Source: an optimization exercise on an open RTL-to-GDS flow (aim: a short achievable clock period and few clock cycles). Production flows keep margins and buffers that such runs may drop. Only simulation tests tie the RTL to the original design; equivalence was not proved. The series may have gaps, and a smaller design here may also do less where the tests do not look. The clock cells of runs 3 and 4 come from the design's own scripts or RTL, not from TritonCTS. No driver is modelled on the clock port, so clock power and skew are understated where the tree is cut down; a real chip needs a root buffer or a tree. No activity file was given, so power comes from the tool's default toggle rates.

--- design/flow/design.v ---
module regfile (
    input  logic        clk,
    input  logic        we3,
    input  logic [4:0]  ra1, ra2, wa3,
    input  logic [31:0] wd3,
    output logic [31:0] rd1, rd2
);
    logic [31:0] rf [31:1];
    always_ff @(posedge clk)
        if (we3 && wa3 != 5'd0) rf[wa3] <= wd3;
    assign rd1 = (ra1 != 5'd0) ? rf[ra1] : 32'd0;
    assign rd2 = (ra2 != 5'd0) ? rf[ra2] : 32'd0;
endmodule
module mul_csa (
    input  logic [31:0] a, b,
    output logic [63:0] s, c
);
    wire [63:0] pp0 = {32'd0, a & {32{b[0]}}} << 0;
    wire [63:0] pp1 = {32'd0, a & {32{b[1]}}} << 1;
    wire [63:0] pp2 = {32'd0, a & {32{b[2]}}} << 2;
    wire [63:0] pp3 = {32'd0, a & {32{b[3]}}} << 3;
    wire [63:0] pp4 = {32'd0, a & {32{b[4]}}} << 4;
    wire [63:0] pp5 = {32'd0, a & {32{b[5]}}} << 5;
    wire [63:0] pp6 = {32'd0, a & {32{b[6]}}} << 6;
    wire [63:0] pp7 = {32'd0, a & {32{b[7]}}} << 7;
    wire [63:0] pp8 = {32'd0, a & {32{b[8]}}} << 8;
    wire [63:0] pp9 = {32'd0, a & {32{b[9]}}} << 9;
    wire [63:0] pp10 = {32'd0, a & {32{b[10]}}} << 10;
    wire [63:0] pp11 = {32'd0, a & {32{b[11]}}} << 11;
    wire [63:0] pp12 = {32'd0, a & {32{b[12]}}} << 12;
    wire [63:0] pp13 = {32'd0, a & {32{b[13]}}} << 13;
    wire [63:0] pp14 = {32'd0, a & {32{b[14]}}} << 14;
    wire [63:0] pp15 = {32'd0, a & {32{b[15]}}} << 15;
    wire [63:0] pp16 = {32'd0, a & {32{b[16]}}} << 16;
    wire [63:0] pp17 = {32'd0, a & {32{b[17]}}} << 17;
    wire [63:0] pp18 = {32'd0, a & {32{b[18]}}} << 18;
    wire [63:0] pp19 = {32'd0, a & {32{b[19]}}} << 19;
    wire [63:0] pp20 = {32'd0, a & {32{b[20]}}} << 20;
    wire [63:0] pp21 = {32'd0, a & {32{b[21]}}} << 21;
    wire [63:0] pp22 = {32'd0, a & {32{b[22]}}} << 22;
    wire [63:0] pp23 = {32'd0, a & {32{b[23]}}} << 23;
    wire [63:0] pp24 = {32'd0, a & {32{b[24]}}} << 24;
    wire [63:0] pp25 = {32'd0, a & {32{b[25]}}} << 25;
    wire [63:0] pp26 = {32'd0, a & {32{b[26]}}} << 26;
    wire [63:0] pp27 = {32'd0, a & {32{b[27]}}} << 27;
    wire [63:0] pp28 = {32'd0, a & {32{b[28]}}} << 28;
    wire [63:0] pp29 = {32'd0, a & {32{b[29]}}} << 29;
    wire [63:0] pp30 = {32'd0, a & {32{b[30]}}} << 30;
    wire [63:0] pp31 = {32'd0, a & {32{b[31]}}} << 31;
    wire [63:0] s0_0 = pp0 ^ pp1 ^ pp2;
    wire [63:0] c0_0 = ((pp0 & pp1) | (pp0 & pp2) | (pp1 & pp2)) << 1;
    wire [63:0] s0_1 = pp3 ^ pp4 ^ pp5;
    wire [63:0] c0_1 = ((pp3 & pp4) | (pp3 & pp5) | (pp4 & pp5)) << 1;
    wire [63:0] s0_2 = pp6 ^ pp7 ^ pp8;
    wire [63:0] c0_2 = ((pp6 & pp7) | (pp6 & pp8) | (pp7 & pp8)) << 1;
    wire [63:0] s0_3 = pp9 ^ pp10 ^ pp11;
    wire [63:0] c0_3 = ((pp9 & pp10) | (pp9 & pp11) | (pp10 & pp11)) << 1;
    wire [63:0] s0_4 = pp12 ^ pp13 ^ pp14;
    wire [63:0] c0_4 = ((pp12 & pp13) | (pp12 & pp14) | (pp13 & pp14)) << 1;
    wire [63:0] s0_5 = pp15 ^ pp16 ^ pp17;
    wire [63:0] c0_5 = ((pp15 & pp16) | (pp15 & pp17) | (pp16 & pp17)) << 1;
    wire [63:0] s0_6 = pp18 ^ pp19 ^ pp20;
    wire [63:0] c0_6 = ((pp18 & pp19) | (pp18 & pp20) | (pp19 & pp20)) << 1;
    wire [63:0] s0_7 = pp21 ^ pp22 ^ pp23;
    wire [63:0] c0_7 = ((pp21 & pp22) | (pp21 & pp23) | (pp22 & pp23)) << 1;
    wire [63:0] s0_8 = pp24 ^ pp25 ^ pp26;
    wire [63:0] c0_8 = ((pp24 & pp25) | (pp24 & pp26) | (pp25 & pp26)) << 1;
    wire [63:0] s0_9 = pp27 ^ pp28 ^ pp29;
    wire [63:0] c0_9 = ((pp27 & pp28) | (pp27 & pp29) | (pp28 & pp29)) << 1;
    wire [63:0] s1_0 = s0_0 ^ c0_0 ^ s0_1;
    wire [63:0] c1_0 = ((s0_0 & c0_0) | (s0_0 & s0_1) | (c0_0 & s0_1)) << 1;
    wire [63:0] s1_1 = c0_1 ^ s0_2 ^ c0_2;
    wire [63:0] c1_1 = ((c0_1 & s0_2) | (c0_1 & c0_2) | (s0_2 & c0_2)) << 1;
    wire [63:0] s1_2 = s0_3 ^ c0_3 ^ s0_4;
    wire [63:0] c1_2 = ((s0_3 & c0_3) | (s0_3 & s0_4) | (c0_3 & s0_4)) << 1;
    wire [63:0] s1_3 = c0_4 ^ s0_5 ^ c0_5;
    wire [63:0] c1_3 = ((c0_4 & s0_5) | (c0_4 & c0_5) | (s0_5 & c0_5)) << 1;
    wire [63:0] s1_4 = s0_6 ^ c0_6 ^ s0_7;
    wire [63:0] c1_4 = ((s0_6 & c0_6) | (s0_6 & s0_7) | (c0_6 & s0_7)) << 1;
    wire [63:0] s1_5 = c0_7 ^ s0_8 ^ c0_8;
    wire [63:0] c1_5 = ((c0_7 & s0_8) | (c0_7 & c0_8) | (s0_8 & c0_8)) << 1;
    wire [63:0] s1_6 = s0_9 ^ c0_9 ^ pp30;
    wire [63:0] c1_6 = ((s0_9 & c0_9) | (s0_9 & pp30) | (c0_9 & pp30)) << 1;
    wire [63:0] s2_0 = s1_0 ^ c1_0 ^ s1_1;
    wire [63:0] c2_0 = ((s1_0 & c1_0) | (s1_0 & s1_1) | (c1_0 & s1_1)) << 1;
    wire [63:0] s2_1 = c1_1 ^ s1_2 ^ c1_2;
    wire [63:0] c2_1 = ((c1_1 & s1_2) | (c1_1 & c1_2) | (s1_2 & c1_2)) << 1;
    wire [63:0] s2_2 = s1_3 ^ c1_3 ^ s1_4;
    wire [63:0] c2_2 = ((s1_3 & c1_3) | (s1_3 & s1_4) | (c1_3 & s1_4)) << 1;
    wire [63:0] s2_3 = c1_4 ^ s1_5 ^ c1_5;
    wire [63:0] c2_3 = ((c1_4 & s1_5) | (c1_4 & c1_5) | (s1_5 & c1_5)) << 1;
    wire [63:0] s2_4 = s1_6 ^ c1_6 ^ pp31;
    wire [63:0] c2_4 = ((s1_6 & c1_6) | (s1_6 & pp31) | (c1_6 & pp31)) << 1;
    wire [63:0] s3_0 = s2_0 ^ c2_0 ^ s2_1;
    wire [63:0] c3_0 = ((s2_0 & c2_0) | (s2_0 & s2_1) | (c2_0 & s2_1)) << 1;
    wire [63:0] s3_1 = c2_1 ^ s2_2 ^ c2_2;
    wire [63:0] c3_1 = ((c2_1 & s2_2) | (c2_1 & c2_2) | (s2_2 & c2_2)) << 1;
    wire [63:0] s3_2 = s2_3 ^ c2_3 ^ s2_4;
    wire [63:0] c3_2 = ((s2_3 & c2_3) | (s2_3 & s2_4) | (c2_3 & s2_4)) << 1;
    wire [63:0] s4_0 = s3_0 ^ c3_0 ^ s3_1;
    wire [63:0] c4_0 = ((s3_0 & c3_0) | (s3_0 & s3_1) | (c3_0 & s3_1)) << 1;
    wire [63:0] s4_1 = c3_1 ^ s3_2 ^ c3_2;
    wire [63:0] c4_1 = ((c3_1 & s3_2) | (c3_1 & c3_2) | (s3_2 & c3_2)) << 1;
    wire [63:0] s5_0 = s4_0 ^ c4_0 ^ s4_1;
    wire [63:0] c5_0 = ((s4_0 & c4_0) | (s4_0 & s4_1) | (c4_0 & s4_1)) << 1;
    wire [63:0] s6_0 = s5_0 ^ c5_0 ^ c4_1;
    wire [63:0] c6_0 = ((s5_0 & c5_0) | (s5_0 & c4_1) | (c5_0 & c4_1)) << 1;
    wire [63:0] s7_0 = s6_0 ^ c6_0 ^ c2_4;
    wire [63:0] c7_0 = ((s6_0 & c6_0) | (s6_0 & c2_4) | (c6_0 & c2_4)) << 1;
    assign s = s7_0;
    assign c = c7_0;
endmodule
module cpu (
    input  logic        clk, reset,
    output logic [31:0] pc,
    input  logic [31:0] instr,
    output logic        memwrite,
    output logic [31:0] aluout, writedata,
    input  logic [31:0] readdata
);
    logic [31:0] pc_q;
    logic        x_valid;
    logic [31:0] x_ir, x_pc4;
    logic        m_we, m_load, m_memwrite;
    logic [4:0]  m_rd;
    logic [31:0] m_res, m_wdata;
    logic        w_we;
    logic [4:0]  w_rd;
    logic [31:0] w_res;
    logic        mul_v;
    logic [31:0] mul_a, mul_b;
    logic [63:0] hs, hc;
    logic [5:0] op, funct;
    logic [4:0] rs, rt, rd;
    assign op    = x_ir[31:26];
    assign funct = x_ir[5:0];
    assign rs    = x_ir[25:21];
    assign rt    = x_ir[20:16];
    assign rd    = x_ir[15:11];
    logic is_r, is_addi, is_lw, is_sw, is_beq;
    assign is_r    = (op == 6'b000000);
    assign is_addi = (op == 6'b001000);
    assign is_lw   = (op == 6'b100011);
    assign is_sw   = (op == 6'b101011);
    assign is_beq  = (op == 6'b000100);
    logic f_add, f_sub, f_and, f_or, f_nor, f_sll, f_srl, f_mult, f_mfhi, f_mflo;
    assign f_add  = is_r & (funct == 6'b100000);
    assign f_sub  = is_r & (funct == 6'b100010);
    assign f_and  = is_r & (funct == 6'b100100);
    assign f_or   = is_r & (funct == 6'b100101);
    assign f_nor  = is_r & (funct == 6'b100111);
    assign f_sll  = is_r & (funct == 6'b000000);
    assign f_srl  = is_r & (funct == 6'b000010);
    assign f_mult = is_r & (funct == 6'b011000);
    assign f_mfhi = is_r & (funct == 6'b010000);
    assign f_mflo = is_r & (funct == 6'b010010);
    logic [31:0] rf_a, rf_b, a, b;
    regfile rf(.clk(clk), .we3(w_we), .ra1(rs), .ra2(rt), .wa3(w_rd), .wd3(w_res),
               .rd1(rf_a), .rd2(rf_b));
    logic fa_m, fa_w, fb_m, fb_w;
    assign fa_m = m_we & ~m_load & (m_rd == rs);
    assign fa_w = w_we & (w_rd == rs);
    assign fb_m = m_we & ~m_load & (m_rd == rt);
    assign fb_w = w_we & (w_rd == rt);
    assign a = fa_m ? m_res : fa_w ? w_res : rf_a;
    assign b = fb_m ? m_res : fb_w ? w_res : rf_b;
    logic uses_rt, stall;
    assign uses_rt = is_r | is_sw | is_beq;
    assign stall = x_valid & (
                     (m_we & m_load & ((m_rd == rs) | (uses_rt & (m_rd == rt)))) |
                     ((f_mfhi | f_mflo) & mul_v));
    logic [31:0] simm, srcb, sum, diff, shl, shr, hilo_sel, res;
    logic [63:0] hilo;
    logic        big;
    assign simm = {{16{x_ir[15]}}, x_ir[15:0]};
    assign srcb = is_r ? b : simm;
    assign sum  = a + srcb;
    assign diff = a - b;
    assign big  = |b[31:5];
    assign shl  = big ? 32'd0 : (a << b[4:0]);
    assign shr  = big ? 32'd0 : (a >> b[4:0]);
    assign hilo = hs + hc;
    assign hilo_sel = f_mfhi ? hilo[63:32] : hilo[31:0];
    always_comb begin
        res = 32'd0;                        
        if (~is_r | f_add)      res = sum;
        else if (f_sub)         res = diff;
        else if (f_and)         res = a & b;
        else if (f_or)          res = a | b;
        else if (f_nor)         res = ~a;
        else if (f_sll)         res = shl;
        else if (f_srl)         res = shr;
        else if (f_mfhi | f_mflo) res = hilo_sel;
    end
    logic [4:0]  dest;
    logic        writes;
    assign dest   = is_r ? rd : rt;
    assign writes = (is_r & ~f_mult) | is_addi | is_lw;
    logic        taken;
    logic [31:0] btarget;
    assign taken   = x_valid & ~stall & is_beq & (a == b);
    assign btarget = x_pc4 + {simm[29:0], 2'b00};
    logic [31:0] pcplus4, jtarget, pc_seq;
    logic        f_isj, take_j;
    assign pcplus4 = pc_q + 32'd4;
    assign jtarget = {pcplus4[31:28], instr[25:0], 2'b00};
    assign f_isj   = (instr[31:26] == 6'b000010);
    assign take_j  = f_isj & ~stall & ~taken;
    assign pc_seq  = stall ? pc_q : taken ? btarget : pcplus4;
    always_ff @(posedge clk, posedge reset) begin
        if (reset) begin
            pc_q    <= 32'd0;
            x_valid <= 1'b0;
        end else begin
            pc_q <= take_j ? jtarget : pc_seq;
            if (!stall) x_valid <= ~taken & ~f_isj;
        end
    end
    always_ff @(posedge clk) begin
        if (!stall) begin
            x_ir  <= instr;
            x_pc4 <= pcplus4;
        end
    end
    logic xgo;
    assign xgo = x_valid & ~stall;
    always_ff @(posedge clk, posedge reset) begin
        if (reset) begin
            m_we       <= 1'b0;
            m_load     <= 1'b0;
            m_memwrite <= 1'b0;
            w_we       <= 1'b0;
            mul_v      <= 1'b0;
        end else begin
            m_we       <= xgo & writes & (dest != 5'd0);
            m_load     <= xgo & is_lw;
            m_memwrite <= xgo & is_sw;
            w_we       <= m_we;
            mul_v      <= xgo & f_mult;
        end
    end
    always_ff @(posedge clk) begin
        m_rd    <= dest;
        m_res   <= res;
        m_wdata <= b;
        w_rd    <= m_rd;
        w_res   <= m_load ? readdata : m_res;
        mul_a   <= a;
        mul_b   <= b;
    end
    logic [63:0] ps, pcarry;
    mul_csa mc(.a(mul_a), .b(mul_b), .s(ps), .c(pcarry));
    always_ff @(posedge clk)
        if (mul_v) begin
            hs <= ps;
            hc <= pcarry;
        end
    assign pc        = pc_q;
    assign aluout    = m_res;
    assign writedata = m_wdata;
    assign memwrite  = m_memwrite;
endmodule
--- design/flow/run.sh ---
#!/bin/bash
# synth_recipe.tcl (not shown) runs the flow's synth.tcl, then flattens the netlist and writes it again
# the make line also repeats each setting of config.mk as NAME=value (left out here)
make -C /OpenROAD-flow-scripts/flow DESIGN_CONFIG=/design/flow/config.mk WORK_HOME=/design/flow/orfs CLKGATE_MAP_FILE= SYNTH_SCRIPT=/design/flow/synth_recipe.tcl finish
--- design/flow/config.mk ---
export PLATFORM = sky130hd
export DESIGN_NAME = cpu
export DESIGN_NICKNAME = cpu
export VERILOG_FILES = /design/flow/design.v
export SDC_FILE = /design/flow/constraint.sdc
export NUM_CORES = 4
export LEC_CHECK = 0
export CAP_MARGIN = 20
export CORE_MARGIN = 2
export CORE_UTILIZATION = 40
export PLACE_DENSITY = 0.6
export SLEW_MARGIN = 20
--- design/flow/constraint.sdc ---
create_clock -name core_clock -period 22.0 [get_ports {clk}]
set_input_delay 4.4000 -clock core_clock [delete_from_list [all_inputs] [get_ports {clk}]]
set_output_delay 4.4000 -clock core_clock [all_outputs]
set_load 0.01 [all_outputs]
Run 1, zoomed window:
Window x 112 to 142, y 367 to 397 um. Cells in grey, sequential cells in the stronger grey; small squares are vias.
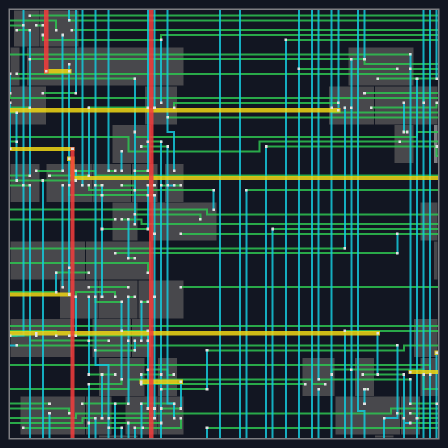
| colour | layer |
|---|---|
| yellow | metal 3 |
| red | metal 4 |
| green | metal 1 |
| cyan | metal 2 |
cells with their middle in the window: 35
sequential cells in the window: 0
most frequent: ha_1 (8), o21ai_0 (3)

Run 1, ports around the boundary:
Scale bar: 200 um. Pins as bars across the die edge, other pins in grey.
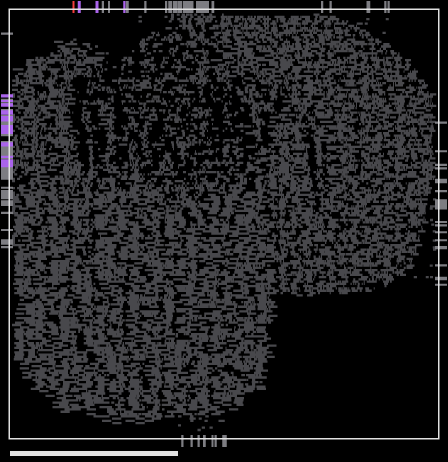
| colour | port | pins | direction | edge |
|---|---|---|---|---|
| red | `reset` | 1 | input | top |
| purple | `pc` | 32 | output | 27 left, 5 top |
all pins by edge: 78 left, 50 top, 26 right, 9 bottom

==> summary.txt, run 1 <==
Power and ir drop
  • NetSw: approximately 9 mW
  • Clk pwr share: about an eighth

Synthesis
  • Distinct cell type count after synthesis: 96
  • Yosys reg bits: approximately 1400
  • Post-synth ARST share: around 2.8%
  • Primary FF master, synth: edfxtp_1

Die
  • I/O pins: about 160

Finish
  • Layout Nets: ~10000
  • Design area: about 110000 sq um

Timing
  • Fin. max-slew vios: 0
  • Maximum clock frequency: between 100 and 150 MHz
  • Final setup fails: 0

Route
  • Drt pass-1 iters: 8

CTS
  • Resized cells post-CTS: 0
  • Worst-path clk slew: 0.06 ns

Critical path
  • Crit path buf inv count: 4
  • R2R Setup Slk: ~14 ns
  • Critical path's most frequent cell: a21oi_1
  • Slowest cell on crit path: buf_4
  • Worst Setup End Kind: flip-flop
  • CP Max Fanout: slightly below 100

GRT
  • Largest net degree at the start of global routing: 114
  • Vias in the first global route: between 70000 and 80000

Placement
  • # placed instances: between 10000 and 15000
  • Post-Place Worst Slack: between 10 and 15 ns

Run status
  • Status: complete, no violations

Worst hold path
  • Hold Path Depth: 0
Testbench counts for the RTL of run 1, summed over its fixed seeds: cycles 17,164.
Run 1, clock routing:
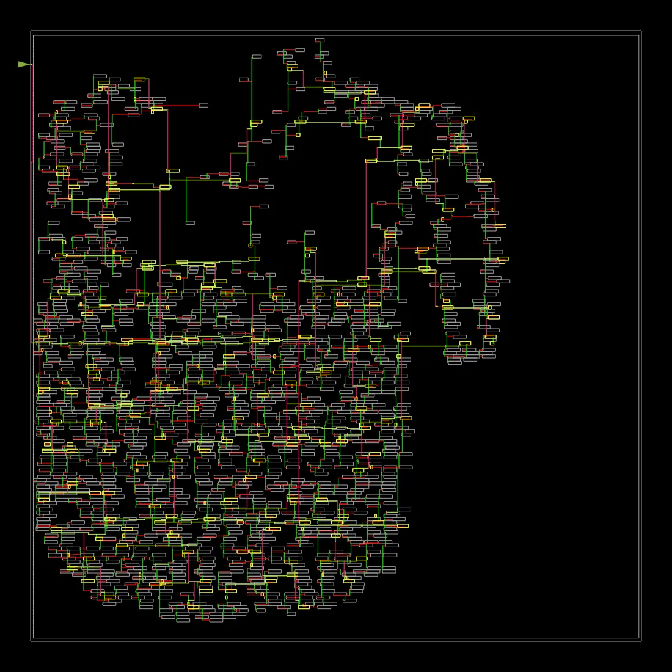
FFs & Latches: 1360
CTS buffer count: 148
CTS sink count: 1360
clock latency on the worst-skew pair: 0.85 ns
number of clock buffers in the layout: 189

Run 1, sequential cells coloured by netlist name:
Scale bar: 200 um. Other sequential cells in the stronger grey, the rest of the logic in the fainter grey.
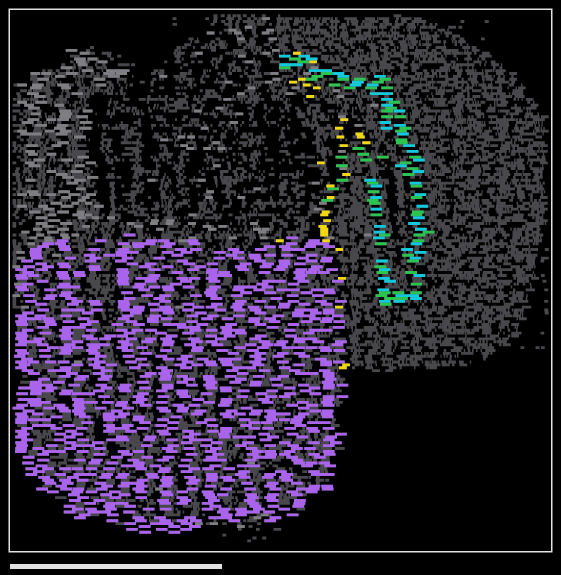
| colour | netlist name | placed flops |
|---|---|---|
| purple | `rf.rf` | 992 |
| yellow | `mul_a` | 32 |
| green | `hs` | 63 |
| cyan | `hc` | 55 |
not coloured: 218

-- run 1: cell families after synthesis --
kind of cell	synth area share [%]
flops	38.2
simple gates	10.6
mux	13.3
fa+ha+maj	22.3
compound gates	8.22
buf+inv	5.81
xor+xnor	1.45
-- run 1: power groups by stage --
stage | Clock (mW) | Combinational (mW) | Sequential, mW
2_1_floorplan | 0 | 7.79 | 4.35
3_3_place_gp | 0 | 13.2 | 4.39
3_5_place_dp | 0 | 12.8 | 4.39
4_1_cts | 2.58 | 13.4 | 4.34
5_1_grt | 2.67 | 15.2 | 4.35
6_report | 2.56 | 13.1 | 4.35
-- run 1: cell type report --
cell class	instances	area (sq um)	area share [%]
sequential	1360	39200	34.6
inverter	959	3600	3.17
timing repair buffer	442	3800	3.35
antenna	4	10.0	0.00882
clock inverter	79	881	0.776
tap	3366	4210	3.71
multi-input combinational	5799	57700	50.9
clock buffer	189	4050	3.57
-- run 1: per-layer routing --
| metal | global-route usage (%) | vias up |
|---|---|---|
| li1 | - | 30548 |
| met5 | 0 | - |
| met2 | 44.5 | 3915 |
| met1 | 37.4 | 38132 |
| met4 | 14.8 | 10 |
| met3 | 5.41 | 811 |
==> inputs of run 2 (changes only) <==
==> design/flow/flow/run.sh (new file) <==
#!/bin/bash
# Own layout flow: the standard ORFS flow (standard.sh, unchanged synthesis and
# SDC), with the resizer's setup repair asked to keep a larger slack margin so that
# it works the paths down towards the period the design can reach, not just the
# 22 ns the SDC sets. Each ORFS step logs to orfs/logs/...; make's own output goes
# to flow_make.log here.
set -euo pipefail
MARGIN=${MARGIN:-16.5}
bash standard.sh SETUP_SLACK_MARGIN=$MARGIN TNS_END_PERCENT=100 finish > flow_make.log 2>&1
==> design/flow/standard.sh (new file) <==
#!/bin/bash
# synth_recipe.tcl (not shown) runs the flow's synth.tcl, then flattens the netlist and writes it again
# the make line also repeats each setting of config.mk as NAME=value (left out here)
make -C /OpenROAD-flow-scripts/flow DESIGN_CONFIG=/design/flow/config.mk WORK_HOME=/design/flow/orfs CLKGATE_MAP_FILE= SYNTH_SCRIPT=/design/flow/synth_recipe.tcl "${@:-finish}"
--- a/design/flow/config.mk
+++ b/design/flow/config.mk
@@ -5,6 +5,7 @@
 export SDC_FILE = /design/flow/constraint.sdc
 export NUM_CORES = 4
 export LEC_CHECK = 0
+export ABC_CLOCK_PERIOD_IN_PS = 5000
 export CAP_MARGIN = 20
 export CORE_MARGIN = 2
 export CORE_UTILIZATION = 40
removed: design/flow/run.sh
==> run 2 against run 1 <==
Die area stayed put. Non-clock buffer count is 412 higher. Sequential cell count stayed put. Still clean. Routed wire length is 13% higher. Largest cell class unchanged. Power is 7.5% higher.
==> summary.txt, run 2 <==
Power and ir drop
  • Top power group: combinational logic
  • NetSw: approximately 9.6 mW
  • P_seq: 4.29 mW
  • Combinational group power: roughly 15 mW
  • Clk pwr share: between 10% and 20%
  • PwrDens: roughly 180 nW/um^2

GRT
  • First-pass GRT wire length: roughly 600000 um
  • Gr ovfl total: 0
  • GR Layer Usage met3: under 10%
  • Global routing usage on met1: between 40% and 50%
  • Antenna violations before repair: 39
  • Met2 usage: roughly half
  • Vias in the first global route: roughly 79000
  • Largest net degree at the start of global routing: 80
  • Most Used Layer, Global Route: met2

Synthesis
  • Post-synth ARST share: 2.79%
  • Distinct cell type count after synthesis: 96
  • Top cells by area, synth: edfxtp_1 34%, fa_1 18%, mux4_2 7.2%, mux2i_1 4.8%, ha_1 4.5%
  • Primary FF master, synth: edfxtp_1
  • Yosys reg bits: between 1000 and 1500
  • Syn Nets: between 10000 and 15000

Run status
  • Status: complete, no violations

Finish
  • Commonest non-fill, non-tap cell in the layout: edfxtp_1
  • Layout Nets: 10473
  • Layout cells sized above 1: 21.6%

Route
  • Drt pass-1 iters: 7
  • Met2 routed WL: 186000 um
  • Vias per cell: 6.17

Die
  • Die ar.: 260000 sq um
  • I/O pins: about 160
  • Die Height: ~510 um
  • Row Count: about 190
  • Area of the core: about 250000 sq um

Worst hold path
  • Hold Path Depth: 0

CTS
  • Resized cells post-CTS: ~1100
  • Worst-path clk slew: 0.07 ns
  • Hold Buf Count CTS: 0
  • CTS sink count: ~1400
  • Clock latency on the worst-skew pair: 0.85 ns

Critical path
  • Crit path DAT: roughly 1.5 ns
  • CP Max Fanout: 2
  • Max stage delay on crit path: between 0.4 and 0.5 ns
  • R2R Setup Slk: around 16 ns
  • Worst Setup End Kind: output pin
  • Crit path buf inv count: 2
  • Slowest cell on crit path: dfxtp_4

Timing
  • Fin. max-slew vios: 0
  • Tmin final: just under 6 ns
  • Final setup fails: 0
  • Maximum clock frequency: ~170 MHz
  • Fin crit share: 26.9%

Placement
  • Post-Place Worst Slack: ~13 ns
-- run 2: cell counts after synthesis --
Identical to the previous run, type by type.
-- run 2: area by class of cell --
class                           count  area [sq um]
Tap cell                         3366          4210
Antenna cell                       12          30.0
Inverter                          959          3610
Sequential cell                  1360         39500
Clock inverter                     77           977
Timing Repair Buffer              854          9760
Clock buffer                      195          4050
Fill cell                       22522        133000
Multi-Input combinational cell   5803         59100
-- run 2: cell families (layout without fill, tap and decap cells) --
| logic type | Yosys count | after routing | synth area share (%) |
|---|---|---|---|
| and+or+nand+nor | 2171 | 2174 | 10.6 |
| buffers and inverters | 1505 | 2085 | 5.81 |
| DFF | 1360 | 1360 | 38.2 |
| adders and majority gates | 1282 | 1282 | 22.3 |
| AOI/OAI and AO/OA | 1248 | 1249 | 8.22 |
| muxes | 928 | 928 | 13.3 |
| xor gates and xnor gates | 170 | 170 | 1.45 |
| other | 0 | 12 | 0 |
-- run 2: metrics by stage --
step	area, sq um	hold WS, ns	cells	util (%)
after global routing	121000	0.394	12615	47.6
after global placement	109000	0.385	11927	42.7
after floorplan	103000	0.367	8664	-
after CTS	119000	0.399	12498	46.9
after detailed placement	109000	0.390	11927	42.7
final	121000	0.393	12626	47.6
Run 2, clock routing:
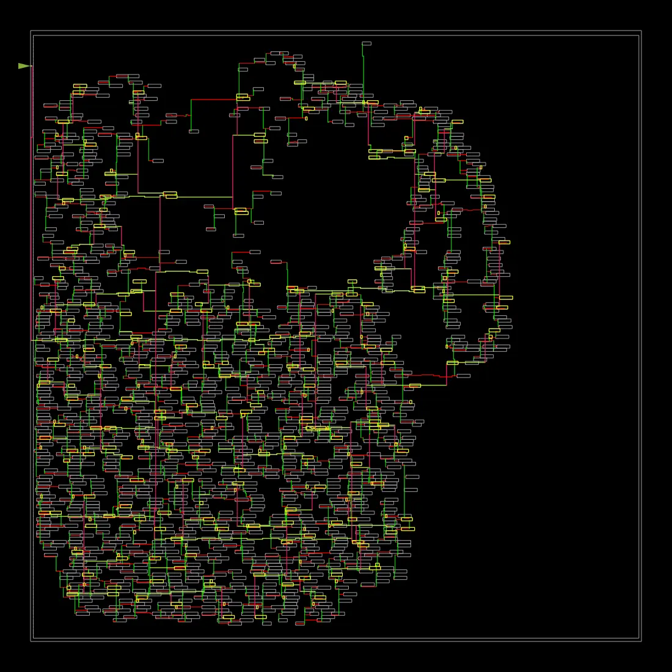
clk pwr: 2.62 mW
CTS buffer count: 147
number of clock buffers in the layout: 195
Setup Skew: 0.0685 ns

Run 2, ports around the boundary:
Scale bar: 200 um. Pins as bars across the die edge, other pins in grey.
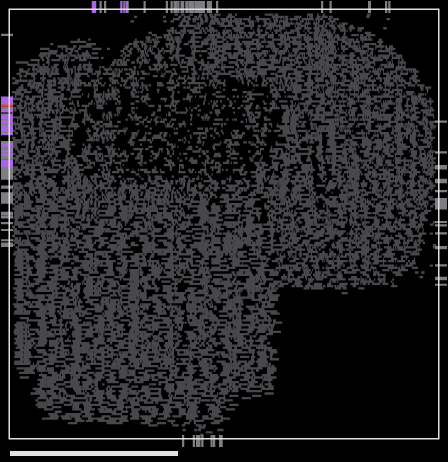
| colour | port | pins | direction | edge |
|---|---|---|---|---|
| red | `reset` | 1 | input | left |
| purple | `pc` | 32 | output | 27 left, 5 top |
all pins by edge: 82 left, 46 top, 26 right, 9 bottom

--- run 3 (changed files replaced; the others as in run 2) ---
==> design/flow/design.v <==
module regfile (
    input  logic        clk,
    input  logic [31:1] wsel,
    input  logic [31:0] wd,
    input  logic [31:1] rsel1, rsel2,
    output logic [31:0] rd1, rd2
);
    logic [31:0] rf [31:1];
    always_ff @(posedge clk)
        for (int i = 1; i < 32; i++)
            if (wsel[i]) rf[i] <= wd;
    always_comb begin
        rd1 = 32'd0;
        rd2 = 32'd0;
        for (int i = 1; i < 32; i++) begin
            rd1 = rd1 | ({32{rsel1[i]}} & rf[i]);
            rd2 = rd2 | ({32{rsel2[i]}} & rf[i]);
        end
    end
endmodule
module mul_csa (
    input  logic [31:0] a, b,
    output logic [63:0] s, c
);
    wire [63:0] pp0 = {32'd0, a & {32{b[0]}}} << 0;
    wire [63:0] pp1 = {32'd0, a & {32{b[1]}}} << 1;
    wire [63:0] pp2 = {32'd0, a & {32{b[2]}}} << 2;
    wire [63:0] pp3 = {32'd0, a & {32{b[3]}}} << 3;
    wire [63:0] pp4 = {32'd0, a & {32{b[4]}}} << 4;
    wire [63:0] pp5 = {32'd0, a & {32{b[5]}}} << 5;
    wire [63:0] pp6 = {32'd0, a & {32{b[6]}}} << 6;
    wire [63:0] pp7 = {32'd0, a & {32{b[7]}}} << 7;
    wire [63:0] pp8 = {32'd0, a & {32{b[8]}}} << 8;
    wire [63:0] pp9 = {32'd0, a & {32{b[9]}}} << 9;
    wire [63:0] pp10 = {32'd0, a & {32{b[10]}}} << 10;
    wire [63:0] pp11 = {32'd0, a & {32{b[11]}}} << 11;
    wire [63:0] pp12 = {32'd0, a & {32{b[12]}}} << 12;
    wire [63:0] pp13 = {32'd0, a & {32{b[13]}}} << 13;
    wire [63:0] pp14 = {32'd0, a & {32{b[14]}}} << 14;
    wire [63:0] pp15 = {32'd0, a & {32{b[15]}}} << 15;
    wire [63:0] pp16 = {32'd0, a & {32{b[16]}}} << 16;
    wire [63:0] pp17 = {32'd0, a & {32{b[17]}}} << 17;
    wire [63:0] pp18 = {32'd0, a & {32{b[18]}}} << 18;
    wire [63:0] pp19 = {32'd0, a & {32{b[19]}}} << 19;
    wire [63:0] pp20 = {32'd0, a & {32{b[20]}}} << 20;
    wire [63:0] pp21 = {32'd0, a & {32{b[21]}}} << 21;
    wire [63:0] pp22 = {32'd0, a & {32{b[22]}}} << 22;
    wire [63:0] pp23 = {32'd0, a & {32{b[23]}}} << 23;
    wire [63:0] pp24 = {32'd0, a & {32{b[24]}}} << 24;
    wire [63:0] pp25 = {32'd0, a & {32{b[25]}}} << 25;
    wire [63:0] pp26 = {32'd0, a & {32{b[26]}}} << 26;
    wire [63:0] pp27 = {32'd0, a & {32{b[27]}}} << 27;
    wire [63:0] pp28 = {32'd0, a & {32{b[28]}}} << 28;
    wire [63:0] pp29 = {32'd0, a & {32{b[29]}}} << 29;
    wire [63:0] pp30 = {32'd0, a & {32{b[30]}}} << 30;
    wire [63:0] pp31 = {32'd0, a & {32{b[31]}}} << 31;
    wire [63:0] s0_0 = pp0 ^ pp1 ^ pp2;
    wire [63:0] c0_0 = ((pp0 & pp1) | (pp0 & pp2) | (pp1 & pp2)) << 1;
    wire [63:0] s0_1 = pp3 ^ pp4 ^ pp5;
    wire [63:0] c0_1 = ((pp3 & pp4) | (pp3 & pp5) | (pp4 & pp5)) << 1;
    wire [63:0] s0_2 = pp6 ^ pp7 ^ pp8;
    wire [63:0] c0_2 = ((pp6 & pp7) | (pp6 & pp8) | (pp7 & pp8)) << 1;
    wire [63:0] s0_3 = pp9 ^ pp10 ^ pp11;
    wire [63:0] c0_3 = ((pp9 & pp10) | (pp9 & pp11) | (pp10 & pp11)) << 1;
    wire [63:0] s0_4 = pp12 ^ pp13 ^ pp14;
    wire [63:0] c0_4 = ((pp12 & pp13) | (pp12 & pp14) | (pp13 & pp14)) << 1;
    wire [63:0] s0_5 = pp15 ^ pp16 ^ pp17;
    wire [63:0] c0_5 = ((pp15 & pp16) | (pp15 & pp17) | (pp16 & pp17)) << 1;
    wire [63:0] s0_6 = pp18 ^ pp19 ^ pp20;
    wire [63:0] c0_6 = ((pp18 & pp19) | (pp18 & pp20) | (pp19 & pp20)) << 1;
    wire [63:0] s0_7 = pp21 ^ pp22 ^ pp23;
    wire [63:0] c0_7 = ((pp21 & pp22) | (pp21 & pp23) | (pp22 & pp23)) << 1;
    wire [63:0] s0_8 = pp24 ^ pp25 ^ pp26;
    wire [63:0] c0_8 = ((pp24 & pp25) | (pp24 & pp26) | (pp25 & pp26)) << 1;
    wire [63:0] s0_9 = pp27 ^ pp28 ^ pp29;
    wire [63:0] c0_9 = ((pp27 & pp28) | (pp27 & pp29) | (pp28 & pp29)) << 1;
    wire [63:0] s1_0 = s0_0 ^ c0_0 ^ s0_1;
    wire [63:0] c1_0 = ((s0_0 & c0_0) | (s0_0 & s0_1) | (c0_0 & s0_1)) << 1;
    wire [63:0] s1_1 = c0_1 ^ s0_2 ^ c0_2;
    wire [63:0] c1_1 = ((c0_1 & s0_2) | (c0_1 & c0_2) | (s0_2 & c0_2)) << 1;
    wire [63:0] s1_2 = s0_3 ^ c0_3 ^ s0_4;
    wire [63:0] c1_2 = ((s0_3 & c0_3) | (s0_3 & s0_4) | (c0_3 & s0_4)) << 1;
    wire [63:0] s1_3 = c0_4 ^ s0_5 ^ c0_5;
    wire [63:0] c1_3 = ((c0_4 & s0_5) | (c0_4 & c0_5) | (s0_5 & c0_5)) << 1;
    wire [63:0] s1_4 = s0_6 ^ c0_6 ^ s0_7;
    wire [63:0] c1_4 = ((s0_6 & c0_6) | (s0_6 & s0_7) | (c0_6 & s0_7)) << 1;
    wire [63:0] s1_5 = c0_7 ^ s0_8 ^ c0_8;
    wire [63:0] c1_5 = ((c0_7 & s0_8) | (c0_7 & c0_8) | (s0_8 & c0_8)) << 1;
    wire [63:0] s1_6 = s0_9 ^ c0_9 ^ pp30;
    wire [63:0] c1_6 = ((s0_9 & c0_9) | (s0_9 & pp30) | (c0_9 & pp30)) << 1;
    wire [63:0] s2_0 = s1_0 ^ c1_0 ^ s1_1;
    wire [63:0] c2_0 = ((s1_0 & c1_0) | (s1_0 & s1_1) | (c1_0 & s1_1)) << 1;
    wire [63:0] s2_1 = c1_1 ^ s1_2 ^ c1_2;
    wire [63:0] c2_1 = ((c1_1 & s1_2) | (c1_1 & c1_2) | (s1_2 & c1_2)) << 1;
    wire [63:0] s2_2 = s1_3 ^ c1_3 ^ s1_4;
    wire [63:0] c2_2 = ((s1_3 & c1_3) | (s1_3 & s1_4) | (c1_3 & s1_4)) << 1;
    wire [63:0] s2_3 = c1_4 ^ s1_5 ^ c1_5;
    wire [63:0] c2_3 = ((c1_4 & s1_5) | (c1_4 & c1_5) | (s1_5 & c1_5)) << 1;
    wire [63:0] s2_4 = s1_6 ^ c1_6 ^ pp31;
    wire [63:0] c2_4 = ((s1_6 & c1_6) | (s1_6 & pp31) | (c1_6 & pp31)) << 1;
    wire [63:0] s3_0 = s2_0 ^ c2_0 ^ s2_1;
    wire [63:0] c3_0 = ((s2_0 & c2_0) | (s2_0 & s2_1) | (c2_0 & s2_1)) << 1;
    wire [63:0] s3_1 = c2_1 ^ s2_2 ^ c2_2;
    wire [63:0] c3_1 = ((c2_1 & s2_2) | (c2_1 & c2_2) | (s2_2 & c2_2)) << 1;
    wire [63:0] s3_2 = s2_3 ^ c2_3 ^ s2_4;
    wire [63:0] c3_2 = ((s2_3 & c2_3) | (s2_3 & s2_4) | (c2_3 & s2_4)) << 1;
    wire [63:0] s4_0 = s3_0 ^ c3_0 ^ s3_1;
    wire [63:0] c4_0 = ((s3_0 & c3_0) | (s3_0 & s3_1) | (c3_0 & s3_1)) << 1;
    wire [63:0] s4_1 = c3_1 ^ s3_2 ^ c3_2;
    wire [63:0] c4_1 = ((c3_1 & s3_2) | (c3_1 & c3_2) | (s3_2 & c3_2)) << 1;
    wire [63:0] s5_0 = s4_0 ^ c4_0 ^ s4_1;
    wire [63:0] c5_0 = ((s4_0 & c4_0) | (s4_0 & s4_1) | (c4_0 & s4_1)) << 1;
    wire [63:0] s6_0 = s5_0 ^ c5_0 ^ c4_1;
    wire [63:0] c6_0 = ((s5_0 & c5_0) | (s5_0 & c4_1) | (c5_0 & c4_1)) << 1;
    wire [63:0] s7_0 = s6_0 ^ c6_0 ^ c2_4;
    wire [63:0] c7_0 = ((s6_0 & c6_0) | (s6_0 & c2_4) | (c6_0 & c2_4)) << 1;
    assign s = s7_0;
    assign c = c7_0;
endmodule
module cpu (
    input  logic        clk, reset,
    output logic [31:0] pc,
    input  logic [31:0] instr,
    output logic        memwrite,
    output logic [31:0] aluout, writedata,
    input  logic [31:0] readdata
);
    localparam int NJ = 4;               
    localparam int NB = 4;               
    logic [31:0] pc_q, pcn_q;            
    logic        x_valid, stall_q, replay, xgo;
    logic [31:0] x_ir, x_pc, x_pc4;
    logic        x_is_lw, x_is_sw, x_is_beq, x_is_mult, x_is_addi;
    logic        x_we, x_is_sum;
    logic [4:0]  x_dest;
    logic        x_sub, x_and, x_or, x_nor, x_sll, x_srl, x_hi, x_lo;
    logic [31:1] x_rsel, x_tsel;
    logic        fa_ms, fa_mo, fa_w, fa_rf;
    logic        fb_ms, fb_mo, fb_w, fb_rf;
    logic        fs_ms, fs_mo, fs_w, fs_rf, fs_imm;
    logic        m_we, m_load, m_memwrite, m_is_sum;
    logic [4:0]  m_rd;
    logic [31:0] m_sum, m_oth, m_wdata, m_addr;
    logic [31:1] w_wsel;
    logic [31:0] w_res;
    logic        mul_v;
    logic [31:0] mul_a, mul_b;
    logic [63:0] hs, hc;
    logic [NJ-1:0]  jt_v;
    logic [31:2]    jt_tag [NJ];
    logic [31:2]    jt_tgt [NJ];
    logic [1:0]     jt_ptr;              
    logic           jp_v;
    logic [31:2]    jp_tag, jp_tgt;
    logic [NB-1:0]  bq_v, bq_same;
    logic [31:2]    bq_tag [NB];
    logic [31:2]    bq_tgt [NB];
    logic [4:0]     bq_reg [NB];
    logic [1:0]     bq_ptr;              
    logic [31:0] rf_a, rf_b, a, b, srcb, simm;
    regfile rf(.clk(clk), .wsel(w_wsel), .wd(w_res), .rsel1(x_rsel), .rsel2(x_tsel),
               .rd1(rf_a), .rd2(rf_b));
    assign simm = {{16{x_ir[15]}}, x_ir[15:0]};
    assign a    = ({32{fa_ms}} & m_sum) | ({32{fa_mo}} & m_oth) |
                  ({32{fa_w}}  & w_res) | ({32{fa_rf}} & rf_a);
    assign b    = ({32{fb_ms}} & m_sum) | ({32{fb_mo}} & m_oth) |
                  ({32{fb_w}}  & w_res) | ({32{fb_rf}} & rf_b);
    assign srcb = ({32{fs_ms}} & m_sum) | ({32{fs_mo}} & m_oth) |
                  ({32{fs_w}}  & w_res) | ({32{fs_rf}} & rf_b) | ({32{fs_imm}} & simm);
    logic [31:0] sum, shl, shr, oth;
    logic [32:0] sum33;
    logic [63:0] hilo;
    logic        big;
    assign sum33 = {a, 1'b1} + {srcb ^ {32{x_sub}}, x_sub};
    assign sum   = sum33[32:1];
    assign big   = |b[31:5];
    assign shl   = big ? 32'd0 : (a << b[4:0]);
    assign shr   = big ? 32'd0 : (a >> b[4:0]);
    assign hilo  = hs + hc;
    assign oth   = ({32{x_and}} & (a & b)) | ({32{x_or}} & (a | b)) |
                   ({32{x_nor}} & ~a) | ({32{x_sll}} & shl) | ({32{x_srl}} & shr) |
                   ({32{x_hi}} & hilo[63:32]) | ({32{x_lo}} & hilo[31:0]);
    logic        taken;
    logic [31:0] btarget;
    assign taken   = xgo & x_is_beq & (a == b);
    assign btarget = x_pc4 + {simm[29:0], 2'b00};
    logic x_zero;
    assign x_zero = xgo & x_is_addi & x_we &
                    ((a ^ simm) == {(a[30:0] | simm[30:0]), 1'b0});
    logic       bq_ins, bq_dup;
    logic [4:0] bq_nreg;
    assign bq_nreg = (x_ir[20:16] == 5'd0) ? x_ir[25:21] : x_ir[20:16];
    assign bq_ins  = xgo & x_is_beq & ((x_ir[25:21] == x_ir[20:16]) |
                                       (x_ir[25:21] == 5'd0) | (x_ir[20:16] == 5'd0));
    always_comb begin
        bq_dup = 1'b0;
        for (int i = 0; i < NB; i++)
            if (bq_v[i] && bq_tag[i] == x_pc[31:2]) bq_dup = 1'b1;
    end
    logic [5:0] f_op, f_funct;
    logic [4:0] f_rs, f_rt, f_rd, f_dest;
    assign f_op    = instr[31:26];
    assign f_funct = instr[5:0];
    assign f_rs    = instr[25:21];
    assign f_rt    = instr[20:16];
    assign f_rd    = instr[15:11];
    logic f_is_r, f_is_addi, f_is_lw, f_is_sw, f_is_beq, f_is_j;
    assign f_is_r    = (f_op == 6'b000000);
    assign f_is_addi = (f_op == 6'b001000);
    assign f_is_lw   = (f_op == 6'b100011);
    assign f_is_sw   = (f_op == 6'b101011);
    assign f_is_beq  = (f_op == 6'b000100);
    assign f_is_j    = (f_op == 6'b000010);
    logic f_add, f_sub, f_and, f_or, f_nor, f_sll, f_srl, f_mult, f_mfhi, f_mflo;
    assign f_add  = f_is_r & (f_funct == 6'b100000);
    assign f_sub  = f_is_r & (f_funct == 6'b100010);
    assign f_and  = f_is_r & (f_funct == 6'b100100);
    assign f_or   = f_is_r & (f_funct == 6'b100101);
    assign f_nor  = f_is_r & (f_funct == 6'b100111);
    assign f_sll  = f_is_r & (f_funct == 6'b000000);
    assign f_srl  = f_is_r & (f_funct == 6'b000010);
    assign f_mult = f_is_r & (f_funct == 6'b011000);
    assign f_mfhi = f_is_r & (f_funct == 6'b010000);
    assign f_mflo = f_is_r & (f_funct == 6'b010010);
    logic f_we, f_uses_rs, f_uses_rt;
    assign f_dest    = f_is_r ? f_rd : f_rt;
    assign f_we      = ((f_is_r & ~f_mult) | f_is_addi | f_is_lw) & (f_dest != 5'd0);
    assign f_uses_rs = f_is_r | f_is_addi | f_is_lw | f_is_sw | f_is_beq;
    assign f_uses_rt = f_is_r | f_is_sw | f_is_beq;
    logic stall_n;
    assign replay  = x_valid & stall_q;
    assign xgo     = x_valid & ~stall_q;
    assign stall_n = xgo & (
                       (x_is_lw & x_we & ((f_uses_rs & (x_dest == f_rs)) |
                                          (f_uses_rt & (x_dest == f_rt)))) |
                       (x_is_mult & (f_mfhi | f_mflo)));
    logic [31:0] pcplus4, jtarget;
    assign pcplus4 = ~pcn_q + 32'd4;
    assign jtarget = {pcplus4[31:28], instr[25:0], 2'b00};
    logic          jt_hit, jt_dup;
    logic [31:2]   jt_t, pcw, jaddr;
    assign pcw   = ~pcn_q[31:2];
    assign jaddr = pcw - 30'd1;
    always_comb begin
        jt_hit = 1'b0;
        jt_dup = 1'b0;
        jt_t   = '0;
        for (int i = 0; i < NJ; i++) begin
            if (jt_v[i] && jt_tag[i] == pcw) begin
                jt_hit = 1'b1;
                jt_t   = jt_t | jt_tgt[i];
            end
            if (jt_v[i] && jt_tag[i] == jaddr) jt_dup = 1'b1;
        end
        if (jp_v && jp_tag == jaddr) jt_dup = 1'b1;
    end
    logic        bq_take;
    logic [31:2] bq_t;
    always_comb begin
        bq_take = 1'b0;
        bq_t    = '0;
        for (int i = 0; i < NB; i++)
            if (bq_v[i] && bq_tag[i] == pcw) begin
                bq_t = bq_t | bq_tgt[i];
                if (bq_same[i] || (x_zero && x_dest == bq_reg[i])) bq_take = 1'b1;
            end
    end
    logic [31:0] pc_x, pc_nxt;
    logic        take_j;
    always_comb begin
        if (taken)        pc_x = btarget;
        else if (replay)  pc_x = x_pc;
        else if (bq_take) pc_x = {bq_t, 2'b00};
        else if (jt_hit)  pc_x = {jt_t, 2'b00};
        else              pc_x = pcplus4;
    end
    assign take_j = f_is_j & ~taken & ~replay & ~bq_take;
    assign pc_nxt = take_j ? jtarget : pc_x;
    logic pm, pms, pmo, ma, mb, wa, wb;
    assign pm  = xgo & x_we & ~x_is_lw;
    assign pms = pm & x_is_sum;
    assign pmo = pm & ~x_is_sum;
    assign ma  = x_dest == f_rs;
    assign mb  = x_dest == f_rt;
    assign wa  = m_we & (m_rd == f_rs);
    assign wb  = m_we & (m_rd == f_rt);
    always_ff @(posedge clk) begin
        fa_ms  <= pms & ma;
        fa_mo  <= pmo & ma;
        fa_w   <= ~(pm & ma) & wa;
        fa_rf  <= ~(pm & ma) & ~wa;
        fb_ms  <= pms & mb;
        fb_mo  <= pmo & mb;
        fb_w   <= ~(pm & mb) & wb;
        fb_rf  <= ~(pm & mb) & ~wb;
        fs_ms  <= f_is_r & pms & mb;
        fs_mo  <= f_is_r & pmo & mb;
        fs_w   <= f_is_r & ~(pm & mb) & wb;
        fs_rf  <= f_is_r & ~(pm & mb) & ~wb;
        fs_imm <= ~f_is_r;
    end
    always_ff @(posedge clk, posedge reset) begin
        if (reset) begin
            pc_q    <= 32'd0;
            pcn_q   <= 32'hffffffff;
            x_valid <= 1'b0;
            stall_q <= 1'b0;
            jt_v    <= '0;
            jt_ptr  <= '0;
            jp_v    <= 1'b0;
            bq_v    <= '0;
            bq_ptr  <= '0;
        end else begin
            pc_q    <= pc_nxt;
            pcn_q   <= ~pc_nxt;
            x_valid <= ~taken & ~replay & ~bq_take & ~f_is_j;
            stall_q <= stall_n;
            jp_v    <= take_j & ~jt_dup;
            if (bq_ins & ~bq_dup) begin
                bq_v[bq_ptr] <= 1'b1;
                bq_ptr       <= bq_ptr + 1'b1;
            end
            if (jp_v) begin
                jt_v[jt_ptr] <= 1'b1;
                jt_ptr       <= jt_ptr + 1'b1;
            end
        end
    end
    always_ff @(posedge clk)
        if (jp_v) begin
            jt_tag[jt_ptr] <= jp_tag;
            jt_tgt[jt_ptr] <= jp_tgt;
        end
    always_ff @(posedge clk)
        if (bq_ins & ~bq_dup) begin
            bq_tag[bq_ptr]  <= x_pc[31:2];
            bq_tgt[bq_ptr]  <= btarget[31:2];
            bq_same[bq_ptr] <= (x_ir[25:21] == x_ir[20:16]);
            bq_reg[bq_ptr]  <= bq_nreg;
        end
    always_ff @(posedge clk) begin
        jp_tag    <= jaddr;
        jp_tgt    <= jtarget[31:2];
        x_ir      <= instr;
        x_pc      <= ~pcn_q;
        x_pc4     <= pcplus4;
        x_is_lw   <= f_is_lw;
        x_is_sw   <= f_is_sw;
        x_is_beq  <= f_is_beq;
        x_is_mult <= f_mult;
        x_is_addi <= f_is_addi;
        x_we      <= f_we;
        x_is_sum  <= ~f_is_r | f_add | f_sub;
        x_dest    <= f_dest;
        x_sub     <= f_sub;
        x_and     <= f_and;
        x_or      <= f_or;
        x_nor     <= f_nor;
        x_sll     <= f_sll;
        x_srl     <= f_srl;
        x_hi      <= f_mfhi;
        x_lo      <= f_mflo;
        for (int i = 1; i < 32; i++) begin
            x_rsel[i] <= (f_rs == 5'(i));
            x_tsel[i] <= (f_rt == 5'(i));
        end
    end
    always_ff @(posedge clk, posedge reset) begin
        if (reset) begin
            m_we       <= 1'b0;
            m_load     <= 1'b0;
            m_memwrite <= 1'b0;
            mul_v      <= 1'b0;
            w_wsel     <= '0;
        end else begin
            m_we       <= xgo & x_we;
            m_load     <= xgo & x_is_lw;
            m_memwrite <= xgo & x_is_sw;
            mul_v      <= xgo & x_is_mult;
            for (int i = 1; i < 32; i++)
                w_wsel[i] <= m_we & (m_rd == 5'(i));
        end
    end
    always_ff @(posedge clk, posedge reset)
        if (reset) begin
            m_addr  <= 32'd0;
            m_wdata <= 32'd0;
        end else begin
            m_addr  <= sum;
            m_wdata <= b;
        end
    always_ff @(posedge clk) begin
        m_rd     <= x_dest;
        m_is_sum <= x_is_sum;
        m_sum    <= sum;
        m_oth    <= oth;
        w_res    <= m_load ? readdata : m_is_sum ? m_sum : m_oth;
        mul_a    <= a;
        mul_b    <= b;
    end
    logic [63:0] ps, pcarry;
    mul_csa mc(.a(mul_a), .b(mul_b), .s(ps), .c(pcarry));
    always_ff @(posedge clk)
        if (mul_v) begin
            hs <= ps;
            hc <= pcarry;
        end
    assign pc        = pc_q;
    assign aluout    = m_addr;
    assign writedata = m_wdata;
    assign memwrite  = m_memwrite;
endmodule
==> design/flow/flow/run.sh <==
#!/bin/bash
# Own layout flow: the standard ORFS flow (standard.sh: unchanged synthesis,
# SDC and steps) with two changes:
#  - the resizer's setup repair keeps a larger slack margin, so that it works
#    the paths down towards the period the design can reach, not just the
#    22 ns the SDC sets;
#  - the clock tree is a balanced tree of clkbuf_16 built by my_cts.tcl (the
#    port drives 4 buffers, each 3, each 8 leaf buffers that drive the clock
#    pins near them), which has less insertion delay than TritonCTS's here.
# Each ORFS step logs to orfs/logs/...; make's own output goes to
# flow_make.log here.
set -euo pipefail
HERE=$(cd "$(dirname "$0")" && pwd)
export MYCTS_BUF=sky130_fd_sc_hd__clkbuf_16 MYCTS_NET=clk MYCTS_FANOUTS="4 3 8"
bash standard.sh SETUP_SLACK_MARGIN=16.6 TNS_END_PERCENT=100 \
  PRE_CTS_TCL="$HERE/pre_cts.tcl" finish > flow_make.log 2>&1
==> design/flow/flow/my_cts.tcl <==
# Clock tree for the clock port: the port drives NROOT root buffers, each root
# drives a group of leaf buffers, each leaf drives a cluster of nearby clock
# pins. Clusters come from recursive bisection of the pin locations, so every
# pin sees the same two buffers and the tree is balanced. Replaces TritonCTS
# (clock_tree_synthesis) for the cts step; the rest of ORFS's cts.tcl (timing
# repair, legalisation) runs as usual.
proc mycts_bisect {pts k} {
  # pts: list of {x y iterm}; returns k clusters (lists of pts), cut across
  # the longer side of their bounding box, in proportion to the clusters
  # each side gets
  if {$k <= 1 || [llength $pts] <= 1} { return [list $pts] }
  set xs [lmap p $pts {lindex $p 0}]
  set ys [lmap p $pts {lindex $p 1}]
  set w [expr {[tcl::mathfunc::max {*}$xs] - [tcl::mathfunc::min {*}$xs]}]
  set h [expr {[tcl::mathfunc::max {*}$ys] - [tcl::mathfunc::min {*}$ys]}]
  set i [expr {$w >= $h ? 0 : 1}]
  set s [lsort -integer -index $i $pts]
  set k1 [expr {$k / 2}]
  set n [expr {[llength $s] * $k1 / $k}]
  return [concat [mycts_bisect [lrange $s 0 [expr {$n - 1}]] $k1] \
                 [mycts_bisect [lrange $s $n end] [expr {$k - $k1}]]]
}

proc mycts_centroid {pts} {
  set sx 0; set sy 0
  foreach p $pts { set sx [expr {$sx + [lindex $p 0]}]; set sy [expr {$sy + [lindex $p 1]}] }
  set n [llength $pts]
  return [list [expr {$sx / $n}] [expr {$sy / $n}]]
}

proc mycts_buffer {block master name x y innet outnet} {
  set inst [odb::dbInst_create $block $master $name]
  $inst setLocation $x $y
  $inst setPlacementStatus PLACED
  [$inst findITerm A] connect $innet
  [$inst findITerm X] connect $outnet
  return $inst
}

# Builds the subtree for pts under driver net innet; fanouts lists the number
# of buffers each level has per parent (the first level hangs on the port).
# Returns the centroid of the buffers made at this level.
proc mycts_level {block pts fanouts innet name} {
  set lcs {}
  set k [lindex $fanouts 0]
  set rest [lrange $fanouts 1 end]
  set i 0
  foreach cpts [mycts_bisect $pts $k] {
    set net [odb::dbNet_create $block "clknet_${name}_$i"]
    $net setSigType CLOCK
    if {[llength $rest] == 0} {
      foreach p $cpts { [lindex $p 2] connect $net }
      set c [mycts_centroid $cpts]
    } else {
      set c [mycts_level $block $cpts $rest $net "${name}_$i"]
    }
    lappend lcs $c
    mycts_buffer $block $::mycts_master "clkbuf_${name}_$i" [lindex $c 0] [lindex $c 1] $innet $net
    incr i
  }
  return [mycts_centroid $lcs]
}

proc mycts_build {} {
  set db [ord::get_db]
  set block [ord::get_db_block]
  set ::mycts_master [$db findMaster $::env(MYCTS_BUF)]
  set clknet [$block findNet $::env(MYCTS_NET)]
  set pts {}
  foreach it [$clknet getITerms] {
    set xy [$it getAvgXY]
    if {![lindex $xy 0]} {
      set b [[$it getInst] getBBox]
      set xy [list 1 [expr {([$b xMin] + [$b xMax]) / 2}] [expr {([$b yMin] + [$b yMax]) / 2}]]
    }
    lappend pts [list [lindex $xy 1] [lindex $xy 2] $it]
  }
  puts "mycts: [llength $pts] sinks, fanouts $::env(MYCTS_FANOUTS)"
  foreach it [$clknet getITerms] { $it disconnect }
  mycts_level $block $pts $::env(MYCTS_FANOUTS) $clknet "t"
  set_propagated_clock [all_clocks]
}
==> design/flow/flow/pre_cts.tcl <==
# Sourced by ORFS's cts.tcl before its clock_tree_synthesis call (PRE_CTS_TCL):
# that call builds the clock tree of my_cts.tcl instead of TritonCTS's.
source [file join [file dirname [info script]] my_cts.tcl]
rename clock_tree_synthesis tritoncts_clock_tree_synthesis
proc clock_tree_synthesis {args} {
  puts "clock_tree_synthesis $args: replaced by mycts_build"
  mycts_build
}
==> design/flow/config.mk <==
export PLATFORM = sky130hd
export DESIGN_NAME = cpu
export DESIGN_NICKNAME = cpu
export VERILOG_FILES = /design/flow/design.v
export SDC_FILE = /design/flow/constraint.sdc
export NUM_CORES = 4
export LEC_CHECK = 0
export ABC_CLOCK_PERIOD_IN_PS = 1500
export CAP_MARGIN = 20
export CORE_MARGIN = 2
export CORE_UTILIZATION = 45
export PLACE_DENSITY = 0.6
export SLEW_MARGIN = 20
==> run 3 against run 2 <==
Clock skew rose by 0.029 ns. Power down 11%. Setup slack better by 0.16 ns. Final cell count rose by 16%. Area after synthesis increased by 26%. Sequential share of layout area rose by 11 points. Largest cell class unchanged.
==> summary.txt, run 3 <==
Synthesis
  • Compound-gate portion of the synthesized area: approximately 13%
  • Simple-Gate Fraction of Synth Area: about a tenth
  • Post-synth ARST share: roughly 8.2%
  • Post-synthesis xor/xnor area fraction: slightly above 5%
  • Primary FF master, synth: edfxtp_1
  • Distinct cell type count after synthesis: 107
  • Top cells by area, synth: edfxtp_1 37%, fa_1 14%, dfxtp_1 5.8%, a22oi_1 3.8%, and2_1 3.7%
  • Syn Nets: around 12000
  • Post-synthesis mux area share: ~1.2%
  • Main combinational cell family by area after synthesis: adder cells

Finish
  • Diode count: 29
  • Multi-input logic area: 62200 sq um
  • Layout cells sized above 1: 9.34%
  • Fin cells: around 15000
  • Comb_multi_in: around 7000
  • Largest class: multi-input gates
  • Sequential share of cell area: 43.6%
  • Design area: between 100000 and 150000 sq um
  • Register Area: 61000 sq um
  • Fillers: roughly 25000
  • Multi-input logic portion of the cell area: approximately 44%

GRT
  • Vias in the first global route: slightly below 100k
  • Gr ovfl total: 0
  • Largest net degree at the start of global routing: 74
  • Antenna violations before repair: 29

Timing
  • Fin. max-slew vios: 0
  • Fin crit share: a little over a quarter
  • Final setup fails: 0
  • Maximum clock frequency: ~170 MHz
  • Tmin final: 5.77 ns

Critical path
  • Crit path buf inv count: 1
  • CP Max Fanout: 1
  • Worst Setup End Kind: output pin
  • Crit path DAT: ~1.4 ns
  • R2R Setup Slk: 16.50 ns
  • Max stage delay on crit path: between 0.5 and 0.6 ns

Power and ir drop
  • P_seq: about 6.4 mW
  • Sw Ratio: a little over two fifths
  • NetSw: 8.25 mW
  • Top power group: combinational logic
  • PwrDens: 138 nW/um^2
  • Clk pwr share: 11.7%

Worst hold path
  • Hold crit path type: reg2reg
  • Hold Path Depth: 1

Placement
  • Post-Place Worst Slack: between 10 and 15 ns
  • # placed instances: ~14000

CTS
  • Worst-path clk slew: ~0.12 ns
  • Resized cells post-CTS: approximately 680
  • Hold Buf Count CTS: 0

Die
  • I/O pins: around 160
  • Die Height: ~540 um
  • Die ar.: around 290000 sq um
  • Tap cells: between 3000 and 4000
  • Row Count: 196
  • Area of the core: between 200000 and 300000 sq um

Route
  • Vias per cell: around 6.7
  • Routed Wire Length: approximately 550000 um

Run status
  • Status: complete, no violations
Testbench counts for the RTL of run 3, summed over its fixed seeds: cycles 16,293.
[run 3: metal layers]
| metal | track usage, % | up-vias | wire length [um] | part of all wire, % |
|---|---|---|---|---|
| met4 | 21.2 | 24 | 43200 | 7.8 |
| li1 | - | 38714 | - | - |
| met2 | 54.5 | 7955 | 235000 | 43 |
| met1 | 46.3 | 49729 | 201000 | 37 |
| met3 | 11.4 | 2156 | 71100 | 13 |
| met5 | 0.723 | - | 428 | 0.078 |
[run 3: how the worst max path moves through the flow]
stage / start / end / slack [ns] / depth (start not counted)
finish: m_addr[15] / aluout[15] / 16.23 / 1
global placement: reset / w_wsel[26] / 14.86 / 4
floorplan: reset / bq_ptr[0] / 15.35 / 1
global route: m_addr[15] / aluout[15] / 16.23 / 1
detailed placement: reset / w_wsel[26] / 14.75 / 4
CTS: m_addr[15] / aluout[15] / 16.24 / 1
[run 3: metrics by stage]
stage                     utilization, %  hold WS, ns
after floorplan                        -        0.329
after global placement              47.2        0.412
after detailed placement            47.2        0.416
after CTS                           48.4        0.380
after global routing                48.9        0.413
final                               49.0        0.390
Run 3, metal 3:
Scale bar: 200 um.
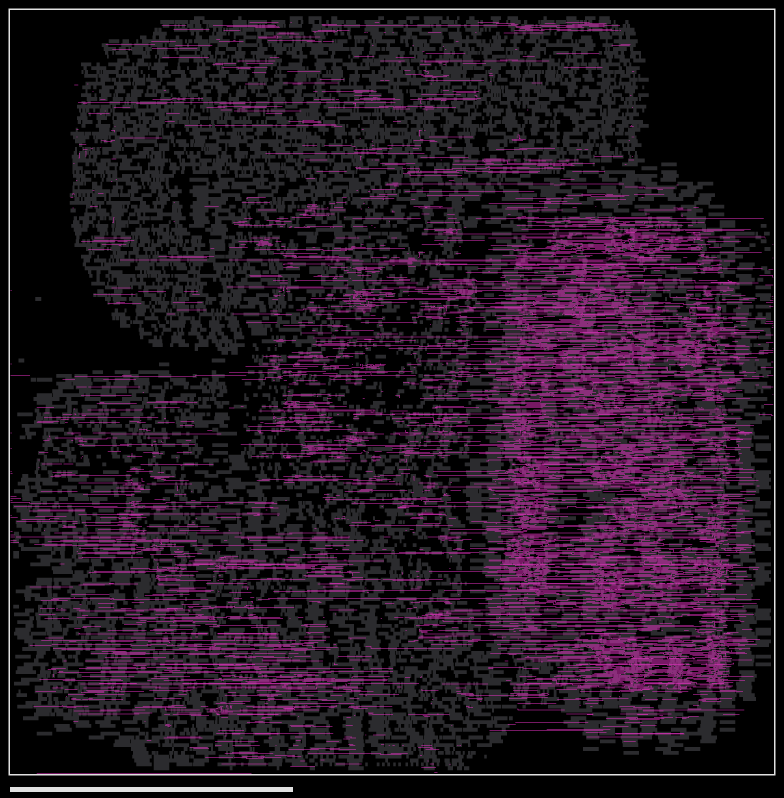
nets with wire on the layer: 1634
main direction: horizontal

Run 3, clock routing:
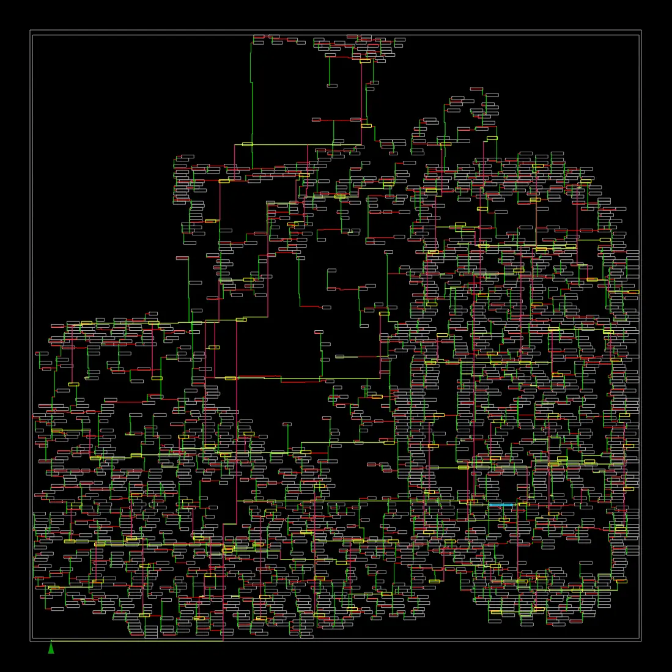
clk pwr: 2.24 mW
clock latency on the worst-skew pair: 0.66 ns
FFs & Latches: 2170
Setup Skew: 0.0979 ns

==> inputs of run 4 (changes only) <==
--- a/design/flow/design.v
+++ b/design/flow/design.v
@@ -381,22 +381,24 @@
                 w_wsel[i] <= m_we & (m_rd == 5'(i));
         end
     end
+    always_ff @(posedge clk) begin
+        m_addr  <= sum;
+        m_wdata <= b;
+    end
     always_ff @(posedge clk, posedge reset)
         if (reset) begin
-            m_addr  <= 32'd0;
-            m_wdata <= 32'd0;
+            m_sum <= 32'd0;
+            mul_b <= 32'd0;
         end else begin
-            m_addr  <= sum;
-            m_wdata <= b;
+            m_sum <= sum;
+            mul_b <= b;
         end
     always_ff @(posedge clk) begin
         m_rd     <= x_dest;
         m_is_sum <= x_is_sum;
-        m_sum    <= sum;
         m_oth    <= oth;
         w_res    <= m_load ? readdata : m_is_sum ? m_sum : m_oth;
         mul_a    <= a;
-        mul_b    <= b;
     end
     logic [63:0] ps, pcarry;
     mul_csa mc(.a(mul_a), .b(mul_b), .s(ps), .c(pcarry));
--- a/design/flow/flow/run.sh
+++ b/design/flow/flow/run.sh
@@ -1,12 +1,14 @@
 #!/bin/bash
 # Own layout flow: the standard ORFS flow (standard.sh: unchanged synthesis,
-# SDC and steps) with two changes:
+# SDC and steps) with three changes:
 #  - the resizer's setup repair keeps a larger slack margin, so that it works
 #    the paths down towards the period the design can reach, not just the
 #    22 ns the SDC sets;
 #  - the clock tree is a balanced tree of clkbuf_16 built by my_cts.tcl (the
 #    port drives 4 buffers, each 3, each 8 leaf buffers that drive the clock
-#    pins near them), which has less insertion delay than TritonCTS's here.
+#    pins near them), which has less insertion delay than TritonCTS's here;
+#  - before it, the registers that drive output ports, and the ports' buffers,
+#    are moved next to the ports' pins (then legalised as usual).
 # Each ORFS step logs to orfs/logs/...; make's own output goes to
 # flow_make.log here.
 set -euo pipefail
--- a/design/flow/flow/my_cts.tcl
+++ b/design/flow/flow/my_cts.tcl
@@ -80,3 +80,39 @@
   mycts_level $block $pts $::env(MYCTS_FANOUTS) $clknet "t"
   set_propagated_clock [all_clocks]
 }
+
+# Moves each register that drives an output port's buffer next to that
+# buffer, so the register-to-port path has no long wire. Run before the clock
+# tree is built; legalisation follows in cts.tcl.
+proc mycts_pull_outputs {} {
+  set block [ord::get_db_block]
+  set n 0
+  foreach bt [$block getBTerms] {
+    if {[$bt getIoType] ne "OUTPUT"} { continue }
+    set net [$bt getNet]
+    if {$net eq "NULL"} { continue }
+    set drv ""
+    foreach it [$net getITerms] { if {[$it isOutputSignal]} { set drv $it } }
+    if {$drv eq ""} { continue }
+    set buf [$drv getInst]
+    set in ""
+    foreach it [$buf getITerms] { if {[$it isInputSignal] && [$it getNet] ne "NULL"} { set in $it } }
+    if {$in eq ""} { continue }
+    set src ""
+    foreach it [[$in getNet] getITerms] { if {[$it isOutputSignal]} { set src $it } }
+    if {$src eq ""} { continue }
+    set ff [$src getInst]
+    if {![string match "*df*" [[$ff getMaster] getName]]} { continue }
+    # the port's pin, pulled into the core area
+    set pb [$bt getBBox]
+    set core [$block getCoreArea]
+    set x [expr {([$pb xMin] + [$pb xMax]) / 2}]
+    set y [expr {([$pb yMin] + [$pb yMax]) / 2}]
+    set x [expr {min(max($x, [$core xMin] + 2000), [$core xMax] - 8000)}]
+    set y [expr {min(max($y, [$core yMin] + 2000), [$core yMax] - 4000)}]
+    $buf setLocation $x $y
+    $ff setLocation $x $y
+    incr n
+  }
+  puts "mycts: moved $n output registers next to their port buffers"
+}
==> design/flow/flow/pre_cts.tcl (replaced) <==
# Sourced by ORFS's cts.tcl before its clock_tree_synthesis call (PRE_CTS_TCL):
# moves the output ports' registers and buffers to their pins, then that call
# builds the clock tree of my_cts.tcl instead of TritonCTS's.
source [file join [file dirname [info script]] my_cts.tcl]
rename clock_tree_synthesis tritoncts_clock_tree_synthesis
proc clock_tree_synthesis {args} {
  puts "clock_tree_synthesis $args: replaced by mycts_pull_outputs, mycts_build"
  mycts_pull_outputs
  mycts_build
}
--- a/design/flow/config.mk
+++ b/design/flow/config.mk
@@ -8,6 +8,6 @@
 export ABC_CLOCK_PERIOD_IN_PS = 1500
 export CAP_MARGIN = 20
 export CORE_MARGIN = 2
-export CORE_UTILIZATION = 45
+export CORE_UTILIZATION = 50
 export PLACE_DENSITY = 0.6
 export SLEW_MARGIN = 20
==> run 4 against run 3 <==
Still clean. Area after synthesis is the same. Worst hold slack gained 0.039 ns. Die area shrank 9.9%. Utilization grew 5.8 points. Final cell count shrank 2.1%. Routed wire length shrank 0.76%. Setup slack gained 0.21 ns. Sequential power is essentially flat. Combinational power is essentially flat. Register-to-register slack lost 0.06 ns. Critical path type is now reg2reg.
==> summary.txt, run 4 <==
Synthesis
  • Adder-Cell Fraction of Synth Area: between 15 and 20%
  • Top cells by area, synth: edfxtp_1 37%, fa_1 14%, dfxtp_1 5.8%, a22oi_1 3.8%, and2_1 3.7%
  • Post-synthesis mux area share: between 1 and 1.5%
  • Post-synth ARST share: just over 8%
  • Main combinational cell family by area after synthesis: adder cells
  • Post-synthesis xor/xnor area fraction: approximately 5.2%
  • Distinct cell type count after synthesis: ~110
  • Syn Nets: about 12000
  • Compound-gate portion of the synthesized area: between 10% and 20%
  • Simple-Gate Fraction of Synth Area: 10.6%

Die
  • Row Count: about 190
  • Area of the core: between 200000 and 300000 sq um
  • Die ar.: approximately 260000 sq um

Power and ir drop
  • PwrDens: between 100 and 150 nW/um^2

Critical path
  • Crit path DAT: around 6 ns
  • CP Max Fanout: 28
  • Slowest cell on crit path: or4_1
  • Crit path buf inv count: 4
  • Worst Setup End Kind: flip-flop

Run status
  • Status: complete, no violations

Finish
  • Inverters: between 1000 and 1500
  • Register Area: 60900 sq um
  • Final core utilization: between 50% and 60%
  • Sequential share of cell area: 43.3%
  • Multi-input logic portion of the cell area: between 40% and 50%
  • Largest class: multi-input gates
  • FFs & Latches: between 2000 and 2500
  • Fin cells: about 14000

GRT
  • Vias in the first global route: approximately 97000
  • First-pass GRT wire length: 753000 um
  • Global routing usage on met1: between 50% and 60%

Route
  • Met2 routed WL: about 230000 um
  • Drt pass-1 iters: 20
  • Met3 Wirelength: 77600 um
  • DR top layer: met5

CTS
  • Resized cells post-CTS: around 750
  • Hold Buf Count CTS: 0

Timing
  • Fin crit share: around a quarter
  • Final setup fails: 0
  • Hold slack: 0.429 ns

Worst hold path
  • Hold crit path type: reg2reg
Testbench counts for the RTL of run 4, summed over its fixed seeds: cycles 16,293.
[run 4: cell counts after synthesis]
Identical to the previous run, type by type.
[run 4: how the worst max path moves through the flow]
stage / from / to / slack (ns) / depth (start not counted)
6_report: x_tsel[13] / pcn_q[9] / 16.44 / 17
5_1_grt: pc_q[3] / pc[3] / 16.46 / 1
4_1_cts: pc_q[3] / pc[3] / 16.46 / 1
3_5_place_dp: instr[30] / x_we / 14.83 / 9
3_3_place_gp: instr[30] / x_we / 14.87 / 9
2_1_floorplan: reset / bq_ptr[0] / 15.35 / 1
[run 4: through the flow]
stage / power (mW) / worst slack [ns]
global route: 20.9 / 16.46
global placement: 16.8 / 14.87
floorplan: 13.0 / 15.35
CTS: 19.2 / 16.46
detailed placement: 17.0 / 14.83
finish: 19.2 / 16.44
[run 4: power groups by stage]
stage	Clock, mW	Sequential, mW	Combinational (mW)
detailed placement	0	6.44	10.5
floorplan	0	6.07	6.95
global route	2.36	6.37	12.2
global placement	0	6.44	10.3
finish	2.23	6.37	10.6
CTS	2.23	6.34	10.6
Run 4, zoomed window:
Window x 113 to 143, y 370 to 400 um. Cells in grey, sequential cells in the stronger grey; small squares are vias.
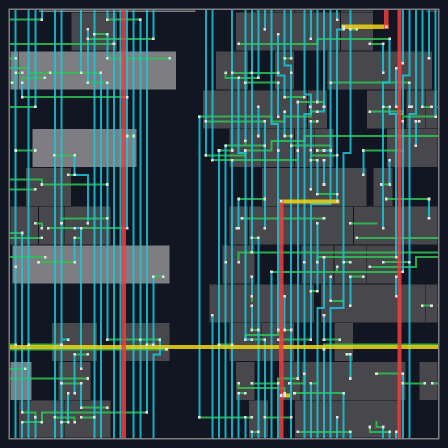
| colour | layer |
|---|---|
| red | metal 4 |
| cyan | metal 2 |
| yellow | metal 3 |
| green | metal 1 |
netlist names of flops here include: `jt_tag` (2), `jp_tag` (1)
most frequent: and2_1 (11), fa_1 (10), inv_1 (8)
sequential cells in the window: 3
cells with their middle in the window: 48

Run 4, ports around the boundary:
Scale bar: 200 um. Pins as bars across the die edge, other pins in grey.
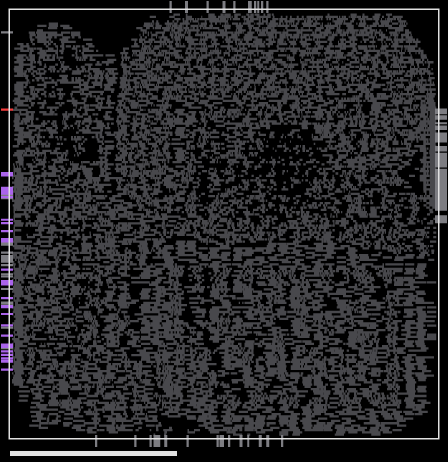
Die Height: 513 um
die width: 513 um
I/O Buffers: 162

## re-timing with driven ports
No port has a modelled driver above. Below, the same layouts with a new extraction and two added sets of constraints. Step 1, drivers: a clkbuf_16 drives clk and a buf_2 each remaining input, both assumed. Step 2 moves the port delays by t, midway between the first and last clock arrival at a register: inputs arrive t later, outputs are due t later. That takes back most of the time a late clock gives input paths. a / b / c = ideal / step 1 / step 2; a / b = the first two.
| run | shift t [ns] | slack for setup (ns) | hold WS [ns] |
|---|---|---|---|
| run 1 | 0.913 | 13.608 / 13.608 / 13.608 | 0.394 / 0.394 / 0.394 |
| run 2 | 0.912 | 16.072 / 15.979 / 15.733 | 0.393 / 0.393 / 0.393 |
| run 3 | 0.818 | 16.231 / 16.021 / 15.986 | 0.390 / 0.390 / 0.390 |
| run 4 | 0.823 | 16.444 / 16.266 / 15.942 | 0.429 / 0.429 / 0.429 |
After both steps every run listed still meets setup and hold. For run 4, which loses most, drivers alone change the setup slack by -0.178 ns; drivers and shift together by -0.502 ns.
